Background: an optimization exercise with open tools, aiming at small area and few clock cycles. Do not read the settings as production practice. Where RTL was checked, it was by simulation tests only, not by an equivalence proof against the original. Some runs may be left out. An edit can pass the tests and still lose a function that they never use. Only the layout flow was run in runs 2 and 4; the RTL was not checked for function there.

### Clock routing, run 1

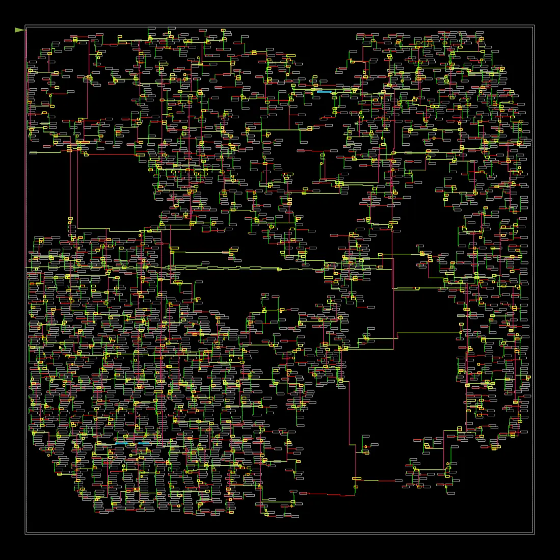
### The metal 1 layer, run 1

Scale bar: 200 µm.
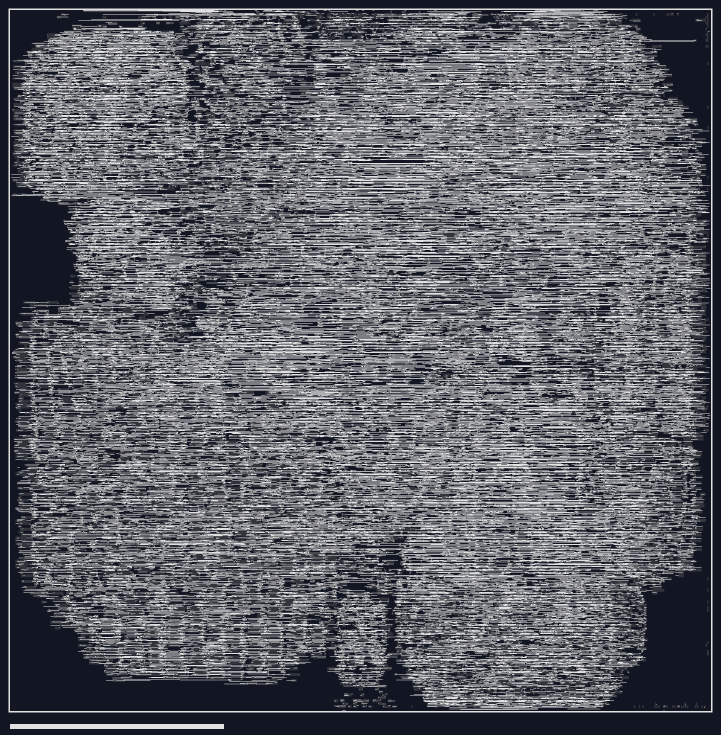
### A small window of the routed layout, run 1

Window x 467 to 517, y 467 to 517 µm. Cells in gray, sequential cells in the stronger gray; small squares are vias.
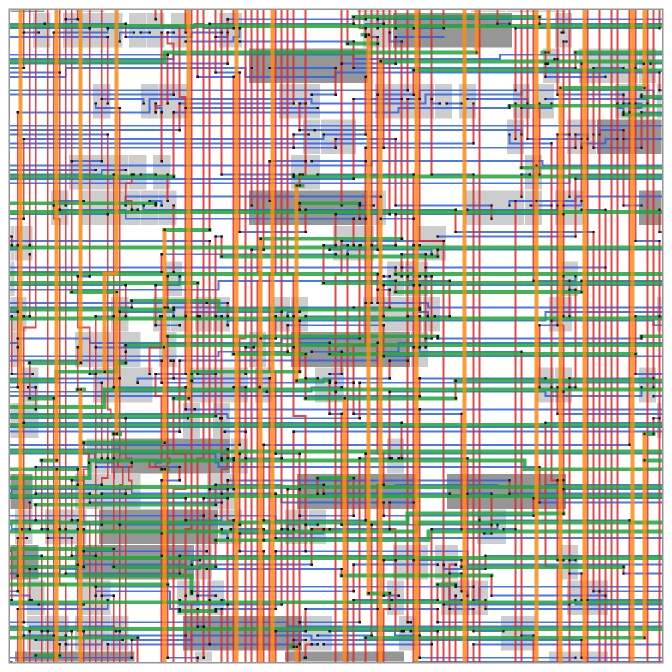
### Pin placement, run 1

Pins as bars across the die edge, other pins in gray.
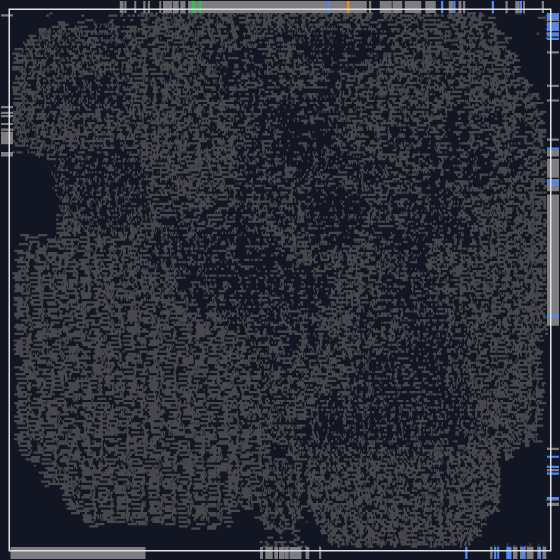
## flow/design.v in outline (module list and top-level ports)
// module cv32e40p_clock_gate: 8 lines
// module cv32e41s_sffr: 18 lines
// module cv32e41s_sffs: 18 lines
// module cv32e41s_alert: 35 lines
// module cv32e41s_alignment_buffer: 396 lines
// module cv32e41s_alu: 173 lines
// module cv32e41s_alu_b_cpop: 12 lines
// module cv32e41s_b_decoder: 289 lines
// module cv32e41s_clic_int_controller: 74 lines
// module cv32e41s_compressed_decoder: 284 lines
// module cv32e41s_controller: 161 lines
// module cv32e41s_controller_bypass: 160 lines
// module cv32e41s_controller_fsm: 771 lines
// module cv32e41s_cs_registers: 2767 lines
// module cv32e41s_csr: 70 lines
// module cv32e41s_data_obi_interface: 78 lines
// module cv32e41s_debug_triggers: 337 lines
// module cv32e41s_decoder: 190 lines
// module cv32e41s_div: 174 lines
// module cv32e41s_dummy_instr: 103 lines
// module cv32e41s_ex_stage: 282 lines
// module cv32e41s_ff_one: 52 lines
// module cv32e41s_i_decoder: 303 lines
// module cv32e41s_id_stage: 441 lines
// module cv32e41s_if_stage: 413 lines
// module cv32e41s_incore: 807 lines
// module cv32e41s_instr_obi_interface: 122 lines
// module cv32e41s_int_controller: 56 lines
// module cv32e41s_lfsr: 39 lines
// module cv32e41s_load_store_unit: 480 lines
// module cv32e41s_lsu_response_filter: 95 lines
// module cv32e41s_m_decoder: 87 lines
// module cv32e41s_mpu_test: 210 lines
// module cv32e41s_mpu_test_data: 210 lines
// module cv32e41s_mult: 134 lines
// module cv32e41s_obi_integrity_fifo: 104 lines
// module cv32e41s_pc_check: 125 lines
// module cv32e41s_pc_target: 31 lines
// module cv32e41s_pma: 63 lines
// module cv32e41s_pmp: 189 lines
// module cv32e41s_pmp_walker_64: 238 lines
// module cv32e41s_prefetch_unit: 100 lines
// module cv32e41s_prefetcher: 82 lines
// module cv32e41s_rchk_check: 22 lines
// module cv32e41s_register_file: 74 lines
// module cv32e41s_register_file_ecc: 42 lines
// module cv32e41s_register_file_wrapper: 46 lines
// module cv32e41s_sequencer: 248 lines
// module cv32e41s_sleep_unit: 44 lines
// module cv32e41s_wb_stage: 80 lines
// module cv32e41s_wpt: 85 lines
// module cv32e41s_write_buffer: 63 lines
// module cv32e41s_xpmp: 143 lines
module cv32e41s_incore 
#(
  parameter                             LIB                                     = 0,
  parameter logic RV32                                    = RV32I,
  parameter logic [1:0] B_EXT                                   = B_NONE,
  parameter logic [1:0] M_EXT                                   = M,
  parameter bit                         DEBUG                                   = 1,
  parameter logic [31:0]                DM_REGION_START                         = 32'hF0000000,
  parameter logic [31:0]                DM_REGION_END                           = 32'hF0003FFF,
  parameter int                         DBG_NUM_TRIGGERS                        = 1,
  parameter int                         PMA_NUM_REGIONS                         = 0,
  parameter logic [PMA_NUM_REGIONS*68-1:0]                   PMA_CFG            = '0,
  parameter bit                         CLIC                                    = 0,
  parameter int unsigned                CLIC_ID_WIDTH                           = 5,
  parameter int unsigned                CLIC_INTTHRESHBITS                      = 8,
  parameter int unsigned                PMP_GRANULARITY                         = 0,
  parameter int                         PMP_NUM_REGIONS                         = 0,
  parameter logic [PMP_NUM_REGIONS*8-1:0]                   PMP_PMPNCFG_RV     = '0,
  parameter logic [PMP_NUM_REGIONS*32-1:0]                PMP_PMPADDR_RV     = '0,
  // ...
==> flow/run.sh <==
#!/bin/bash
# synth_recipe.tcl (not shown) runs the flow's synth.tcl, then flattens the netlist and writes it again
# the make line also repeats each setting of config.mk as NAME=value (left out here)
make -C /OpenROAD-flow-scripts/flow DESIGN_CONFIG=/design/flow/config.mk WORK_HOME=/design/flow/orfs CLKGATE_MAP_FILE= SYNTH_SCRIPT=/design/flow/synth_recipe.tcl finish
==> flow/config.mk <==
export PLATFORM = sky130hd
export DESIGN_NAME = cv32e41s_incore
export DESIGN_NICKNAME = cv32e41s_incore
export VERILOG_FILES = /design/flow/design.v
export SDC_FILE = /design/flow/constraint.sdc
export NUM_CORES = 8
export LEC_CHECK = 0
export ABC_AREA = 1
export CAP_MARGIN = 25
export CORE_MARGIN = 2
export CORE_UTILIZATION = 40
export CTS_BUF_LIST = sky130_fd_sc_hd__clkbuf_4 sky130_fd_sc_hd__clkbuf_8
export CTS_CLUSTER_SIZE = 30
export SLEW_MARGIN = 25
==> flow/constraint.sdc <==
create_clock -name core_clock -period 20.0 [get_ports {clk_i}]
set_input_delay 4.0000 -clock core_clock [delete_from_list [all_inputs] [get_ports {clk_i}]]
set_output_delay 4.0000 -clock core_clock [all_outputs]
set_load 0.01 [all_outputs]
==> flow_summary.ini, run 1 <==
[logic_synthesis]
synth_top_family_by_area = compound AO/OA/AOI/OAI gates
synth_compound_area_frac = 0.236
synth_fa_ha_area_frac = 0.0820
ys_ff_latch = 2454
synth_xor_area_frac = 0.0349
synth_edf_count = 992
syn_inst = 21400
synth.largest_area_cell = dfrtp_1
synth_area_leaders = dfrtp_1 21%, edfxtp_1 18%, nand2_1 9.1%, o21ai_0 8.4%, ha_1 4.7%
yosys-mux-area-fraction = 0.00470
ys.flop_type = dfrtp_1

[floorplanning]
std_cell_rows = 239
io_pins = 747
start_util = 0.401

[grt]
grt_busiest_layer = met2
use_met1 = 0.555
grt_pass1_wl_um = 1280000
grt.overflow.total = 0
grtUsageMet2 = 0.590
grt_max_degree = 162
use_met3 = 0.124

[critical_path]
cp_num_cells = 51
slowest_stage = buf_4
cp_common_cell = nand2_1
path_max_fanout = 63
r2r_slack_ns = 4.61
path_buf_inv = 7

[clock_tree]
postCtsHoldBufs = 0
cts.path.max_buffers = 4
cts-htree-levels = 5
clk_latency_ns = 1.27
cts_setup_buffers = 0

[route]
dr.first_iter.drc_count = 27500
wl_met3_um = 120000
wl_met2_um = 381000
routedWlPerCell_um = 33.9

[worst_hold_path]
hold_depth = 2

[sta]
period_share = 0.831
fin_ws_ns = 3.38
hold_ws_ns = 0.449
final_max_slew_viol_count = 0
rsz0062_at_grt = no
skew_ns = 0.182
worst_pin_slew_ns = 1.24
fmax_mhz = 60.2

[cells_and_area]
multi_input_area_mm2 = 0.0900
nets = 22900
area_growth_pct = 13.0
multi_input_area_share = 0.469
nNonClkInverters = 2249
buf_share = 0.0522
multi_input_gates = 15200
final_core_util = 0.454
layout-drive-gt1-share = 0.0961

[placement]
hpwlAfterDp_um = 680000
globalplace.congestion = 1.09

[run]
max-cap-violations = 0

[outcome]
status = timing/DRC/antenna clean
Testbench counts for the RTL of run 1, summed over its fixed seeds: cycles 1,166,485.
-- 'Clock routing' (at the start) --
clock buf count: 678
Num CTS Buffers: 448

-- 'The metal 1 layer' (at the start) --
nets with wire on the layer: 21385
longest straight run: 184 µm
wire length on this layer: 364 mm
main direction: horizontal

-- 'A small window of the routed layout' (at the start) --
| color | layer |
|---|---|
| green | met3 |
| blue | met1 |
| red | met2 |
| orange | met4 |
cells with their middle in the window: 113
sequential cells in the window: 11
most frequent: nand2_1 (34), inv_1 (27), dfrtp_1 (11)

-- 'Pin placement' (at the start) --
| color | port | pins | direction | edge |
|---|---|---|---|---|
| green | `instr_prot_o` | 3 | output | top |
| blue | `pmp_lsu_addr_o` | 32 | output | 17 right, 10 bottom, 5 top |
| orange | `data_dbg_o` | 1 | output | top |

==> run 1 -> run 2 <==
--- a/flow/design.v
+++ b/flow/design.v
@@ -9894,6 +9894,7 @@
     end else begin
       c_obi_instr_if_ma_o.s_req.req   = 1'b1;                               
       c_obi_instr_if_ma_o.req_payload = obi_a_req_q;
+      c_obi_instr_if_ma_o.req_payload.achk = achk;                           
     end
   end
   always_comb begin
==> flow/flow/run.sh (new file) <==
#!/bin/bash
# Layout flow: the standard flow (standard synthesis, floorplan, placement, routing),
# with clock tree synthesis told not to add dummy loads and to use small clock buffers.
# Full tool output goes to flow_standard.log in the work folder (ORFS also keeps its
# per-step logs under orfs/logs/).
set -euo pipefail
export CTS_ARGS="-sink_clustering_enable -repair_clock_nets -dont_use_dummy_load -buf_list {sky130_fd_sc_hd__clkbuf_4 sky130_fd_sc_hd__clkbuf_8} -sink_clustering_size 30"
bash standard.sh finish > flow_standard.log 2>&1
==> flow/standard.sh (new file) <==
#!/bin/bash
# synth_recipe.tcl (not shown) runs the flow's synth.tcl, then flattens the netlist and writes it again
# the make line also repeats each setting of config.mk as NAME=value (left out here)
make -C /OpenROAD-flow-scripts/flow DESIGN_CONFIG=/design/flow/config.mk WORK_HOME=/design/flow/orfs CLKGATE_MAP_FILE= SYNTH_SCRIPT=/design/flow/synth_recipe.tcl "${@:-finish}"
--- a/flow/config.mk
+++ b/flow/config.mk
@@ -9,6 +9,4 @@
 export CAP_MARGIN = 25
 export CORE_MARGIN = 2
 export CORE_UTILIZATION = 40
-export CTS_BUF_LIST = sky130_fd_sc_hd__clkbuf_4 sky130_fd_sc_hd__clkbuf_8
-export CTS_CLUSTER_SIZE = 30
 export SLEW_MARGIN = 25
removed: flow/run.sh
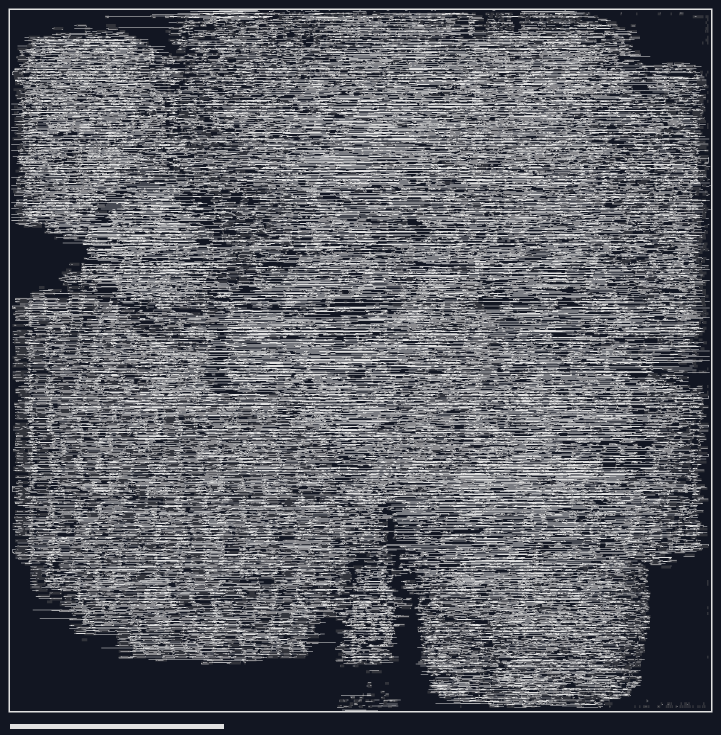
*The metal 1 layer, run 2*
Scale bar: 200 µm.
wire length on this layer: 348 mm
nets with wire on the layer: 21247
main direction: horizontal
share of all routed wire: 38%

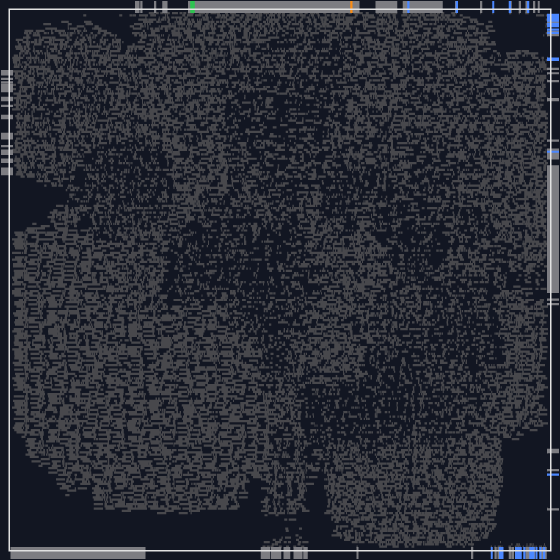
*Pin placement, run 2*
Pins as bars across the die edge, other pins in gray.
| color | port | pins | direction | edge |
|---|---|---|---|---|
| orange | `data_dbg_o` | 1 | output | top |
| blue | `pmp_lsu_addr_o` | 32 | output | 15 bottom, 12 right, 5 top |
| green | `instr_prot_o` | 3 | output | top |

==> run 2 against run 1 <==
Effect of this change:
- worst hold slack improved by 0.014 ns
- fmax fell by 2.9%
- clock skew rose by 0.036 ns
- sequential share of layout area rose by 0.70 points
- routed wire length fell by 2.8%
- still clean
- first-iteration DRC count fell by 3.7%
- highest routed layer unchanged
- non-clock buffer count fell by 50
==> flow_summary.ini, run 2 <==
[clock_tree]
cts_resized = 0
cts.path.max_buffers = 4
cts_setup_buffers = 0
numCtsBuffers = 442
ctsRootBufferMaster = clkbuf_8
cts-htree-levels = 5
postCtsHoldBufs = 0
cts.sinks = 2441

[cells_and_area]
area_growth_pct = 10.4
final_core_util = 0.443
area_dominant_class = multi-input gates
nNonClkInverters = 2269
buffers = 1085
buf_share = 0.0510
final_cells = 27200
n_fill_cell = 43100
multi_input_area_mm2 = 0.0897
multi_input_area_share = 0.479
layout-drive-gt1-share = 0.0756
largest_reg_flops = 992
nClkBuffers = 442
multi_input_gates = 15200
final_area_mm2 = 0.187
nets = 22800
clkCellAreaFrac = 0.0325

[sta]
period_share = 0.856
fmax_mhz = 58.4
hold_ws_ns = 0.463
period_needed_ns = 17.11
setup_viol = 0
setup_tns_ns = 0
worst_pin_slew_ns = 1.28
final_max_slew_viol_count = 0
rsz0062_at_grt = no
fin_ws_ns = 2.89
skew_ns = 0.218

[logic_synthesis]
synth_edf_count = 992
yosys_warnings = 347
syn_inst = 21400
synth_compound_area_frac = 0.236
synth_xor_area_frac = 0.0350
synth_area_leaders = dfrtp_1 21%, edfxtp_1 18%, nand2_1 9.0%, o21ai_0 8.5%, inv_1 4.7%
ys.flop_type = dfrtp_1
yosys-mux-area-fraction = 0.00465
synth-async-reset-ratio = 0.594
yosysSeqAreaShare = 0.390
synth.largest_area_cell = dfrtp_1
synth_top_family_by_area = compound AO/OA/AOI/OAI gates
synth_fa_ha_area_frac = 0.0821
ys_ff_latch = 2441
synth-simple-area-share = 0.162

[floorplanning]
die_y_um = 655
nWellTaps = 5663
dieArea_mm2 = 0.429
io_pins = 747
coreArea_mm2 = 0.423
die_w_um = 655
std_cell_rows = 239
start_util = 0.401

[placement]
placed_area_mm2 = 0.181
hpwlAfterDp_um = 657000
globalplace.congestion = 1.08
place_inst = 26700

[worst_hold_path]
hold_depth = 2

[route]
dr.first_iter.drc_count = 26500
ant_nets = 0
wl_met3_um = 113000
wl_met2_um = 374000
wl_um = 910000
top_layer_used = met5
routedWlPerCell_um = 33.5

[grt]
use_met3 = 0.117
grt_busiest_layer = met2
grtUsageMet2 = 0.587
grt_max_degree = 172
grt.overflow.total = 0
grt_pass1_wl_um = 1250000
use_met1 = 0.533

[critical_path]
worst-setup-path-type = flip-flop to output pin
path_buf_inv = 8
cp.required_ns = 16.00
cpLargestDelayFamily = compound AO/OA/AOI/OAI gates
r2r_slack_ns = 4.59
cp_common_cell = nand2_1
slowest_stage = buf_4
cp_num_cells = 47
path_max_fanout = 60

[outcome]
status = timing/DRC/antenna clean

[run]
max-cap-violations = 0
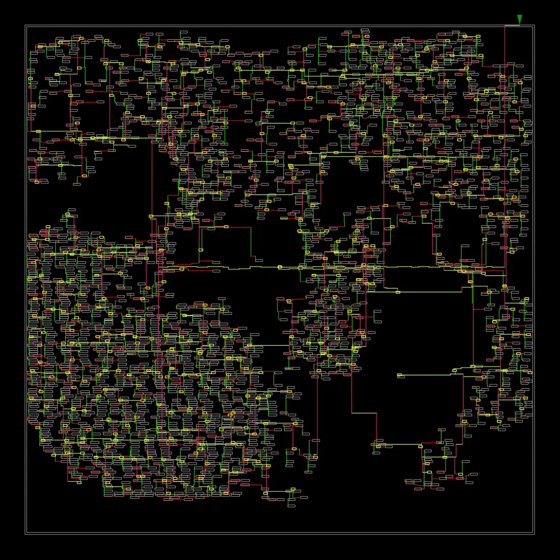
*Clock routing, run 2*
sequential cell count: 2441
clk latency of the worst-skew pair: 1.26 ns

### A small window of the routed layout, run 2

Window x 466 to 516, y 466 to 516 µm. Cells in gray, sequential cells in the stronger gray; small squares are vias.
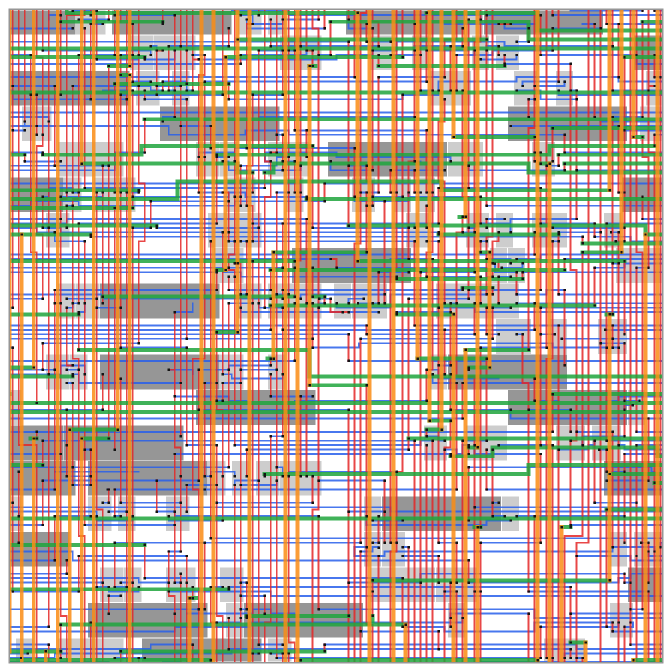

==> run 2 -> run 3 <==
--- a/flow/design.v
+++ b/flow/design.v
@@ -1681,6 +1681,8 @@
     if (resp_valid_gated) begin
       wptr_n   = wptr < (ALBUF_DEPTH-1) ? wptr + ALBUF_CNT_WIDTH'(1) : ALBUF_CNT_WIDTH'(0);
       resp_n   = resp_i;
+      resp_n.bus_resp.rchk      = '0;
+      resp_n.bus_resp.integrity = 1'b0;
       valid_int[wptr] = 1'b1;
     end  
   end  
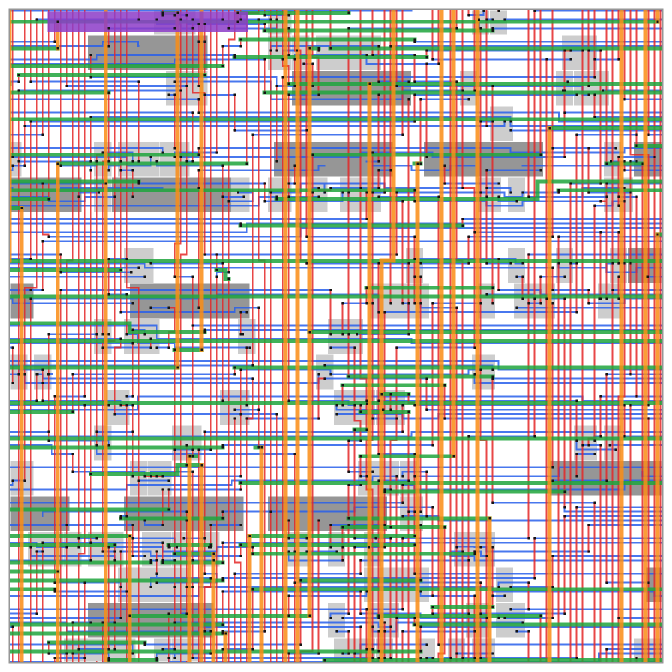
*A small window of the routed layout, run 3*
Window x 466 to 516, y 466 to 516 µm. Cells in gray, sequential cells in the stronger gray; small squares are vias.
| color | layer |
|---|---|
| green | met3 |
| blue | met1 |
| orange | met4 |
| red | met2 |
| purple | met5 |
most frequent: nand2_1 (23), o21ai_0 (13), inv_1 (11)
sequential cells in the window: 11
cells with their middle in the window: 96

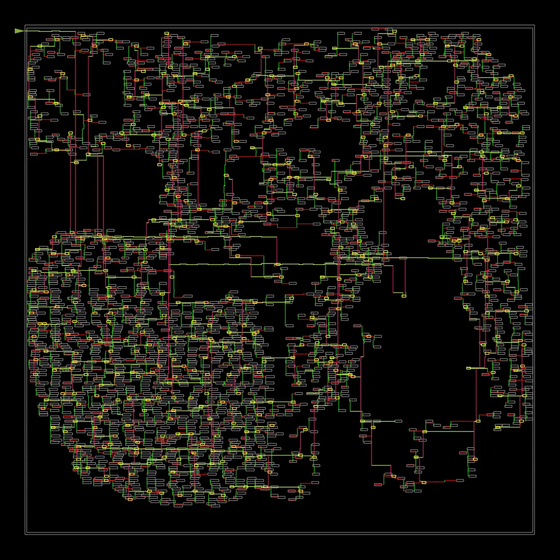
*Clock routing, run 3*
Num CTS Buffers: 434
worst-case clock skew: 0.201 ns

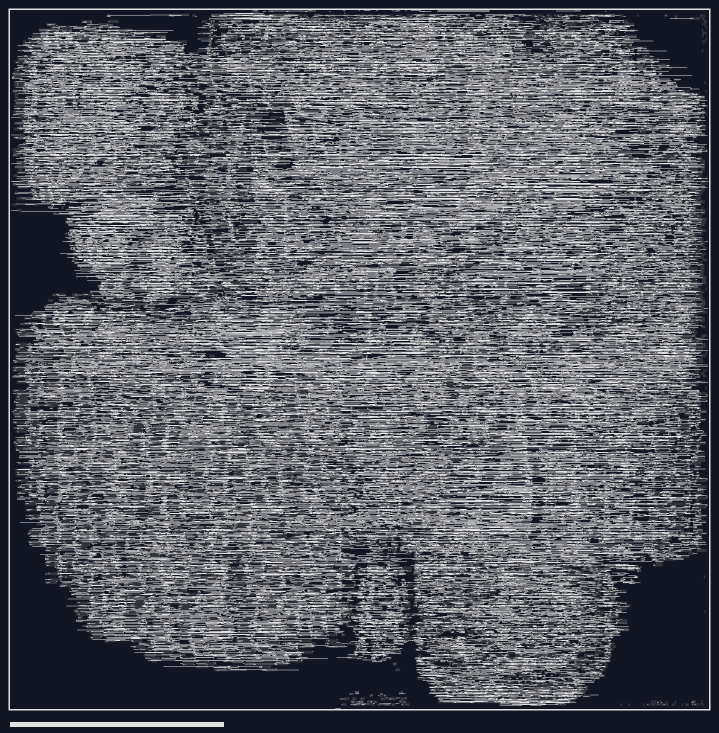
*The metal 1 layer, run 3*
Scale bar: 200 µm.
main direction: horizontal
nets with wire on the layer: 21197
longest straight run: 190 µm

==> run 3 against run 2 <==
Effect of this change:
- first-iteration DRC count increased by 6.1%
- highest routed layer unchanged
- die area decreased by 0.33%
- sequential share of layout area about the same
- still clean on timing, DRC and antenna
- final cell count decreased by 0.29%
- non-clock buffer count increased by 40
- utilization increased by 0.26 points
==> flow_summary.ini, run 3 <==
[outcome]
status = timing/DRC/antenna clean

[grt]
use_met3 = 0.118
grtUsageMet2 = 0.584
first_global_vias = 157000
use_met1 = 0.545
grt_max_degree = 174
grt_busiest_layer = met2
grt.overflow.total = 0
grt_pass1_wl_um = 1250000

[clock_tree]
postCtsHoldBufs = 0
cts.sinks = 2441
cts-htree-levels = 5
cts.path.max_buffers = 4
cts_resized = 0
ctsRootBufferMaster = clkbuf_8
cts_setup_buffers = 0
clk_latency_ns = 1.23

[cells_and_area]
area_dominant_class = multi-input gates
area_growth_pct = 10.8
largest_reg_flops = 992
seq_cell_count = 2441
nets = 22800
final_core_util = 0.445
antenna_cells = 44
multi_input_gates = 15200
clkCellAreaFrac = 0.0319
multi_input_area_mm2 = 0.0897
final_cells = 27100
multi_input_area_share = 0.479
buf_share = 0.0527
n_fill_cell = 42700
layout-drive-gt1-share = 0.0771
nClkBuffers = 434
nNonClkInverters = 2225
final_area_mm2 = 0.187
buffers = 1125

[logic_synthesis]
synth_fa_ha_area_frac = 0.0824
ys_ff_latch = 2441
yosysSeqAreaShare = 0.391
yosys_warnings = 347
synth.largest_area_cell = dfrtp_1
synth-async-reset-ratio = 0.594
synth-simple-area-share = 0.162
synth_xor_area_frac = 0.0351
synth_area_per_cell_um2 = 7.94
synth_area_leaders = dfrtp_1 21%, edfxtp_1 18%, nand2_1 8.9%, o21ai_0 8.8%, inv_1 4.7%
synth_compound_area_frac = 0.236
ys.flop_type = dfrtp_1
synth_edf_count = 992
syn_inst = 21300
yosys-mux-area-fraction = 0.00594
synth_top_family_by_area = compound AO/OA/AOI/OAI gates

[sta]
fmax_mhz = 59.2
slew-limit-headroom = 0.167
fin_ws_ns = 3.12
hold_ws_ns = 0.433
worst_pin_slew_ns = 1.24
setup_viol = 0
period_needed_ns = 16.88
final_max_slew_viol_count = 0
rsz0062_at_grt = no
setup_tns_ns = 0
period_share = 0.844

[placement]
place_inst = 26600
hpwlAfterDp_um = 659000
globalplace.congestion = 1.08

[route]
num_vias = 173000
dr.first_iter.drc_count = 28100
ant_nets = 0
routedWlPerCell_um = 33.6
wl_um = 909000
wl_met2_um = 372000
wl_met3_um = 118000
top_layer_used = met5

[floorplanning]
die_w_um = 654
coreArea_mm2 = 0.420
die_y_um = 654
std_cell_rows = 238
nWellTaps = 5640
start_util = 0.402
dieArea_mm2 = 0.428
io_pins = 747

[critical_path]
slowest_stage = a311oi_2
cpLargestDelayFamily = compound AO/OA/AOI/OAI gates
cp_common_cell = nand2_1
worst-setup-path-type = flip-flop to output pin
path_max_fanout = 58
r2r_slack_ns = 4.45
path_buf_inv = 6
cp.required_ns = 16.00

[run]
max-cap-violations = 0

[worst_hold_path]
hold_depth = 2
Testbench counts for the RTL of run 3, summed over its fixed seeds: cycles 1,166,485.
### Pin placement, run 3

Pins as bars across the die edge, other pins in gray.
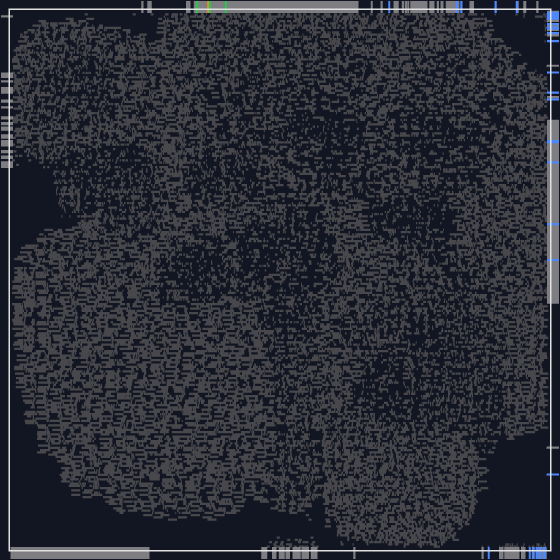

==> run 3 -> run 4 <==
--- a/flow/design.v
+++ b/flow/design.v
@@ -1681,8 +1681,6 @@
     if (resp_valid_gated) begin
       wptr_n   = wptr < (ALBUF_DEPTH-1) ? wptr + ALBUF_CNT_WIDTH'(1) : ALBUF_CNT_WIDTH'(0);
       resp_n   = resp_i;
-      resp_n.bus_resp.rchk      = '0;
-      resp_n.bus_resp.integrity = 1'b0;
       valid_int[wptr] = 1'b1;
     end  
   end  
==> flow/flow/run.sh (replaced) <==
#!/bin/bash
# Layout flow: the standard flow (standard synthesis, floorplan, placement, routing),
# with clock tree synthesis told not to add dummy loads and to use small clock buffers,
# and power recovery (downsizing of cells on paths with slack) after global routing.
# Full tool output goes to flow_standard.log in the work folder (ORFS also keeps its
# per-step logs under orfs/logs/).
set -euo pipefail
export CTS_ARGS="-sink_clustering_enable -repair_clock_nets -dont_use_dummy_load -buf_list {sky130_fd_sc_hd__clkbuf_4 sky130_fd_sc_hd__clkbuf_8} -sink_clustering_size 30"
export RECOVER_POWER=100
bash standard.sh finish > flow_standard.log 2>&1
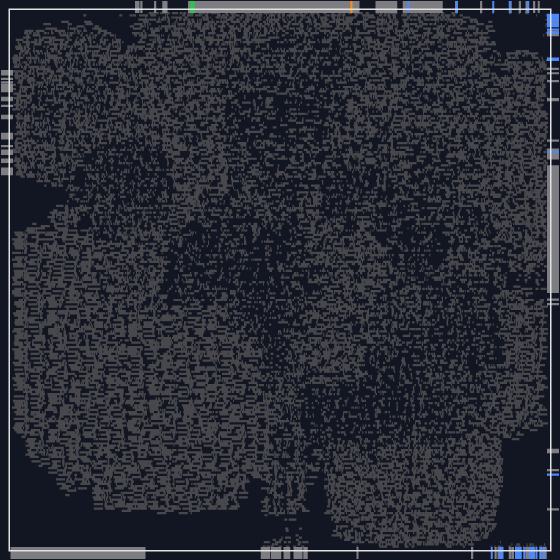
*Pin placement, run 4*
Pins as bars across the die edge, other pins in gray.
| color | port | pins | direction | edge |
|---|---|---|---|---|
| blue | `pmp_lsu_addr_o` | 32 | output | 15 bottom, 12 right, 5 top |
| green | `instr_prot_o` | 3 | output | top |
| orange | `data_dbg_o` | 1 | output | top |
all pins by edge: 321 top, 244 bottom, 151 right, 31 left

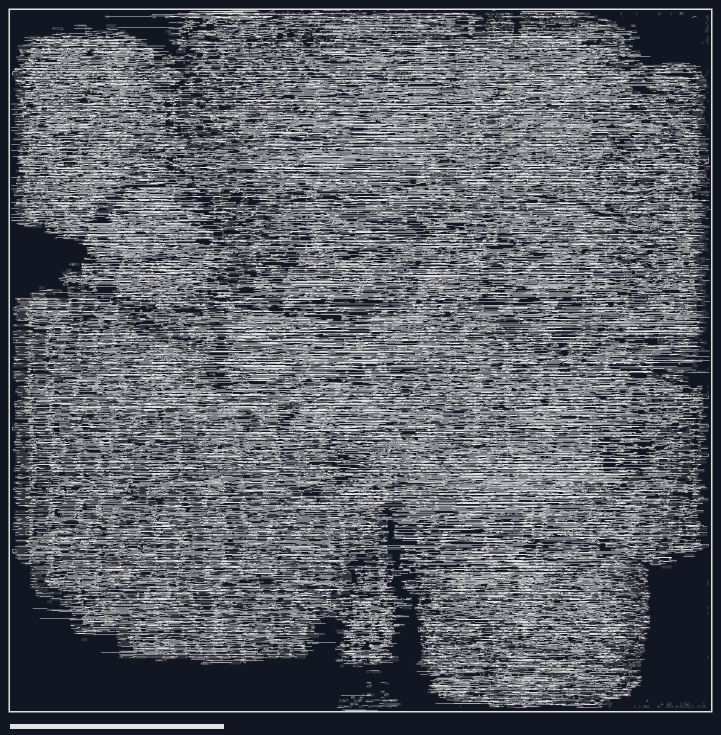
*The metal 1 layer, run 4*
Scale bar: 200 µm.
nets with wire on the layer: 21258
wire length on this layer: 349 mm
share of all routed wire: 38%
met1 Usage GRT: 0.533
vias: 172k

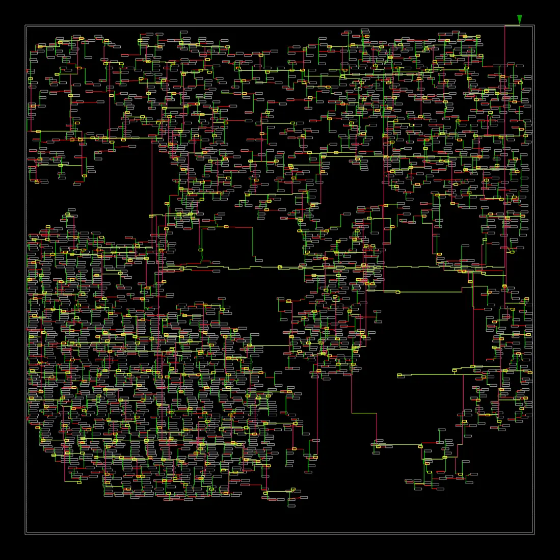
*Clock routing, run 4*
worst-case clock skew: 0.226 ns
Num CTS Buffers: 442

==> run 4 against run 3 <==
Effect of this change:
- now fails the layout checks on max-capacitance violations, max-slew violations
- setup slack got worse by 1.5 ns
- synthesized cell count rose by 0.40%
- non-clock buffer count fell by 40
- area after synthesis rose by 0.34%
- highest routed layer unchanged
- global-route usage barely moved
==> flow_summary.ini, run 4 <==
[outcome]
status = complete, but fails checks
violatedChecks = max-capacitance violations, max-slew violations

[cells_and_area]
layout-drive-gt1-share = 0.0639
antenna_cells = 49
multi_input_area_share = 0.479
nClkBuffers = 442
nNonClkInverters = 2269
n_fill_cell = 43300
final_cells = 27200
area_growth_pct = 9.78
final_area_mm2 = 0.186
buf_share = 0.0482
clkCellAreaFrac = 0.0327
nets = 22800
largest_reg_flops = 992
buffers = 1085
seq_cell_count = 2441
multi_input_area_mm2 = 0.0892
final_core_util = 0.440

[logic_synthesis]
syn_inst = 21400
synth-async-reset-ratio = 0.594
synth_area_leaders = dfrtp_1 21%, edfxtp_1 18%, nand2_1 9.0%, o21ai_0 8.5%, inv_1 4.7%
synth_edf_count = 992
synth.largest_area_cell = dfrtp_1
synth_top_family_by_area = compound AO/OA/AOI/OAI gates
synth-simple-area-share = 0.162
synth_fa_ha_area_frac = 0.0821
yosys-mux-area-fraction = 0.00465
ys_ff_latch = 2441
yosysSeqAreaShare = 0.390
ys.flop_type = dfrtp_1
synth_compound_area_frac = 0.236

[clock_tree]
cts-htree-levels = 5
cts.sinks = 2441
clk_latency_ns = 1.27
ctsRootBufferMaster = clkbuf_8
cts.path.max_buffers = 4
cts_resized = 0

[critical_path]
cp.required_ns = 16.00
cpLargestDelayFamily = buffers and inverters
worst-setup-path-type = input port to output pin
path_buf_inv = 15
slowest_stage = clkbuf_1
cp_num_cells = 39
cp_common_cell = inv_1

[route]
wl_um = 911000
ant_nets = 0
wl_met2_um = 373000
top_layer_used = met5
dr.first_iter.drc_count = 26400
wl_met3_um = 112000

[grt]
grtUsageMet2 = 0.587
use_met3 = 0.117
grt.overflow.total = 0
first_global_vias = 159000
grt_pass1_wl_um = 1250000

[sta]
setup_viol = 0
fmax_mhz = 54.3
slew-limit-headroom = -4.11
period_needed_ns = 18.40
hold_ws_ns = 0.454
period_share = 0.920
fin_ws_ns = 1.60
rsz0062_at_grt = no
final_max_slew_viol_count = 4707

[worst_hold_path]
hold_depth = 2

[placement]
place_inst = 26700
placed_area_mm2 = 0.181
globalplace.congestion = 1.08

[floorplanning]
die_w_um = 655
std_cell_rows = 239
io_pins = 747
die_y_um = 655
nWellTaps = 5663

[run]
max-cap-violations = 144
### A small window of the routed layout, run 4

Window x 466 to 516, y 466 to 516 µm. Cells in gray, sequential cells in the stronger gray; small squares are vias.
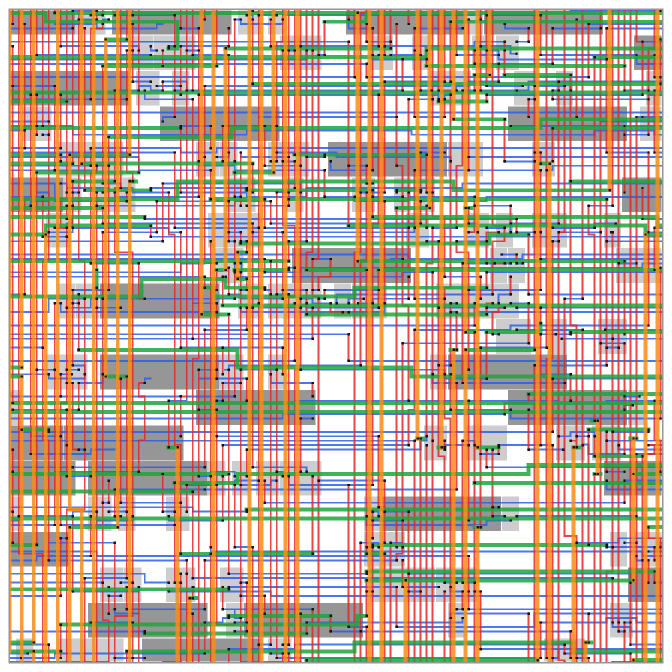

==> run 4 -> run 5 <==
--- a/flow/design.v
+++ b/flow/design.v
@@ -1681,6 +1681,8 @@
     if (resp_valid_gated) begin
       wptr_n   = wptr < (ALBUF_DEPTH-1) ? wptr + ALBUF_CNT_WIDTH'(1) : ALBUF_CNT_WIDTH'(0);
       resp_n   = resp_i;
+      resp_n.bus_resp.rchk      = '0;
+      resp_n.bus_resp.integrity = 1'b0;
       valid_int[wptr] = 1'b1;
     end  
   end  
==> flow/flow/run.sh (replaced) <==
#!/bin/bash
# Layout flow: the standard flow (standard synthesis, floorplan, placement, routing) with
# - clock tree synthesis told not to add dummy loads and to use small clock buffers,
# - the buffers placed on the ports made of the smallest buffer cell.
# Full tool output goes to flow_standard.log in the work folder (ORFS also keeps its
# per-step logs under orfs/logs/).
set -euo pipefail
export CTS_ARGS="-sink_clustering_enable -repair_clock_nets -dont_use_dummy_load -buf_list {sky130_fd_sc_hd__clkbuf_4 sky130_fd_sc_hd__clkbuf_8} -sink_clustering_size 30"
export BUFFER_PORTS_ARGS="-buffer_cell sky130_fd_sc_hd__buf_1"
bash standard.sh finish > flow_standard.log 2>&1
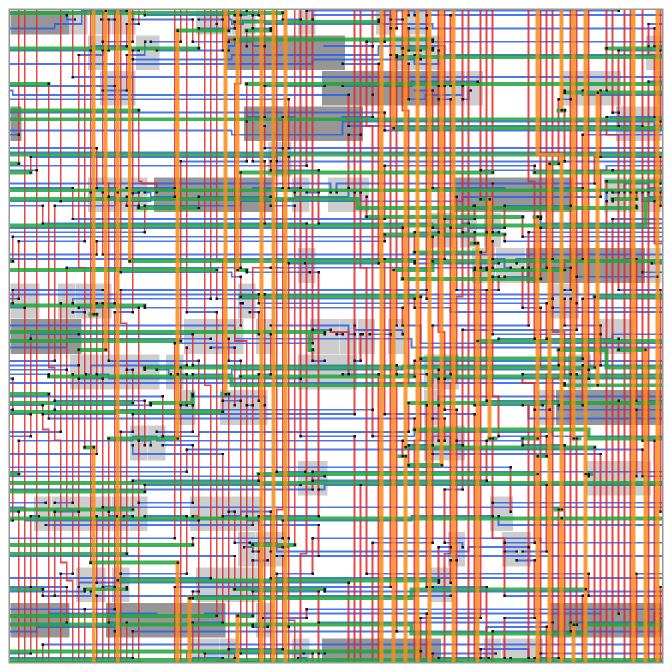
*A small window of the routed layout, run 5*
Window x 466 to 516, y 466 to 516 µm. Cells in gray, sequential cells in the stronger gray; small squares are vias.
| color | layer |
|---|---|
| blue | met1 |
| orange | met4 |
| green | met3 |
| red | met2 |
sequential cells in the window: 11
cells with their middle in the window: 93
most frequent: nand2_1 (23), inv_1 (15), o21ai_0 (10)

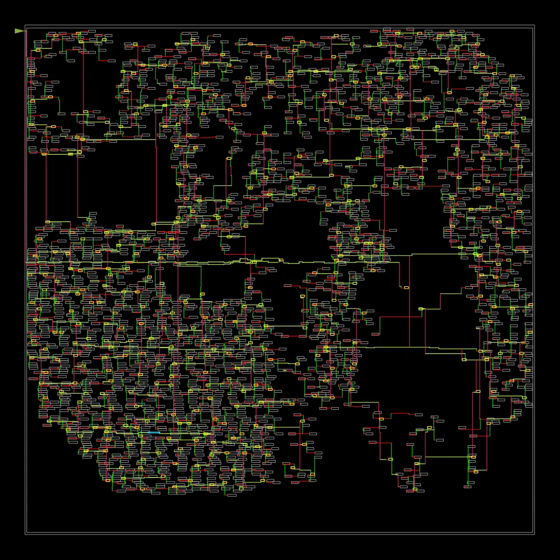
*Clock routing, run 5*
count of clock tree sinks: 2441
clock buf count: 433
clk latency of the worst-skew pair: 1.24 ns

==> run 5 against run 4 <==
Effect of this change:
- the run now finishes clean
- register-to-register slack improved by 1.9 ns
- clock skew down 0.027 ns
- clock-buffer cell count decreased by 9
- non-clock buffer count up 50
- global-route usage is 0.14 points lower
- die area shrank 0.33%
- flip-flop and latch count unchanged
==> flow_summary.ini, run 5 <==
[worst_hold_path]
hold_depth = 2

[logic_synthesis]
yosysSeqAreaShare = 0.391
synth_fa_ha_area_frac = 0.0824
synth-async-reset-ratio = 0.594
synth_compound_area_frac = 0.236
ys_ff_latch = 2441
ys.flop_type = dfrtp_1
synth_edf_count = 992

[route]
dr.first_iter.drc_count = 26900
wl_met2_um = 372000
wl_met3_um = 117000
wl_um = 906000
routedWlPerCell_um = 33.4

[cells_and_area]
buf_share = 0.0376
area_dominant_class = multi-input gates
multi_input_gates = 15200
nNonClkInverters = 2225
final_area_mm2 = 0.184
largest_reg_flops = 992
multi_input_area_mm2 = 0.0896
area_growth_pct = 9.03
final_core_util = 0.438
n_fill_cell = 42900
layout-drive-gt1-share = 0.0775

[run]
max-cap-violations = 0

[critical_path]
cp.required_ns = 16.00
r2r_slack_ns = 4.41
path_buf_inv = 7
cp_num_cells = 51
cpLargestDelayFamily = compound AO/OA/AOI/OAI gates
path_max_fanout = 83
slowest_stage = a311oi_2
cp_common_cell = nand2_1

[sta]
period_share = 0.878
worst_pin_slew_ns = 1.30
fmax_mhz = 56.9
setup_viol = 0
fin_ws_ns = 2.44
hold_ws_ns = 0.468

[floorplanning]
die_y_um = 654
io_pins = 747
dieArea_mm2 = 0.428
std_cell_rows = 238
coreArea_mm2 = 0.420
die_w_um = 654

[clock_tree]
postCtsHoldBufs = 0
cts-htree-levels = 5
cts_setup_buffers = 0

[placement]
placed_area_mm2 = 0.178
hpwlAfterDp_um = 657000
place_inst = 26600

[grt]
first_global_vias = 157000
grt_busiest_layer = met2
grt.overflow.total = 0
grt_max_degree = 149
use_met3 = 0.129

[outcome]
status = timing/DRC/antenna clean
Testbench counts for the RTL of run 5, summed over its fixed seeds: cycles 1,166,485.
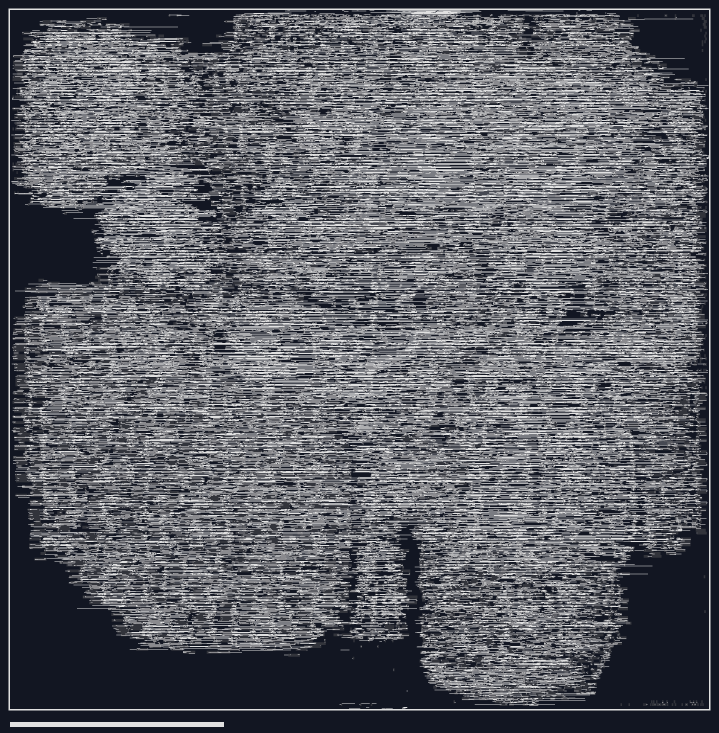
*The metal 1 layer, run 5*
Scale bar: 200 µm.
wire length on this layer: 345 mm
share of all routed wire: 38%
main direction: horizontal
nets with wire on the layer: 21201
vias: 173k
met1 Usage GRT: 0.531

### Pin placement, run 5

Pins as bars across the die edge, other pins in gray.
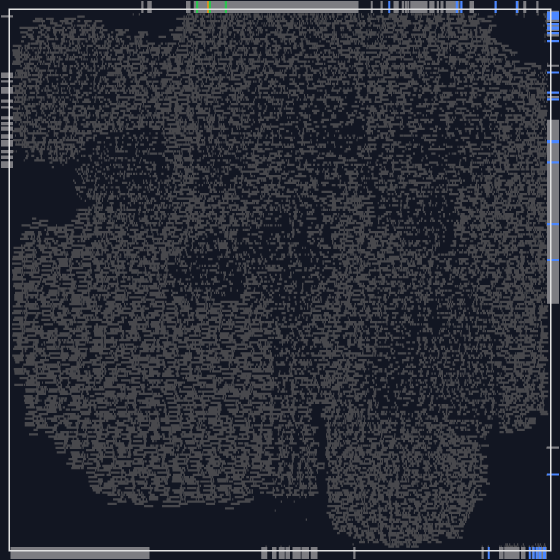

==> run 5 -> run 6 <==
==> flow/flow/run.sh (replaced) <==
#!/bin/bash
# Layout flow: the standard flow (standard synthesis, floorplan, placement, routing) with
# - clock tree synthesis without dummy loads, with larger sink clusters driven by
#   clkbuf_4/8/16 cells (fewer clock buffers),
# - the buffers placed on the ports made of the smallest buffer cell.
# Full tool output goes to flow_standard.log in the work folder (ORFS also keeps its
# per-step logs under orfs/logs/).
set -euo pipefail
export CTS_ARGS="-sink_clustering_enable -repair_clock_nets -dont_use_dummy_load -buf_list {sky130_fd_sc_hd__clkbuf_4 sky130_fd_sc_hd__clkbuf_8 sky130_fd_sc_hd__clkbuf_16} -sink_clustering_size 22 -sink_clustering_max_diameter 180"
export BUFFER_PORTS_ARGS="-buffer_cell sky130_fd_sc_hd__buf_1"
bash standard.sh finish > flow_standard.log 2>&1
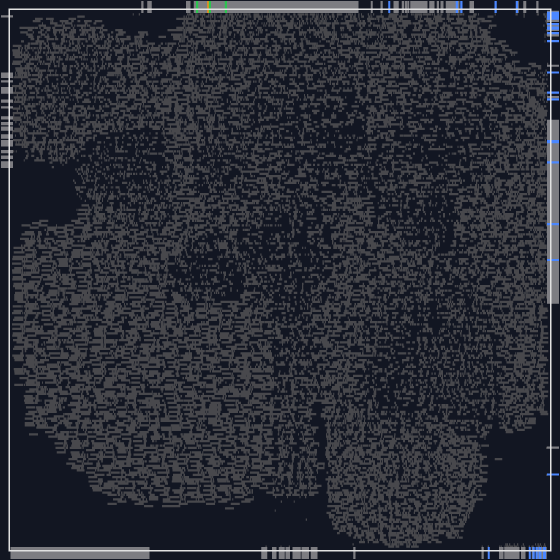
*Pin placement, run 6*
Pins as bars across the die edge, other pins in gray.
| color | port | pins | direction | edge |
|---|---|---|---|---|
| blue | `pmp_lsu_addr_o` | 32 | output | 19 right, 8 bottom, 5 top |
| green | `instr_prot_o` | 3 | output | top |
| orange | `data_dbg_o` | 1 | output | top |
all pins by edge: 277 top, 250 bottom, 189 right, 31 left
Die Height: 654 µm
Port Buffer Count: 484
die width: 654 µm

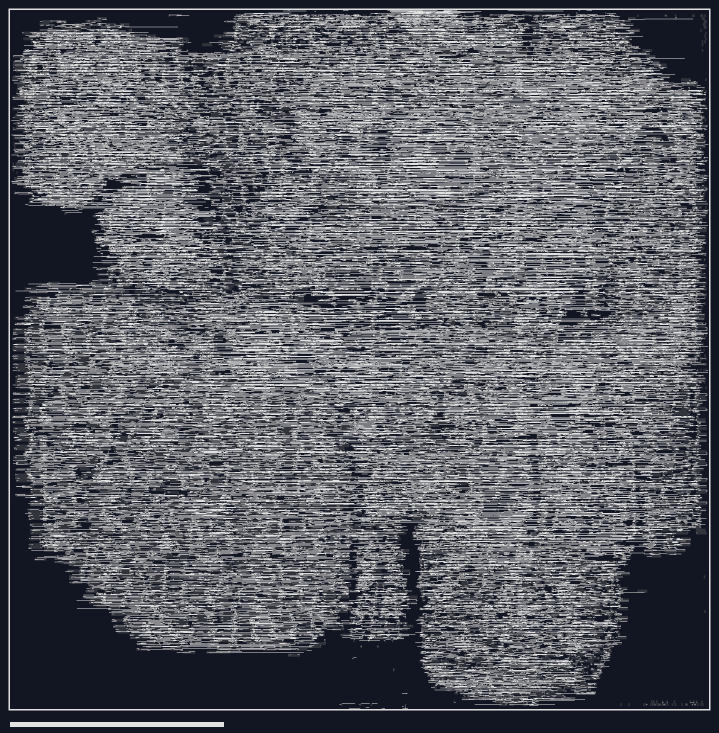
*The metal 1 layer, run 6*
Scale bar: 200 µm.
wire length on this layer: 342 mm
share of all routed wire: 38%
longest straight run: 148 µm
nets with wire on the layer: 20883

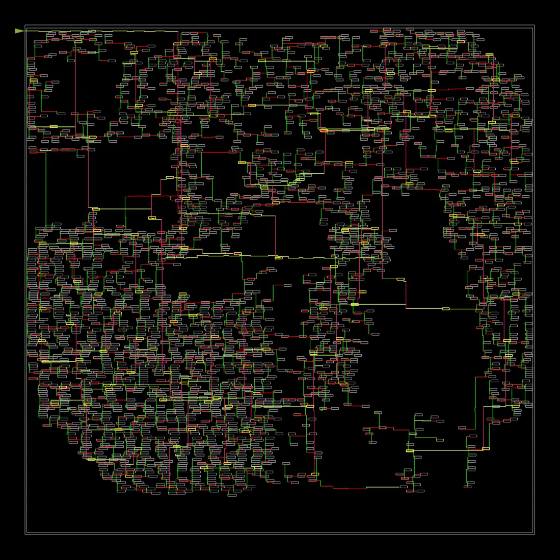
*Clock routing, run 6*
clk latency of the worst-skew pair: 1.07 ns
worst-case clock skew: 0.192 ns

==> run 6 against run 5 <==
Effect of this change:
- non-clock buffer count shrank 2
- sequential share of layout area grew 0.57 points
- critical endpoint unchanged
- critical path type unchanged
- highest routed layer unchanged
- utilization shrank 0.68 points
==> flow_summary.ini, run 6 <==
[logic_synthesis]
synth-simple-area-share = 0.162
yosys-mux-area-fraction = 0.00594
synth_xor_area_frac = 0.0351
ys.flop_type = dfrtp_1
synth.largest_area_cell = dfrtp_1
synth_area_per_cell_um2 = 7.94
synth_top_family_by_area = compound AO/OA/AOI/OAI gates
synth_compound_area_frac = 0.236
yosysSeqAreaShare = 0.391
yosys_warnings = 347
synth_area_leaders = dfrtp_1 21%, edfxtp_1 18%, nand2_1 8.9%, o21ai_0 8.8%, inv_1 4.7%

[critical_path]
r2r_slack_ns = 4.34
cp_num_cells = 51
slowest_stage = a311oi_2
path_max_fanout = 83

[placement]
globalplace.congestion = 1.09
place_inst = 26600
placed_area_mm2 = 0.178

[route]
ant_nets = 0
top_layer_used = met5
wl_met2_um = 369000
wl_met3_um = 117000
num_vias = 171000
wl_um = 900000
dr.first_iter.drc_count = 26700

[grt]
first_global_vias = 155000
grt_busiest_layer = met2
use_met3 = 0.121
grt_max_degree = 149
grtUsageMet2 = 0.581
grt_pass1_wl_um = 1230000

[sta]
fin_ws_ns = 2.66
setup_tns_ns = 0
setup_viol = 0
rsz0062_at_grt = no
period_share = 0.867
period_needed_ns = 17.34
final_max_slew_viol_count = 0
slew-limit-headroom = 0.150
fmax_mhz = 57.7
hold_ws_ns = 0.476

[cells_and_area]
nets = 22500
layout-drive-gt1-share = 0.0640
buf_share = 0.0381
n_fill_cell = 43000
area_dominant_class = multi-input gates
largest_reg_flops = 992
multi_input_area_mm2 = 0.0896
clkCellAreaFrac = 0.0172
multi_input_area_share = 0.494
final_area_mm2 = 0.181

[floorplanning]
start_util = 0.402
io_pins = 747
coreArea_mm2 = 0.420
dieArea_mm2 = 0.428
nWellTaps = 5640
std_cell_rows = 238

[outcome]
status = timing/DRC/antenna clean

[clock_tree]
cts_resized = 0
numCtsBuffers = 125
ctsRootBufferMaster = clkbuf_16
cts.path.max_buffers = 4
cts.sinks = 2441
cts-htree-levels = 3
postCtsHoldBufs = 0

[run]
max-cap-violations = 0
### A small window of the routed layout, run 6

Window x 466 to 516, y 466 to 516 µm. Cells in gray, sequential cells in the stronger gray; small squares are vias.
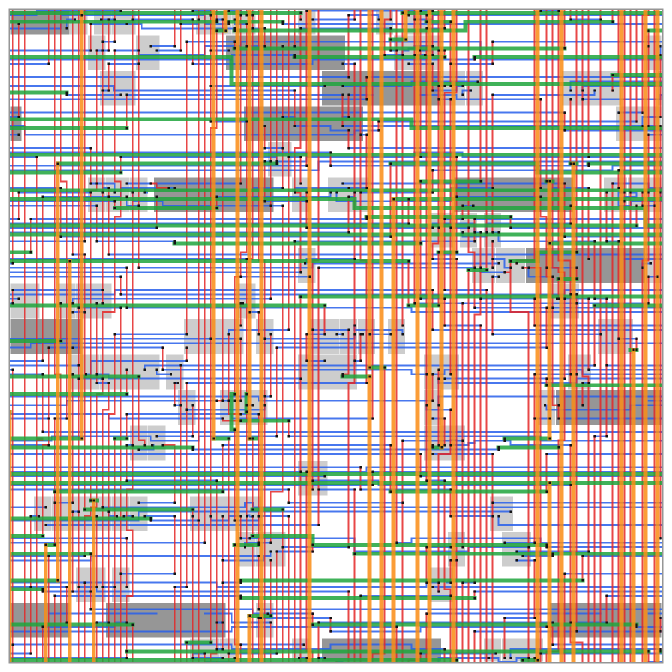

==> run 6 -> run 7 <==
==> flow/flow/run.sh (replaced) <==
#!/bin/bash
# Layout flow: the standard flow (standard synthesis, floorplan, placement, routing) with
# - clock tree synthesis without dummy loads, with larger sink clusters driven by
#   clkbuf_4/8/16 cells (fewer clock buffers),
# - the buffers placed on the ports made of the smallest buffer cell.
# Full tool output goes to flow_standard.log in the work folder (ORFS also keeps its
# per-step logs under orfs/logs/).
set -euo pipefail
export CTS_ARGS="-sink_clustering_enable -repair_clock_nets -dont_use_dummy_load -buf_list {sky130_fd_sc_hd__clkbuf_4 sky130_fd_sc_hd__clkbuf_8 sky130_fd_sc_hd__clkbuf_16} -sink_clustering_size 20 -sink_clustering_max_diameter 170"
export BUFFER_PORTS_ARGS="-buffer_cell sky130_fd_sc_hd__buf_1"
bash standard.sh finish > flow_standard.log 2>&1
--- a/flow/config.mk
+++ b/flow/config.mk
@@ -6,7 +6,7 @@
 export NUM_CORES = 8
 export LEC_CHECK = 0
 export ABC_AREA = 1
-export CAP_MARGIN = 25
+export CAP_MARGIN = 15
 export CORE_MARGIN = 2
 export CORE_UTILIZATION = 40
-export SLEW_MARGIN = 25
+export SLEW_MARGIN = 15
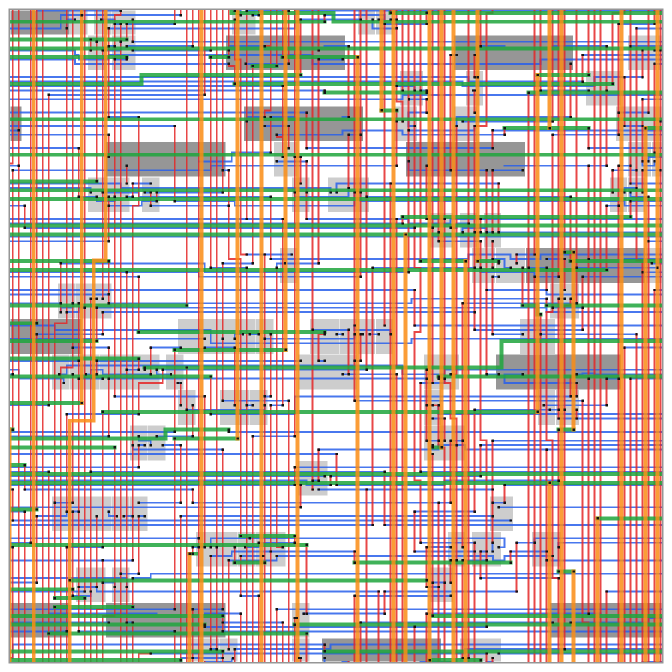
*A small window of the routed layout, run 7*
Window x 466 to 516, y 466 to 516 µm. Cells in gray, sequential cells in the stronger gray; small squares are vias.
| color | layer |
|---|---|
| green | met3 |
| orange | met4 |
| red | met2 |
| blue | met1 |
cells with their middle in the window: 88
most frequent: nand2_1 (24), inv_1 (14)
sequential cells in the window: 11

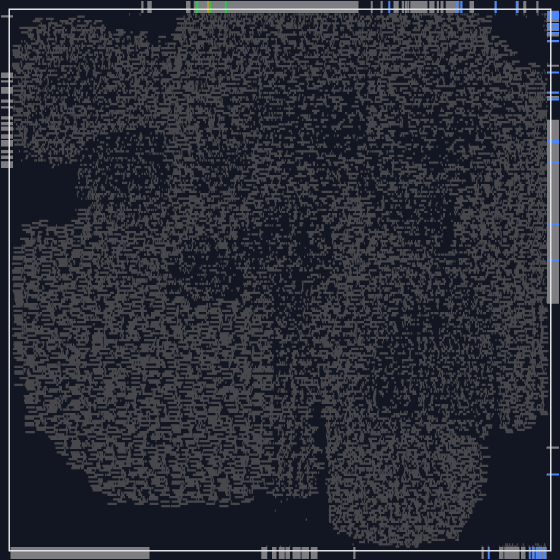
*Pin placement, run 7*
Pins as bars across the die edge, other pins in gray.
| color | port | pins | direction | edge |
|---|---|---|---|---|
| orange | `data_dbg_o` | 1 | output | top |
| blue | `pmp_lsu_addr_o` | 32 | output | 19 right, 8 bottom, 5 top |
| green | `instr_prot_o` | 3 | output | top |

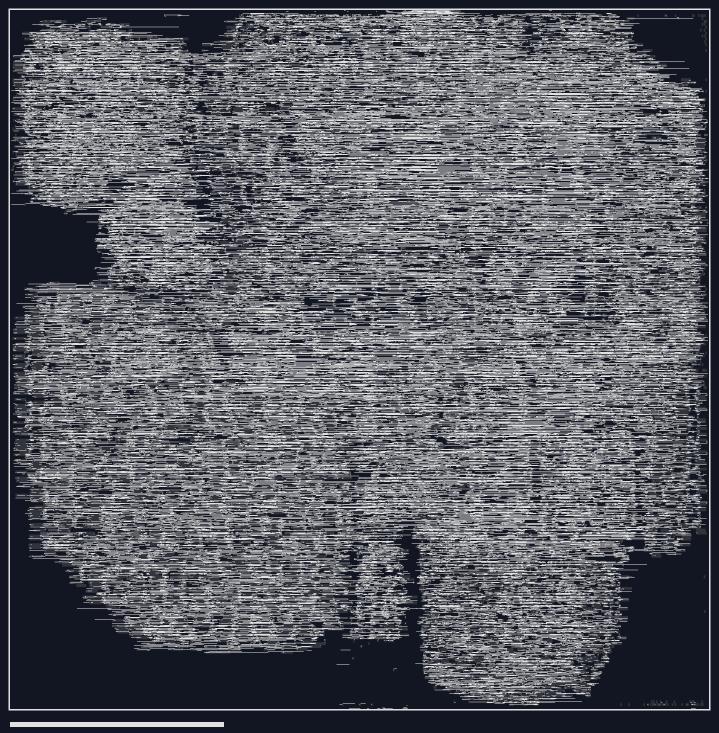
*The metal 1 layer, run 7*
Scale bar: 200 µm.
share of all routed wire: 38%
longest straight run: 172 µm
wire length on this layer: 343 mm
main direction: horizontal

==> run 7 against run 6 <==
Effect of this change:
- the layout now fails its checks (max-capacitance violations, max-slew violations)
- critical path depth unchanged
- sequential share of layout area down 0.051 points
- fmax hardly changed
- clock-buffer cell count up 20
- utilization is 0.061 points higher
- worst hold slack got worse by 0.0040 ns
- critical endpoint unchanged
- largest cell class unchanged
==> flow_summary.ini, run 7 <==
[logic_synthesis]
synth-simple-area-share = 0.162
synth_edf_count = 992
synth_fa_ha_area_frac = 0.0824
synth-async-reset-ratio = 0.594
synth_area_per_cell_um2 = 7.94
syn_inst = 21300
yosys-mux-area-fraction = 0.00594
ys_ff_latch = 2441
ys.flop_type = dfrtp_1

[sta]
worst_pin_slew_ns = 1.56
fin_ws_ns = 2.67
final_max_slew_viol_count = 2
period_needed_ns = 17.33
setup_viol = 0
period_share = 0.867

[route]
wl_um = 901000
wl_met3_um = 118000
top_layer_used = met5
routedWlPerCell_um = 33.6

[critical_path]
slowest_stage = a311oi_2
path_buf_inv = 7
cp.required_ns = 16.00
path_max_fanout = 83
cp_num_cells = 51
r2r_slack_ns = 4.21
cp_common_cell = nand2_1

[cells_and_area]
final_area_mm2 = 0.182
buffers = 1126
layout-drive-gt1-share = 0.0637
multi_input_area_mm2 = 0.0895
buf_share = 0.0375
final_core_util = 0.432
nets = 22500
nClkBuffers = 145

[placement]
hpwlAfterDp_um = 656000
globalplace.congestion = 1.09

[worst_hold_path]
hold_depth = 2

[clock_tree]
ctsRootBufferMaster = clkbuf_16
cts_setup_buffers = 0
numCtsBuffers = 145
clk_latency_ns = 1.01

[floorplanning]
dieArea_mm2 = 0.428
std_cell_rows = 238

[outcome]
violatedChecks = max-capacitance violations, max-slew violations
status = complete, but fails checks

[run]
max-cap-violations = 1

[grt]
first_global_vias = 156000
grt.overflow.total = 0
### Clock routing, run 7

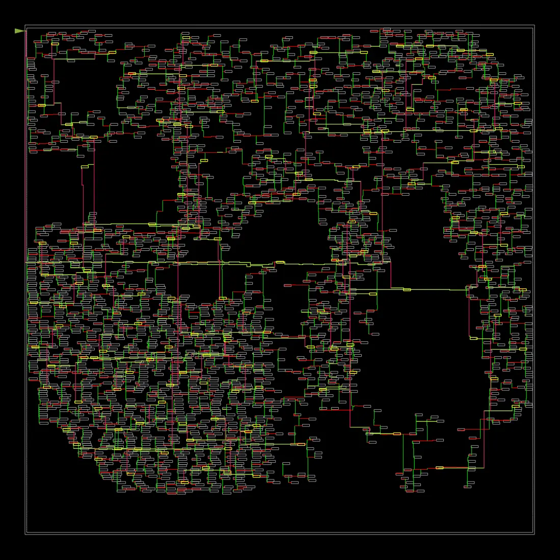

==> run 7 -> run 8 <==
--- a/flow/config.mk
+++ b/flow/config.mk
@@ -6,7 +6,7 @@
 export NUM_CORES = 8
 export LEC_CHECK = 0
 export ABC_AREA = 1
-export CAP_MARGIN = 15
+export CAP_MARGIN = 25
 export CORE_MARGIN = 2
-export CORE_UTILIZATION = 40
-export SLEW_MARGIN = 15
+export CORE_UTILIZATION = 45
+export SLEW_MARGIN = 25
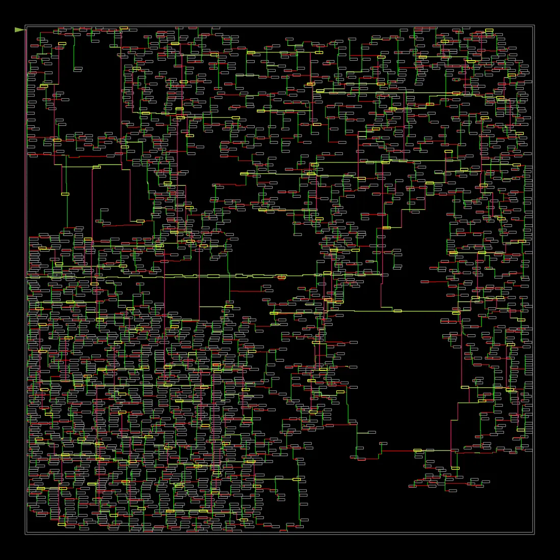
*Clock routing, run 8*
Num CTS Buffers: 145
clock buf count: 145

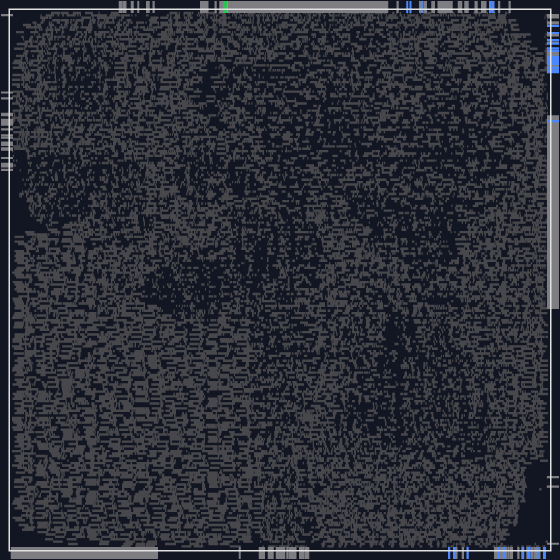
*Pin placement, run 8*
Pins as bars across the die edge, other pins in gray.
| color | port | pins | direction | edge |
|---|---|---|---|---|
| green | `instr_prot_o` | 3 | output | top |
| blue | `pmp_lsu_addr_o` | 32 | output | 17 right, 10 bottom, 5 top |
| orange | `data_dbg_o` | 1 | output | top |
Die Height: 617 µm
die width: 617 µm

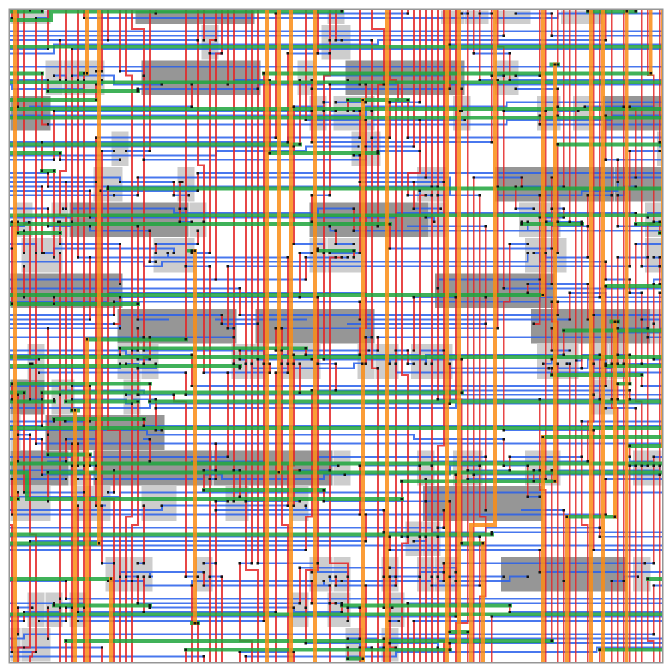
*A small window of the routed layout, run 8*
Window x 438 to 488, y 438 to 488 µm. Cells in gray, sequential cells in the stronger gray; small squares are vias.
| color | layer |
|---|---|
| blue | met1 |
| green | met3 |
| orange | met4 |
| red | met2 |
sequential cells in the window: 15
cells with their middle in the window: 90
most frequent: nand2_1 (25), dfrtp_1 (14), inv_1 (12)

==> run 8 against run 7 <==
Effect of this change:
- synthesized cell count unchanged
- worst hold slack improved by 0.00096 ns
- die area decreased by 11%
- critical path type unchanged
- via count decreased by 0.14%
- highest routed layer unchanged
- register-to-register slack improved by 0.39 ns
- non-clock buffer count decreased by 4
- flip-flop and latch count unchanged
- global-route usage increased by 5.7 points
- the run now finishes clean
- first-iteration DRC count increased by 4.3%
- final cell count decreased by 2.4%
==> flow_summary.ini, run 8 <==
[logic_synthesis]
ys_ff_latch = 2441
synth-simple-area-share = 0.162
yosysSeqAreaShare = 0.391
synth_area_leaders = dfrtp_1 21%, edfxtp_1 18%, nand2_1 8.9%, o21ai_0 8.8%, inv_1 4.7%
synth_xor_area_frac = 0.0351
synth_compound_area_frac = 0.236
synth-async-reset-ratio = 0.594
synth_edf_count = 992
yosys-mux-area-fraction = 0.00594
yosys_warnings = 347
syn_inst = 21300
yosysMostFrequentCell = nand2_1
synth.largest_area_cell = dfrtp_1
synth_top_family_by_area = compound AO/OA/AOI/OAI gates
ys.flop_type = dfrtp_1
synth_fa_ha_area_frac = 0.0824
synth_area_per_cell_um2 = 7.94

[route]
routedWlPerCell_um = 34.8
wl_met2_um = 370000
num_vias = 171000
dr.first_iter.drc_count = 28100
wl_um = 911000
ant_nets = 0
top_layer_used = met5
wl_met3_um = 119000

[grt]
use_met3 = 0.140
use_met1 = 0.611
grt_busiest_layer = met2
first_global_vias = 156000
grt.overflow.total = 0
grtUsageMet2 = 0.655
grt_pass1_wl_um = 1250000
grt_max_degree = 174

[cells_and_area]
n_fill_cell = 37600
layout-drive-gt1-share = 0.0649
nNonClkInverters = 2225
area_growth_pct = 7.17
multi_input_area_mm2 = 0.0898
final_area_mm2 = 0.181
antenna_cells = 59
area_dominant_class = multi-input gates
buffers = 1122
seq_cell_count = 2441
buf_share = 0.0374
final_core_util = 0.483
clkCellAreaFrac = 0.0200
final_cells = 26200
largest_reg_flops = 992
nets = 22500
multi_input_area_share = 0.496
multi_input_gates = 15200

[floorplanning]
coreArea_mm2 = 0.375
io_pins = 747
nWellTaps = 4994
dieArea_mm2 = 0.380
std_cell_rows = 225
start_util = 0.451

[clock_tree]
cts-htree-levels = 4
cts.path.max_buffers = 4
postCtsHoldBufs = 0
ctsRootBufferMaster = clkbuf_16
cts_setup_buffers = 0
cts_resized = 0
cts.sinks = 2441
clk_latency_ns = 0.97

[sta]
fmax_mhz = 60.1
rsz0062_at_grt = no
period_needed_ns = 16.63
setup_tns_ns = 0
setup_viol = 0
final_max_slew_viol_count = 0
worst_pin_slew_ns = 1.31
skew_ns = 0.143
period_share = 0.831
slew-limit-headroom = 0.130
fin_ws_ns = 3.37
hold_ws_ns = 0.473

[worst_hold_path]
hold_depth = 2
hold_path_class = flip-flop to flip-flop

[placement]
io_buffers = 484
hpwlAfterDp_um = 662000
place_inst = 25900
placed_area_mm2 = 0.177
globalplace.congestion = 1.07

[critical_path]
slowest_stage = dfrtp_1
cp.required_ns = 16.00
r2r_slack_ns = 4.60
cp_num_cells = 48
path_buf_inv = 6
cp-start-kind = flip-flop
cp_common_cell = nand2_1
worst-setup-path-type = flip-flop to output pin
cpLargestDelayFamily = compound AO/OA/AOI/OAI gates
path_max_fanout = 7

[run]
max-cap-violations = 0

[outcome]
status = timing/DRC/antenna clean
### The metal 1 layer, run 8

Scale bar: 200 µm.
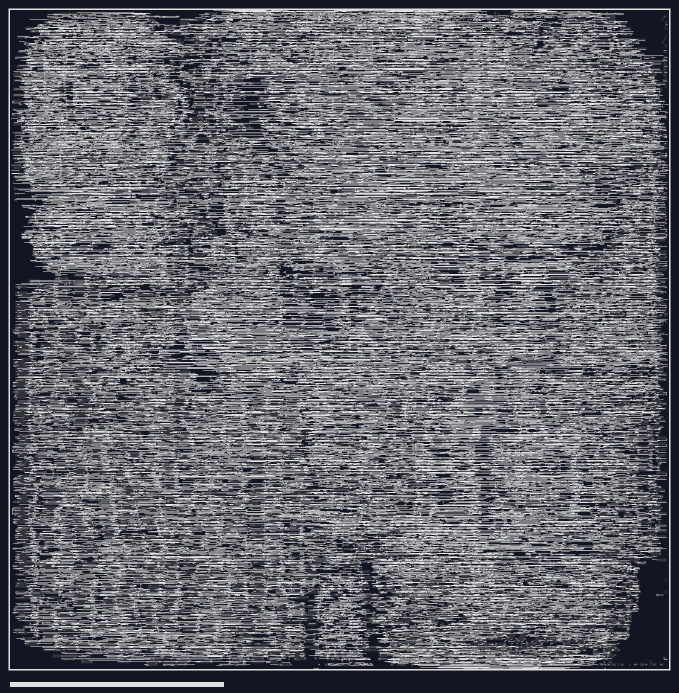

==> run 8 -> run 9 <==
--- a/flow/config.mk
+++ b/flow/config.mk
@@ -8,5 +8,6 @@
 export ABC_AREA = 1
 export CAP_MARGIN = 25
 export CORE_MARGIN = 2
-export CORE_UTILIZATION = 45
+export CORE_UTILIZATION = 40
+export PLACE_DENSITY = 0.7
 export SLEW_MARGIN = 25
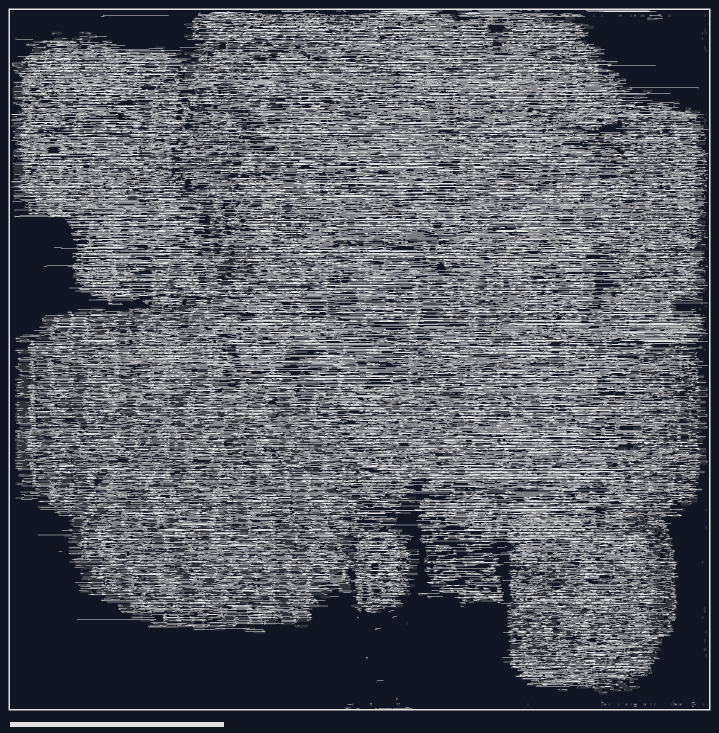
*The metal 1 layer, run 9*
Scale bar: 200 µm.
nets with wire on the layer: 20886
wire length on this layer: 328 mm
main direction: horizontal
share of all routed wire: 37%
longest straight run: 161 µm
vias: 173k
Post-Route WL: 889000 µm
met1 Usage GRT: 0.518

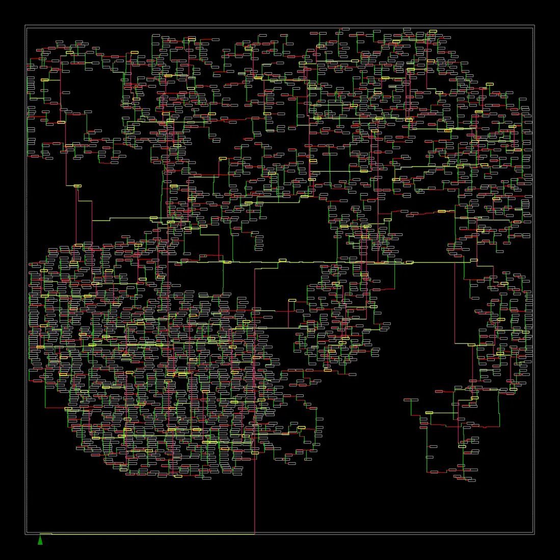
*Clock routing, run 9*
clk latency of the worst-skew pair: 1.01 ns
worst-case clock skew: 0.183 ns

==> run 9 against run 8 <==
Effect of this change:
- utilization fell by 5.1 points
- routed wire length fell by 2.4%
- cell area up 0.28%
- area after synthesis did not move
- still clean
==> flow_summary.ini, run 9 <==
[outcome]
status = timing/DRC/antenna clean

[clock_tree]
cts.sinks = 2441
cts_resized = 0
numCtsBuffers = 145
cts-htree-levels = 4
postCtsHoldBufs = 0
ctsRootBufferMaster = clkbuf_16
cts.path.max_buffers = 4
cts_setup_buffers = 0

[placement]
placed_area_mm2 = 0.178
hpwlAfterDp_um = 649000

[grt]
grt_busiest_layer = met2
grtUsageMet2 = 0.572
use_met3 = 0.122
grt_pass1_wl_um = 1220000
grt.overflow.total = 0
grt_max_degree = 150

[critical_path]
cp_common_cell = nand2_1
cp.required_ns = 16.00
path_max_fanout = 61
worst-setup-path-type = flip-flop to output pin
cp-start-kind = flip-flop
r2r_slack_ns = 4.21
cp_num_cells = 51
slowest_stage = a311oi_4

[route]
wl_met3_um = 122000
top_layer_used = met5
ant_nets = 0
dr.first_iter.drc_count = 30200
wl_met2_um = 364000

[logic_synthesis]
synth_top_family_by_area = compound AO/OA/AOI/OAI gates
synth-simple-area-share = 0.162
synth_compound_area_frac = 0.236
synth.largest_area_cell = dfrtp_1
synth_area_per_cell_um2 = 7.94
synth-async-reset-ratio = 0.594
yosys-mux-area-fraction = 0.00594
synth_fa_ha_area_frac = 0.0824
synth_edf_count = 992
synth_xor_area_frac = 0.0351
ys.flop_type = dfrtp_1
yosys_warnings = 347
ys_ff_latch = 2441
synth_area_leaders = dfrtp_1 21%, edfxtp_1 18%, nand2_1 8.9%, o21ai_0 8.8%, inv_1 4.7%
syn_inst = 21300

[cells_and_area]
clkCellAreaFrac = 0.0200
layout-drive-gt1-share = 0.0638
nClkBuffers = 145
area_dominant_class = multi-input gates
area_growth_pct = 7.47
final_core_util = 0.432
final_area_mm2 = 0.182
buf_share = 0.0366
nNonClkInverters = 2225
multi_input_area_mm2 = 0.0896
multi_input_area_share = 0.494
largest_reg_flops = 992
seq_cell_count = 2441
final_cells = 26800

[floorplanning]
die_w_um = 654
nWellTaps = 5640
io_pins = 747
die_y_um = 654
coreArea_mm2 = 0.420
std_cell_rows = 238

[sta]
period_share = 0.809
fin_ws_ns = 3.83
setup_viol = 0
period_needed_ns = 16.17
worst_pin_slew_ns = 1.40
fmax_mhz = 61.8
slew-limit-headroom = 0.0618
hold_ws_ns = 0.475
rsz0062_at_grt = no

[worst_hold_path]
hold_path_class = flip-flop to flip-flop
hold_depth = 2

[run]
max-cap-violations = 0
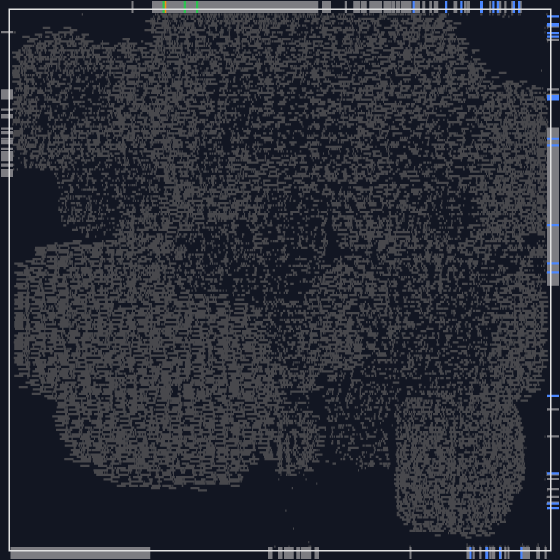
*Pin placement, run 9*
Pins as bars across the die edge, other pins in gray.
| color | port | pins | direction | edge |
|---|---|---|---|---|
| blue | `pmp_lsu_addr_o` | 32 | output | 18 right, 9 top, 5 bottom |
| green | `instr_prot_o` | 3 | output | top |
| orange | `data_dbg_o` | 1 | output | top |
all pins by edge: 309 top, 241 bottom, 164 right, 33 left

### A small window of the routed layout, run 9

Window x 466 to 516, y 466 to 516 µm. Cells in gray, sequential cells in the stronger gray; small squares are vias.
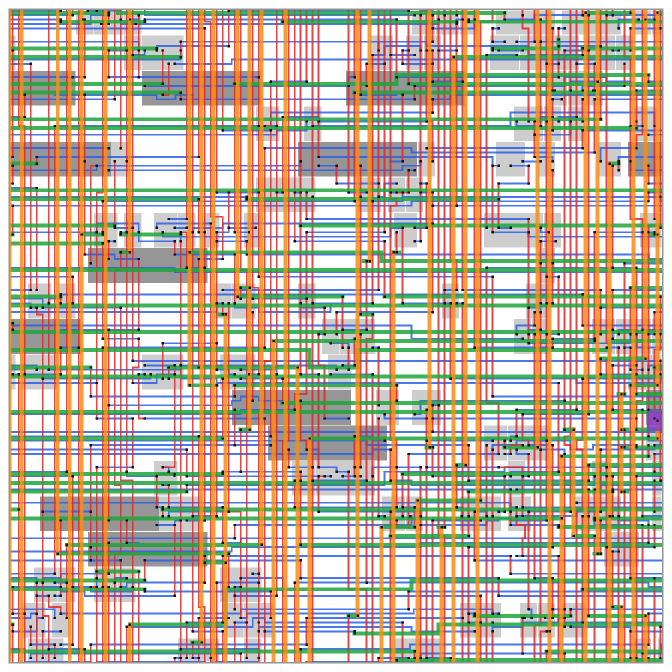

==> run 9 -> run 10 <==
--- a/flow/config.mk
+++ b/flow/config.mk
@@ -9,5 +9,4 @@
 export CAP_MARGIN = 25
 export CORE_MARGIN = 2
 export CORE_UTILIZATION = 40
-export PLACE_DENSITY = 0.7
 export SLEW_MARGIN = 25
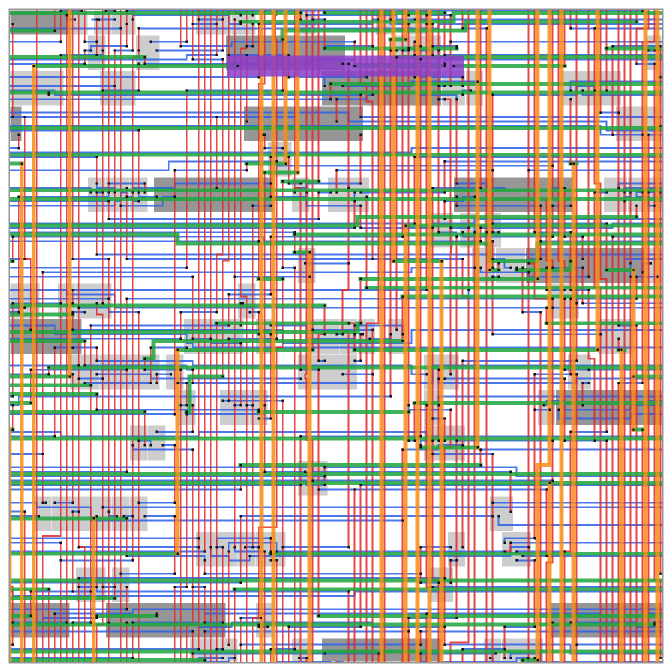
*A small window of the routed layout, run 10*
Window x 466 to 516, y 466 to 516 µm. Cells in gray, sequential cells in the stronger gray; small squares are vias.
| color | layer |
|---|---|
| blue | met1 |
| red | met2 |
| green | met3 |
| orange | met4 |
| purple | met5 |
sequential cells in the window: 11
most frequent: nand2_1 (23), inv_1 (15), o21ai_0 (10)
cells with their middle in the window: 91

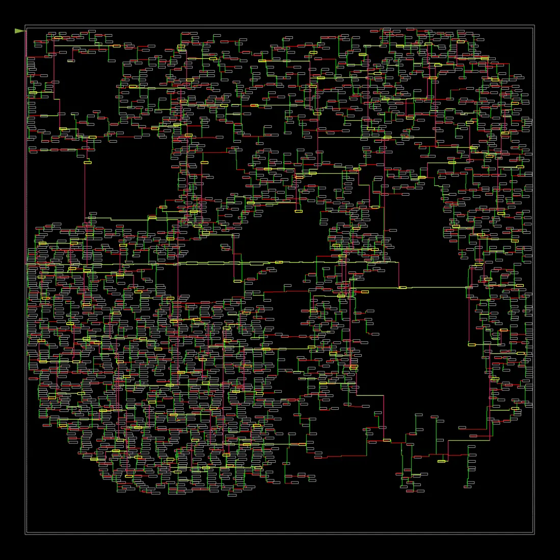
*Clock routing, run 10*
clock buf count: 144
worst-case clock skew: 0.155 ns
Num CTS Buffers: 144

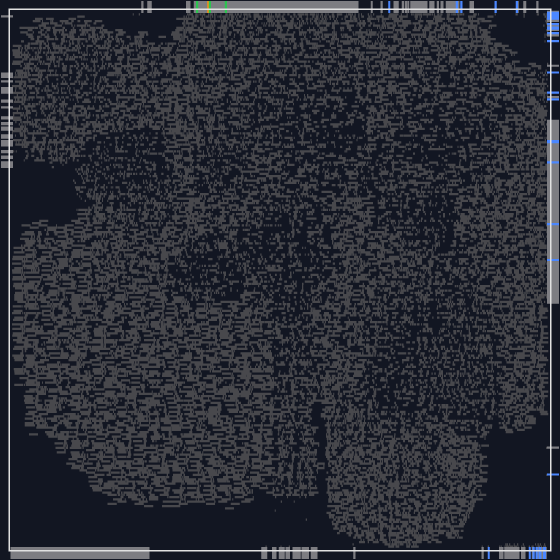
*Pin placement, run 10*
Pins as bars across the die edge, other pins in gray.
| color | port | pins | direction | edge |
|---|---|---|---|---|
| orange | `data_dbg_o` | 1 | output | top |
| blue | `pmp_lsu_addr_o` | 32 | output | 19 right, 8 bottom, 5 top |
| green | `instr_prot_o` | 3 | output | top |
all pins by edge: 277 top, 250 bottom, 189 right, 31 left

==> run 10 against run 9 <==
Effect of this change:
- still clean on timing, DRC and antenna
- first-iteration DRC count decreased by 12%
- critical path depth increased by 2
- sequential share of layout area about the same
- flip-flop and latch count unchanged
- setup slack got worse by 1.0 ns
- final cell count about the same
- register-to-register slack improved by 0.08 ns
- clock-buffer cell count decreased by 1
- clock skew decreased by 0.029 ns
- synthesized cell count unchanged
- critical endpoint unchanged
- highest routed layer unchanged
==> flow_summary.ini, run 10 <==
[sta]
fmax_mhz = 58.2
slew-limit-headroom = 0.111
rsz0062_at_grt = no
final_max_slew_viol_count = 0
fin_ws_ns = 2.82
worst_pin_slew_ns = 1.33
hold_ws_ns = 0.474
setup_viol = 0
setup_tns_ns = 0

[placement]
globalplace.congestion = 1.09
place_inst = 26600
hpwlAfterDp_um = 657000

[run]
max-cap-violations = 0

[cells_and_area]
layout-drive-gt1-share = 0.0647
seq_cell_count = 2441
nets = 22500
final_area_mm2 = 0.182
buf_share = 0.0381
largest_reg_flops = 992
multi_input_gates = 15200
multi_input_area_mm2 = 0.0896
final_cells = 26800
antenna_cells = 52
clkCellAreaFrac = 0.0198
area_growth_pct = 7.59
area_dominant_class = multi-input gates
nNonClkInverters = 2225

[floorplanning]
start_util = 0.402
coreArea_mm2 = 0.420
std_cell_rows = 238
io_pins = 747
dieArea_mm2 = 0.428
die_w_um = 654
die_y_um = 654

[logic_synthesis]
syn_inst = 21300
synth-simple-area-share = 0.162
yosysSeqAreaShare = 0.391
ys_ff_latch = 2441
synth_area_leaders = dfrtp_1 21%, edfxtp_1 18%, nand2_1 8.9%, o21ai_0 8.8%, inv_1 4.7%
yosys_warnings = 347
synth_edf_count = 992
synth-async-reset-ratio = 0.594
synth_compound_area_frac = 0.236
yosysMostFrequentCell = nand2_1

[route]
wl_met3_um = 119000
routedWlPerCell_um = 33.6
top_layer_used = met5
ant_nets = 0
wl_um = 901000
num_vias = 171000
wl_met2_um = 369000

[clock_tree]
cts.sinks = 2441
cts.path.max_buffers = 4
postCtsHoldBufs = 0
cts_resized = 0
cts_setup_buffers = 0

[critical_path]
cp_common_cell = nand2_1
slowest_stage = a311oi_2
cpLargestDelayFamily = compound AO/OA/AOI/OAI gates
cp_num_cells = 53
r2r_slack_ns = 4.29
path_max_fanout = 83
worst-setup-path-type = flip-flop to output pin

[grt]
first_global_vias = 155000
grt_pass1_wl_um = 1230000
use_met1 = 0.528
grt.overflow.total = 0
grtUsageMet2 = 0.581
grt_max_degree = 149

[outcome]
status = timing/DRC/antenna clean

[worst_hold_path]
hold_path_class = flip-flop to flip-flop
hold_depth = 2
### The metal 1 layer, run 10

Scale bar: 200 µm.
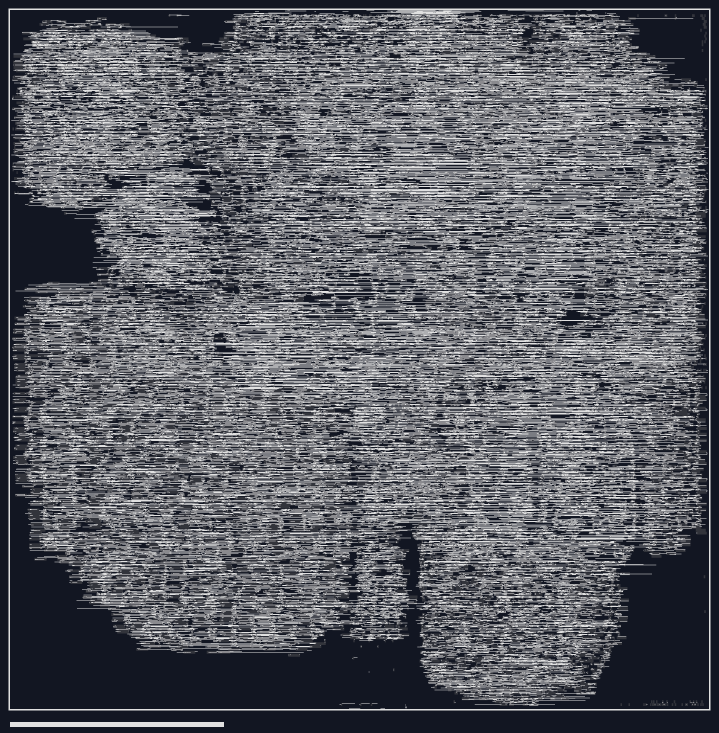

==> run 10 -> run 11 <==
--- a/flow/design.v
+++ b/flow/design.v
@@ -1925,64 +1925,30 @@
   assign adder_in_b = {adder_subtract ? ~operand_b_i : operand_b_i, adder_subtract};
   assign adder_result_expanded = $unsigned(adder_in_a) + $unsigned(adder_in_b);
   assign adder_result = adder_result_expanded[32:1];
-  logic [5:0]  shifter_shamt;            
   logic        shifter_rshift;           
-  logic [31:0] shifter_aa, shifter_bb;
-  logic [63:0] shifter_tmp;
+  logic        shifter_left;
+  logic        shifter_fill;
+  logic [4:0]  shifter_amt;
+  logic [31:0] shifter_src, shifter_in, shifter_out;
   logic [31:0] shifter_result;
   assign shifter_rshift = operator_i[2];
+  assign shifter_left   = div_shift_en_i || !shifter_rshift;      
+  assign shifter_amt    = div_shift_en_i ? div_shift_amt_i[4:0] : operand_b_i[4:0];
+  assign shifter_src    = div_shift_en_i ? muldiv_operand_b_i : operand_a_i;
+  assign shifter_fill   = (operator_i == ALU_SRA) && operand_a_i[31];
   always_comb begin
-    if (div_shift_en_i) begin
-      shifter_shamt =  {1'b0, div_shift_amt_i[4:0]};     
-    end else if (shifter_rshift) begin
-      shifter_shamt = -{1'b0, operand_b_i[4:0]};
-    end else begin
-      shifter_shamt =  {1'b0, operand_b_i[4:0]};
-    end
+    logic [31:0] s;
+    for (int i = 0; i < 32; i++) shifter_in[i] = shifter_left ? shifter_src[31-i] : shifter_src[i];
+    s = shifter_in;
+    if (shifter_amt[4]) s = {{16{shifter_fill}}, s[31:16]};
+    if (shifter_amt[3]) s = {{8{shifter_fill}},  s[31:8]};
+    if (shifter_amt[2]) s = {{4{shifter_fill}},  s[31:4]};
+    if (shifter_amt[1]) s = {{2{shifter_fill}},  s[31:2]};
+    if (shifter_amt[0]) s = {shifter_fill,       s[31:1]};
+    shifter_out = s;
+    for (int i = 0; i < 32; i++) shifter_result[i] = shifter_left ? shifter_out[31-i] : shifter_out[i];
   end
-  always_comb begin
-    shifter_aa = div_shift_en_i ? muldiv_operand_b_i : operand_a_i;
-    shifter_bb = 32'h0;
-    case (operator_i)
-      ALU_SRA : begin
-        shifter_bb = {32{operand_a_i[31]}};
-      end
-      ALU_B_BSET,
-      ALU_B_BCLR,
-      ALU_B_BINV : begin
-        if (RV32B_ZBS) begin
-          shifter_aa = 32'h1;
-        end
-      end
-      default: ;
-    endcase
-  end
-  always_comb begin
-    shifter_tmp = {shifter_bb, shifter_aa};
-    shifter_tmp = shifter_shamt[5] ? {shifter_tmp[31:0], shifter_tmp[63:32]} : shifter_tmp;
-    shifter_tmp = shifter_shamt[4] ? {shifter_tmp[47:0], shifter_tmp[63:48]} : shifter_tmp;
-    shifter_tmp = shifter_shamt[3] ? {shifter_tmp[55:0], shifter_tmp[63:56]} : shifter_tmp;
-    shifter_tmp = shifter_shamt[2] ? {shifter_tmp[59:0], shifter_tmp[63:60]} : shifter_tmp;
-    shifter_tmp = shifter_shamt[1] ? {shifter_tmp[61:0], shifter_tmp[63:62]} : shifter_tmp;
-    shifter_tmp = shifter_shamt[0] ? {shifter_tmp[62:0], shifter_tmp[63:63]} : shifter_tmp;
-  end
-  generate
-    if (RV32B_ZBS) begin : gen_shift_zbs
-      always_comb begin
-        shifter_result = shifter_tmp[31:0];
-        case (operator_i)
-          ALU_B_BEXT : shifter_result =       32'h1 &  shifter_tmp[31:0];
-          ALU_B_BSET : shifter_result = operand_a_i |  shifter_tmp[31:0];
-          ALU_B_BCLR : shifter_result = operand_a_i & ~shifter_tmp[31:0];
-          ALU_B_BINV : shifter_result = operand_a_i ^  shifter_tmp[31:0];
-          default: ;
-        endcase
-      end
-    end else begin : gen_shift_nozbs
-      assign shifter_result = shifter_tmp[31:0];
-    end
-  endgenerate
-  assign div_op_b_shifted_o = shifter_tmp[31:0];
+  assign div_op_b_shifted_o = shifter_result;
   logic [31:0] result_shnadd;
   assign result_shnadd = (operand_a_i << ((operator_i == ALU_B_SH1ADD) ? 1 : (operator_i == ALU_B_SH2ADD) ? 2 : 3)) + operand_b_i;
   logic is_equal;
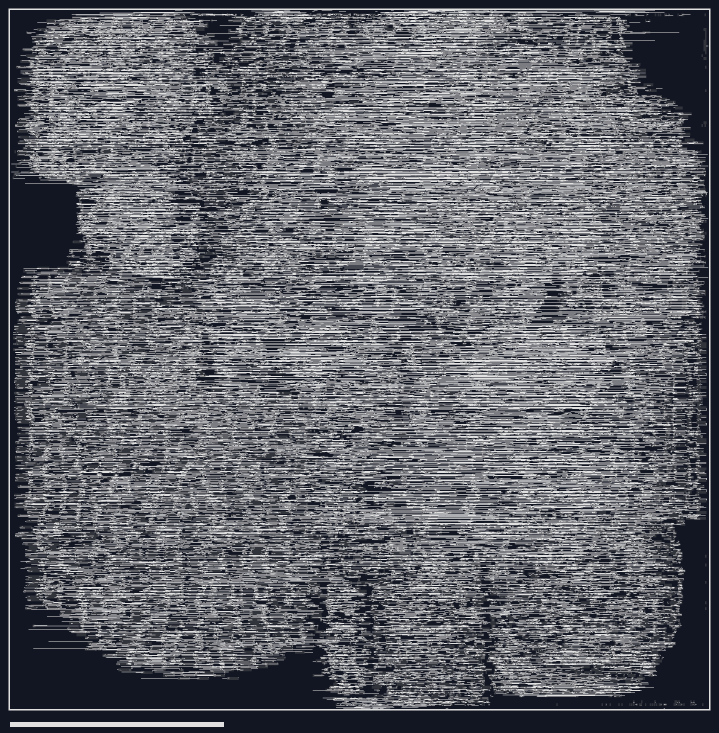
*The metal 1 layer, run 11*
Scale bar: 200 µm.
share of all routed wire: 39%
main direction: horizontal

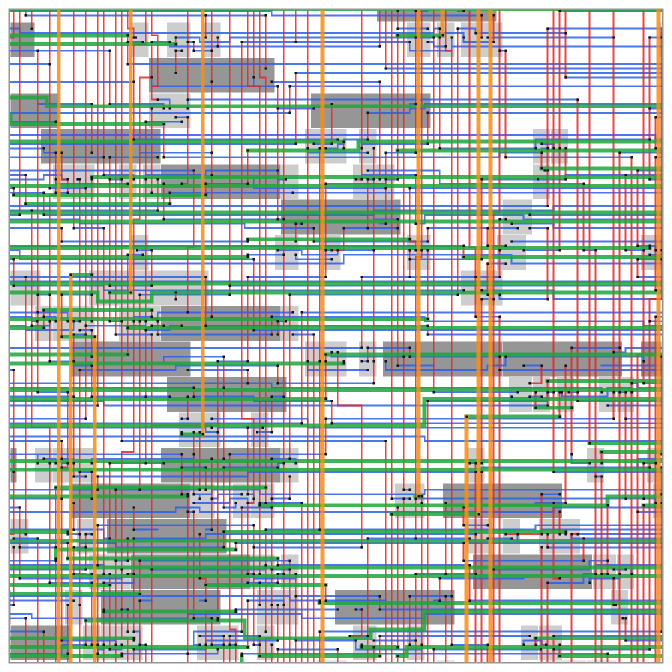
*A small window of the routed layout, run 11*
Window x 465 to 515, y 465 to 515 µm. Cells in gray, sequential cells in the stronger gray; small squares are vias.
| color | layer |
|---|---|
| red | met2 |
| orange | met4 |
| green | met3 |
| blue | met1 |
sequential cells in the window: 19
cells with their middle in the window: 90
most frequent: nand2_1 (28), dfrtp_1 (18), o21ai_0 (11)

==> run 11 against run 10 <==
Effect of this change:
- flip-flop and latch count is the same
- clock-buffer cell count is the same
- fmax grew 2.0%
- routed wire length is 4.8% higher
- critical path type unchanged
- worst hold slack got worse by 0.00096 ns
- die area decreased by 0.21%
- sequential share of layout area increased by 0.089 points
==> flow_summary.ini, run 11 <==
[outcome]
status = timing/DRC/antenna clean

[cells_and_area]
n_fill_cell = 42900
seq_cell_count = 2441
clkCellAreaFrac = 0.0199
buffers = 1108
nClkBuffers = 144
antenna_cells = 47
final_area_mm2 = 0.181
multi_input_area_mm2 = 0.0893

[clock_tree]
ctsRootBufferMaster = clkbuf_16
cts.sinks = 2441

[critical_path]
cp_num_cells = 46
cp.required_ns = 16.00
cp-start-kind = flip-flop
cpLargestDelayFamily = compound AO/OA/AOI/OAI gates
path_buf_inv = 8
slowest_stage = buf_4
path_max_fanout = 145

[logic_synthesis]
synth_area_per_cell_um2 = 7.97
synth-simple-area-share = 0.153
synth_compound_area_frac = 0.245
synth.largest_area_cell = dfrtp_1
synth_area_leaders = dfrtp_1 21%, edfxtp_1 18%, o21ai_0 9.1%, nand2_1 8.1%, inv_1 4.7%
yosysMostFrequentCell = nand2_1
syn_inst = 21200

[floorplanning]
nWellTaps = 5520
start_util = 0.402
dieArea_mm2 = 0.427
die_y_um = 653

[grt]
use_met3 = 0.129
grt_max_degree = 179
grt_busiest_layer = met2
grt_pass1_wl_um = 1280000
grt.overflow.total = 0
grtUsageMet2 = 0.603

[run]
max-cap-violations = 0

[sta]
fmax_mhz = 59.4
hold_ws_ns = 0.473
setup_viol = 0
final_max_slew_viol_count = 0
period_needed_ns = 16.85
fin_ws_ns = 3.15

[route]
dr.first_iter.drc_count = 26200
routedWlPerCell_um = 35.6
wl_met2_um = 384000
top_layer_used = met5

[pwr]
Testbench counts for the RTL of run 11, summed over its fixed seeds: cycles 1,166,485.
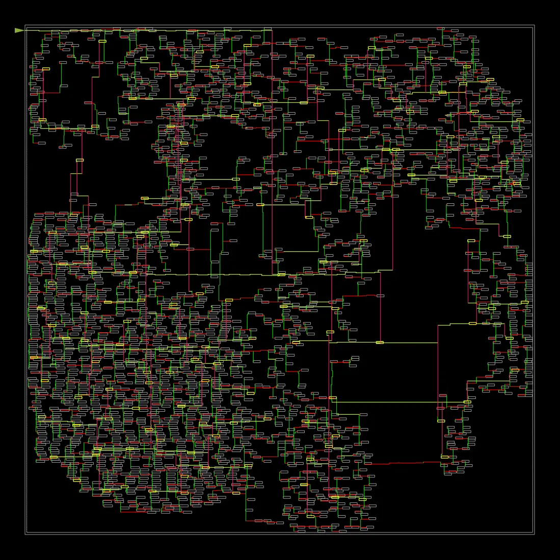
*Clock routing, run 11*
clk latency of the worst-skew pair: 0.98 ns
worst-case clock skew: 0.124 ns

### Pin placement, run 11

Pins as bars across the die edge, other pins in gray.
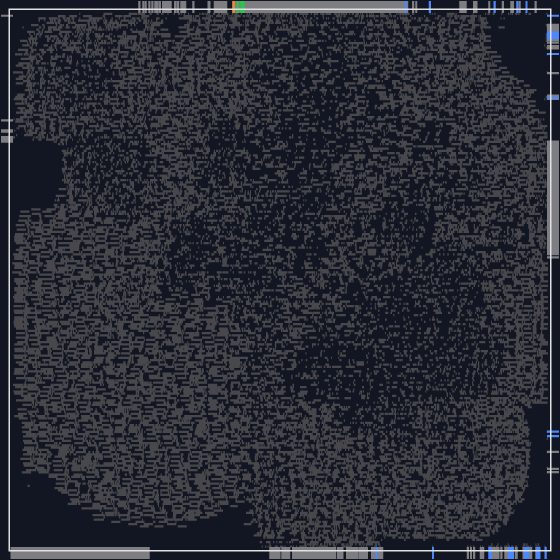

==> run 11 -> run 12 <==
==> flow/run.sh (new file) <==
#!/bin/bash
# synth_recipe.tcl (not shown) runs the flow's synth.tcl, then flattens the netlist and writes it again
# the make line also repeats each setting of config.mk as NAME=value (left out here)
make -C /OpenROAD-flow-scripts/flow DESIGN_CONFIG=/design/flow/config.mk WORK_HOME=/design/flow/orfs CLKGATE_MAP_FILE= SYNTH_SCRIPT=/design/flow/synth_recipe.tcl finish
--- a/flow/config.mk
+++ b/flow/config.mk
@@ -9,4 +9,6 @@
 export CAP_MARGIN = 25
 export CORE_MARGIN = 2
 export CORE_UTILIZATION = 40
+export CTS_BUF_LIST = sky130_fd_sc_hd__clkbuf_4 sky130_fd_sc_hd__clkbuf_8
+export CTS_CLUSTER_SIZE = 30
 export SLEW_MARGIN = 25
removed: flow/flow/run.sh
removed: flow/standard.sh
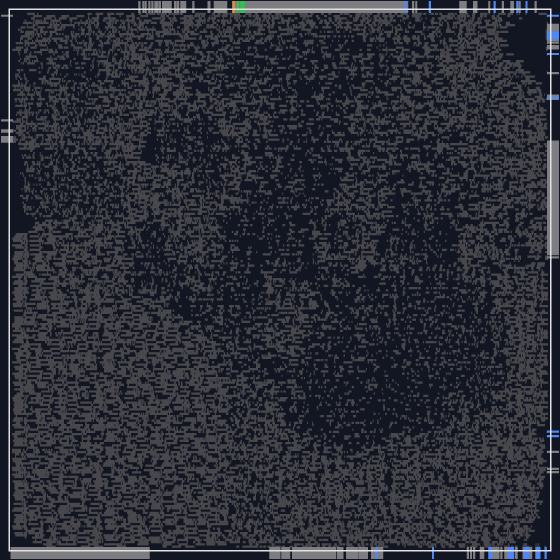
*Pin placement, run 12*
Pins as bars across the die edge, other pins in gray.
| color | port | pins | direction | edge |
|---|---|---|---|---|
| green | `instr_prot_o` | 3 | output | top |
| blue | `pmp_lsu_addr_o` | 32 | output | 17 bottom, 10 right, 5 top |
| orange | `data_dbg_o` | 1 | output | top |
all pins by edge: 318 bottom, 289 top, 131 right, 9 left

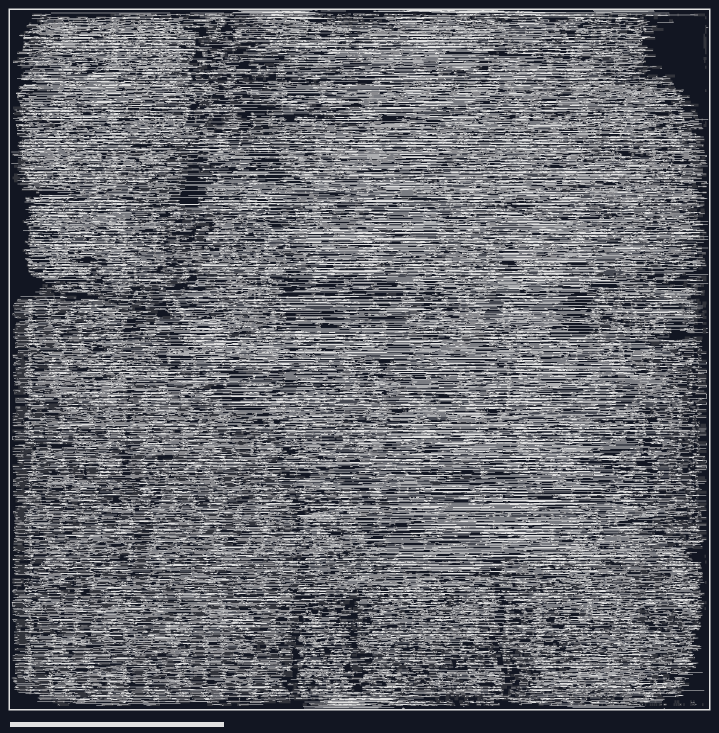
*The metal 1 layer, run 12*
Scale bar: 200 µm.
longest straight run: 190 µm
main direction: horizontal
met1 Usage GRT: 0.603
Post-Route WL: 991000 µm

==> run 12 against run 11 <==
Effect of this change:
- die area did not move
- flip-flop and latch count unchanged
- via count increased by 1.7%
- global-route usage is 2.0 points higher
- register-to-register slack better by 0.63 ns
- worst hold slack got worse by 0.0072 ns
- setup slack worse by 0.53 ns
- clock skew up 0.063 ns
==> flow_summary.ini, run 12 <==
[logic_synthesis]
synth_top_family_by_area = compound AO/OA/AOI/OAI gates
yosys_warnings = 347
synth_area_per_cell_um2 = 7.97
synth_compound_area_frac = 0.245
yosysMostFrequentCell = nand2_1
ys.flop_type = dfrtp_1
ys_ff_latch = 2441
synth.largest_area_cell = dfrtp_1
syn_inst = 21200
synth_xor_area_frac = 0.0355
synth-async-reset-ratio = 0.594
synth_area_leaders = dfrtp_1 21%, edfxtp_1 18%, o21ai_0 9.1%, nand2_1 8.1%, inv_1 4.7%

[critical_path]
path_max_fanout = 34
cp_common_cell = nand2_1
r2r_slack_ns = 4.35
slowest_stage = nor2_1

[grt]
use_met3 = 0.130
grt_max_degree = 216
grt.overflow.total = 0
grt_busiest_layer = met2
grtUsageMet2 = 0.632
grt_pass1_wl_um = 1330000

[outcome]
status = timing/DRC/antenna clean

[sta]
worst_pin_slew_ns = 1.36
fin_ws_ns = 2.63
slew-limit-headroom = 0.0885
hold_ws_ns = 0.466
setup_viol = 0
fmax_mhz = 57.6
final_max_slew_viol_count = 0
period_share = 0.869
rsz0062_at_grt = no
skew_ns = 0.187

[floorplanning]
nWellTaps = 5520
std_cell_rows = 238
die_w_um = 653
start_util = 0.402
dieArea_mm2 = 0.427

[cells_and_area]
largest_reg_flops = 992
multi_input_area_mm2 = 0.0893
clkCellAreaFrac = 0.0500
n_fill_cell = 42300
multi_input_area_share = 0.469
final_core_util = 0.454
seq_cell_count = 2441
final_area_mm2 = 0.191
layout-drive-gt1-share = 0.0920
buf_share = 0.0526
nClkBuffers = 677

[placement]
place_inst = 26400
globalplace.congestion = 1.08
hpwlAfterDp_um = 730000
placed_area_mm2 = 0.181

[clock_tree]
cts_setup_buffers = 0
numCtsBuffers = 446
cts.path.max_buffers = 4
cts-htree-levels = 5

[worst_hold_path]
hold_depth = 2

[route]
num_vias = 174000
top_layer_used = met5
ant_nets = 0
dr.first_iter.drc_count = 27100

[run]
max-cap-violations = 0
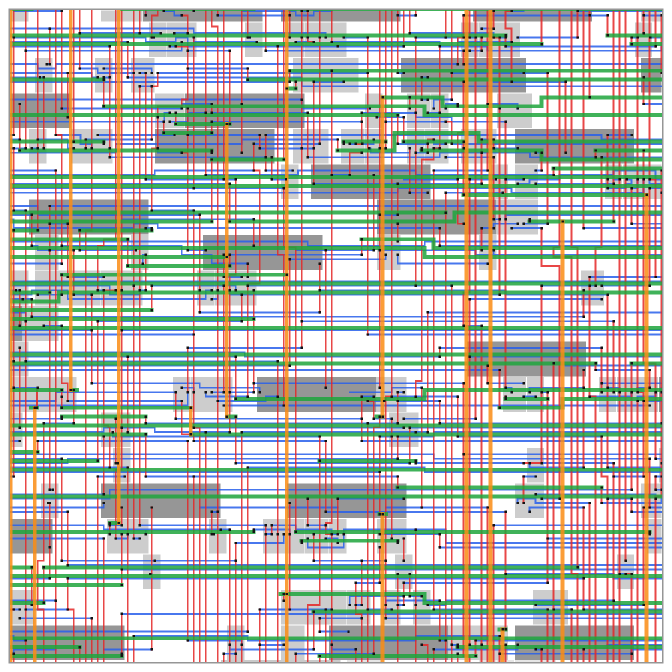
*A small window of the routed layout, run 12*
Window x 465 to 515, y 465 to 515 µm. Cells in gray, sequential cells in the stronger gray; small squares are vias.
| color | layer |
|---|---|
| blue | met1 |
| red | met2 |
| orange | met4 |
| green | met3 |
sequential cells in the window: 16
cells with their middle in the window: 92
most frequent: nand2_1 (22), dfrtp_1 (15), inv_1 (12)

### Clock routing, run 12

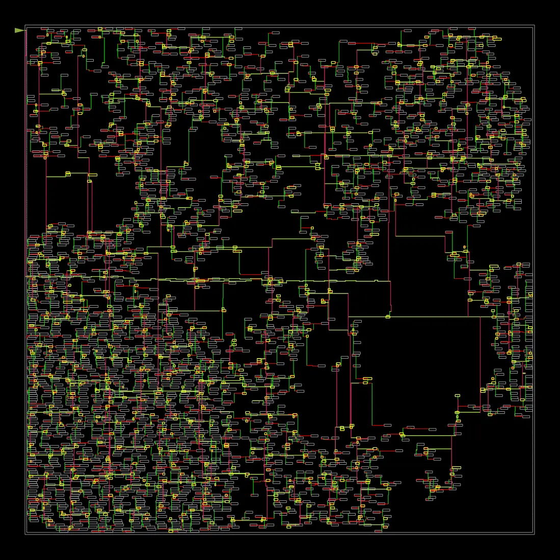

--- run 13: outline of the changes from run 12 ---
flow/design.v: 13017 -> 13067 lines; modules unchanged: 48
  cv32e41s_alignment_buffer: edited, 398 -> 400 lines
  cv32e41s_div: edited, 174 -> 169 lines
  cv32e41s_ex_stage: edited, 282 -> 295 lines
  cv32e41s_id_stage: edited, 441 -> 466 lines
  cv32e41s_if_stage: edited, 413 -> 428 lines
==> flow/flow/run.sh (new file) <==
#!/bin/bash
# Layout flow: the standard flow (standard synthesis, floorplan, placement, routing) with
# - clock tree synthesis without dummy loads, with larger sink clusters driven by
#   clkbuf_4/8/16 cells (fewer clock buffers),
# - the buffers placed on the ports made of the smallest buffer cell.
# Full tool output goes to flow_standard.log in the work folder (ORFS also keeps its
# per-step logs under orfs/logs/).
set -euo pipefail
export CTS_ARGS="-sink_clustering_enable -repair_clock_nets -dont_use_dummy_load -buf_list {sky130_fd_sc_hd__clkbuf_4 sky130_fd_sc_hd__clkbuf_8 sky130_fd_sc_hd__clkbuf_16} -sink_clustering_size 20 -sink_clustering_max_diameter 170"
export BUFFER_PORTS_ARGS="-buffer_cell sky130_fd_sc_hd__buf_1"
bash standard.sh finish > flow_standard.log 2>&1
==> flow/standard.sh (new file) <==
#!/bin/bash
# synth_recipe.tcl (not shown) runs the flow's synth.tcl, then flattens the netlist and writes it again
# the make line also repeats each setting of config.mk as NAME=value (left out here)
make -C /OpenROAD-flow-scripts/flow DESIGN_CONFIG=/design/flow/config.mk WORK_HOME=/design/flow/orfs CLKGATE_MAP_FILE= SYNTH_SCRIPT=/design/flow/synth_recipe.tcl "${@:-finish}"
--- a/flow/config.mk
+++ b/flow/config.mk
@@ -10,5 +10,3 @@
 export CORE_MARGIN = 2
 export CORE_UTILIZATION = 40
-export CTS_BUF_LIST = sky130_fd_sc_hd__clkbuf_4 sky130_fd_sc_hd__clkbuf_8
-export CTS_CLUSTER_SIZE = 30
 export SLEW_MARGIN = 25
removed: flow/run.sh
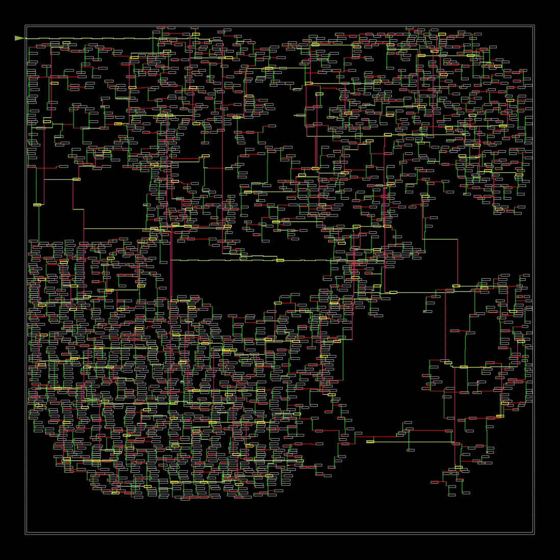
*Clock routing, run 13*
Num CTS Buffers: 146
clock buf count: 146
clk latency of the worst-skew pair: 1.00 ns

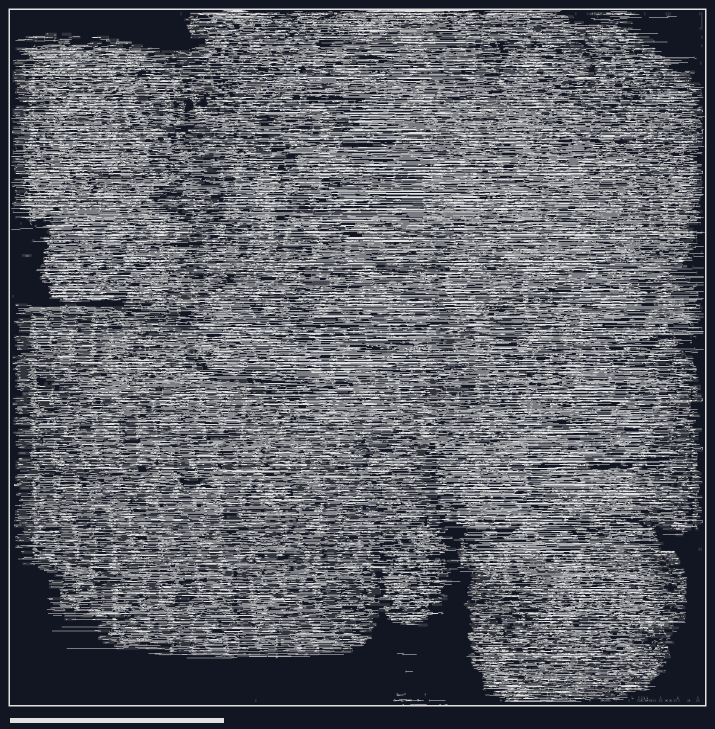
*The metal 1 layer, run 13*
Scale bar: 200 µm.
main direction: horizontal
share of all routed wire: 38%
longest straight run: 131 µm
nets with wire on the layer: 19987
wire length on this layer: 348 mm
met1 Usage GRT: 0.547
Post-Route WL: 905000 µm
vias: 166k

==> run 13 against run 12 <==
Effect of this change:
- routed wire length fell by 8.6%
- die area shrank 1.1%
- critical path depth up 6
- via count fell by 5.0%
- clock skew fell by 0.018 ns
- sequential share of layout area is 3.5 points higher
- first-iteration DRC count is 0.51% lower
- final cell count down 5.9%
==> flow_summary.ini, run 13 <==
[logic_synthesis]
syn_inst = 20200
ys.flop_type = edfxtp_1
synth_area_leaders = edfxtp_1 27%, dfrtp_1 13%, o21ai_0 7.8%, nand2_1 7.4%, ha_1 4.8%
synth-async-reset-ratio = 0.378
ys_ff_latch = 2441
yosysSeqAreaShare = 0.410
synth_area_per_cell_um2 = 8.24

[clock_tree]
cts.path.max_buffers = 4
cts.sinks = 2441
postCtsHoldBufs = 0

[route]
ant_nets = 0

[cells_and_area]
n_fill_cell = 42000
area_growth_pct = 7.46
multi_input_area_mm2 = 0.0856
buf_share = 0.0364
final_core_util = 0.431
nNonClkInverters = 2112
multi_input_area_share = 0.478
largest_reg_flops = 992
layout-drive-gt1-share = 0.0603

[critical_path]
path_max_fanout = 70
slowest_stage = dfrtp_4
cp_num_cells = 54

[grt]
first_global_vias = 151000
grt_max_degree = 152
grt.overflow.total = 0

[outcome]
status = timing/DRC/antenna clean

[floorplanning]
coreArea_mm2 = 0.416
dieArea_mm2 = 0.422

[sta]
hold_ws_ns = 0.456
final_max_slew_viol_count = 0
period_needed_ns = 16.84
fin_ws_ns = 3.16

[placement]
placed_area_mm2 = 0.175
hpwlAfterDp_um = 661000
globalplace.congestion = 1.08

[worst_hold_path]
hold_depth = 0
hold_path_class = flip-flop to flip-flop

[run]
max-cap-violations = 0
Testbench counts for the RTL of run 13, summed over its fixed seeds: cycles 1,166,485.
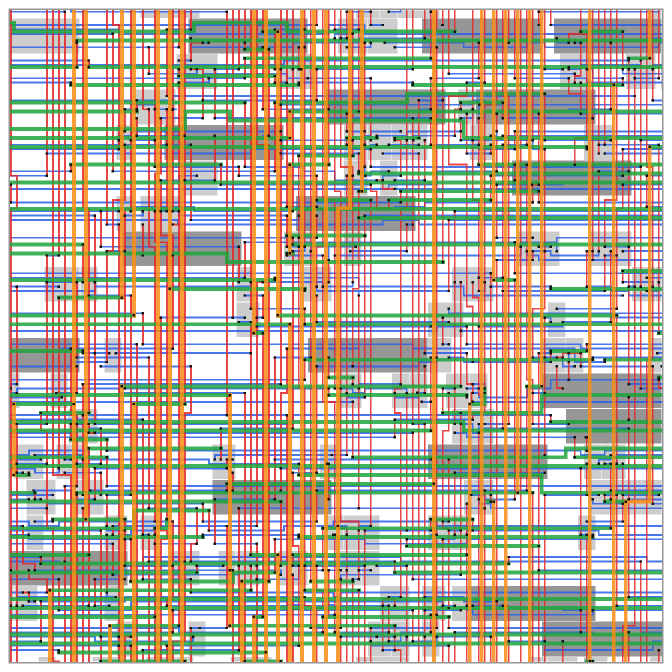
*A small window of the routed layout, run 13*
Window x 462 to 512, y 462 to 512 µm. Cells in gray, sequential cells in the stronger gray; small squares are vias.
| color | layer |
|---|---|
| red | met2 |
| green | met3 |
| orange | met4 |
| blue | met1 |
most frequent: nand2_1 (19), o21ai_0 (18), dfrtp_1 (17)
cells with their middle in the window: 102
sequential cells in the window: 18

==> static timing again, ports no longer ideal <==
The results above use ideal ports. As a check the final layouts listed here were re-extracted and re-timed, cells and wires unchanged. Step 1 assumes that a clkbuf_16 drives the clock port and a buf_2 every other input. Step 2 times the ports against the registers' clock, not the clock port: input delays grow and output delays shrink by t, the midpoint of the rising clock arrivals with the driver on. a / b / c = ideal / step 1 / step 2; a / b = the first two.
| run | t (ns) | slack for setup (ns) | worst setup path at the end | cell pins on the clock port's net |
|---|---|---|---|---|
| run 1 | 1.296 | 3.383 / 3.268 / 3.985 | input to output | 1 |
| run 2 | 1.275 | 2.890 / 2.760 / 3.885 | input to output | 1 |
| run 3 | 1.260 | 3.115 / 2.986 / 3.908 | input to output | 1 |
| run 4 | 1.285 | 1.599 / 1.577 / 0.706 | input to register | 1 |
| run 5 | 1.256 | 2.437 / 2.325 / 3.580 | register to output | 1 |
| run 6 | 1.099 | 2.663 / 2.537 / 3.635 | register to output | 1 |
| run 7 | 1.040 | 2.669 / 2.551 / 3.591 | register to output | 1 |
| run 8 | 1.011 | 3.374 / 3.257 / 4.268 | register to output | 1 |
| run 9 | 1.034 | 3.826 / 3.714 / 4.209 | register to register | 1 |
| run 10 | 1.052 | 2.817 / 2.700 / 3.753 | register to output | 1 |
| run 11 | 1.060 | 3.153 / 3.016 / 3.721 | register to register | 1 |
| run 12 | 1.297 | 2.627 / 2.513 / 3.492 | input to output | 1 |
| run 13 | 1.041 | 3.157 / 3.028 / 3.384 | input to output | 1 |
The setup slack of run 4, which loses most, moves by -0.022 ns with the drivers and by -0.893 ns with both steps.
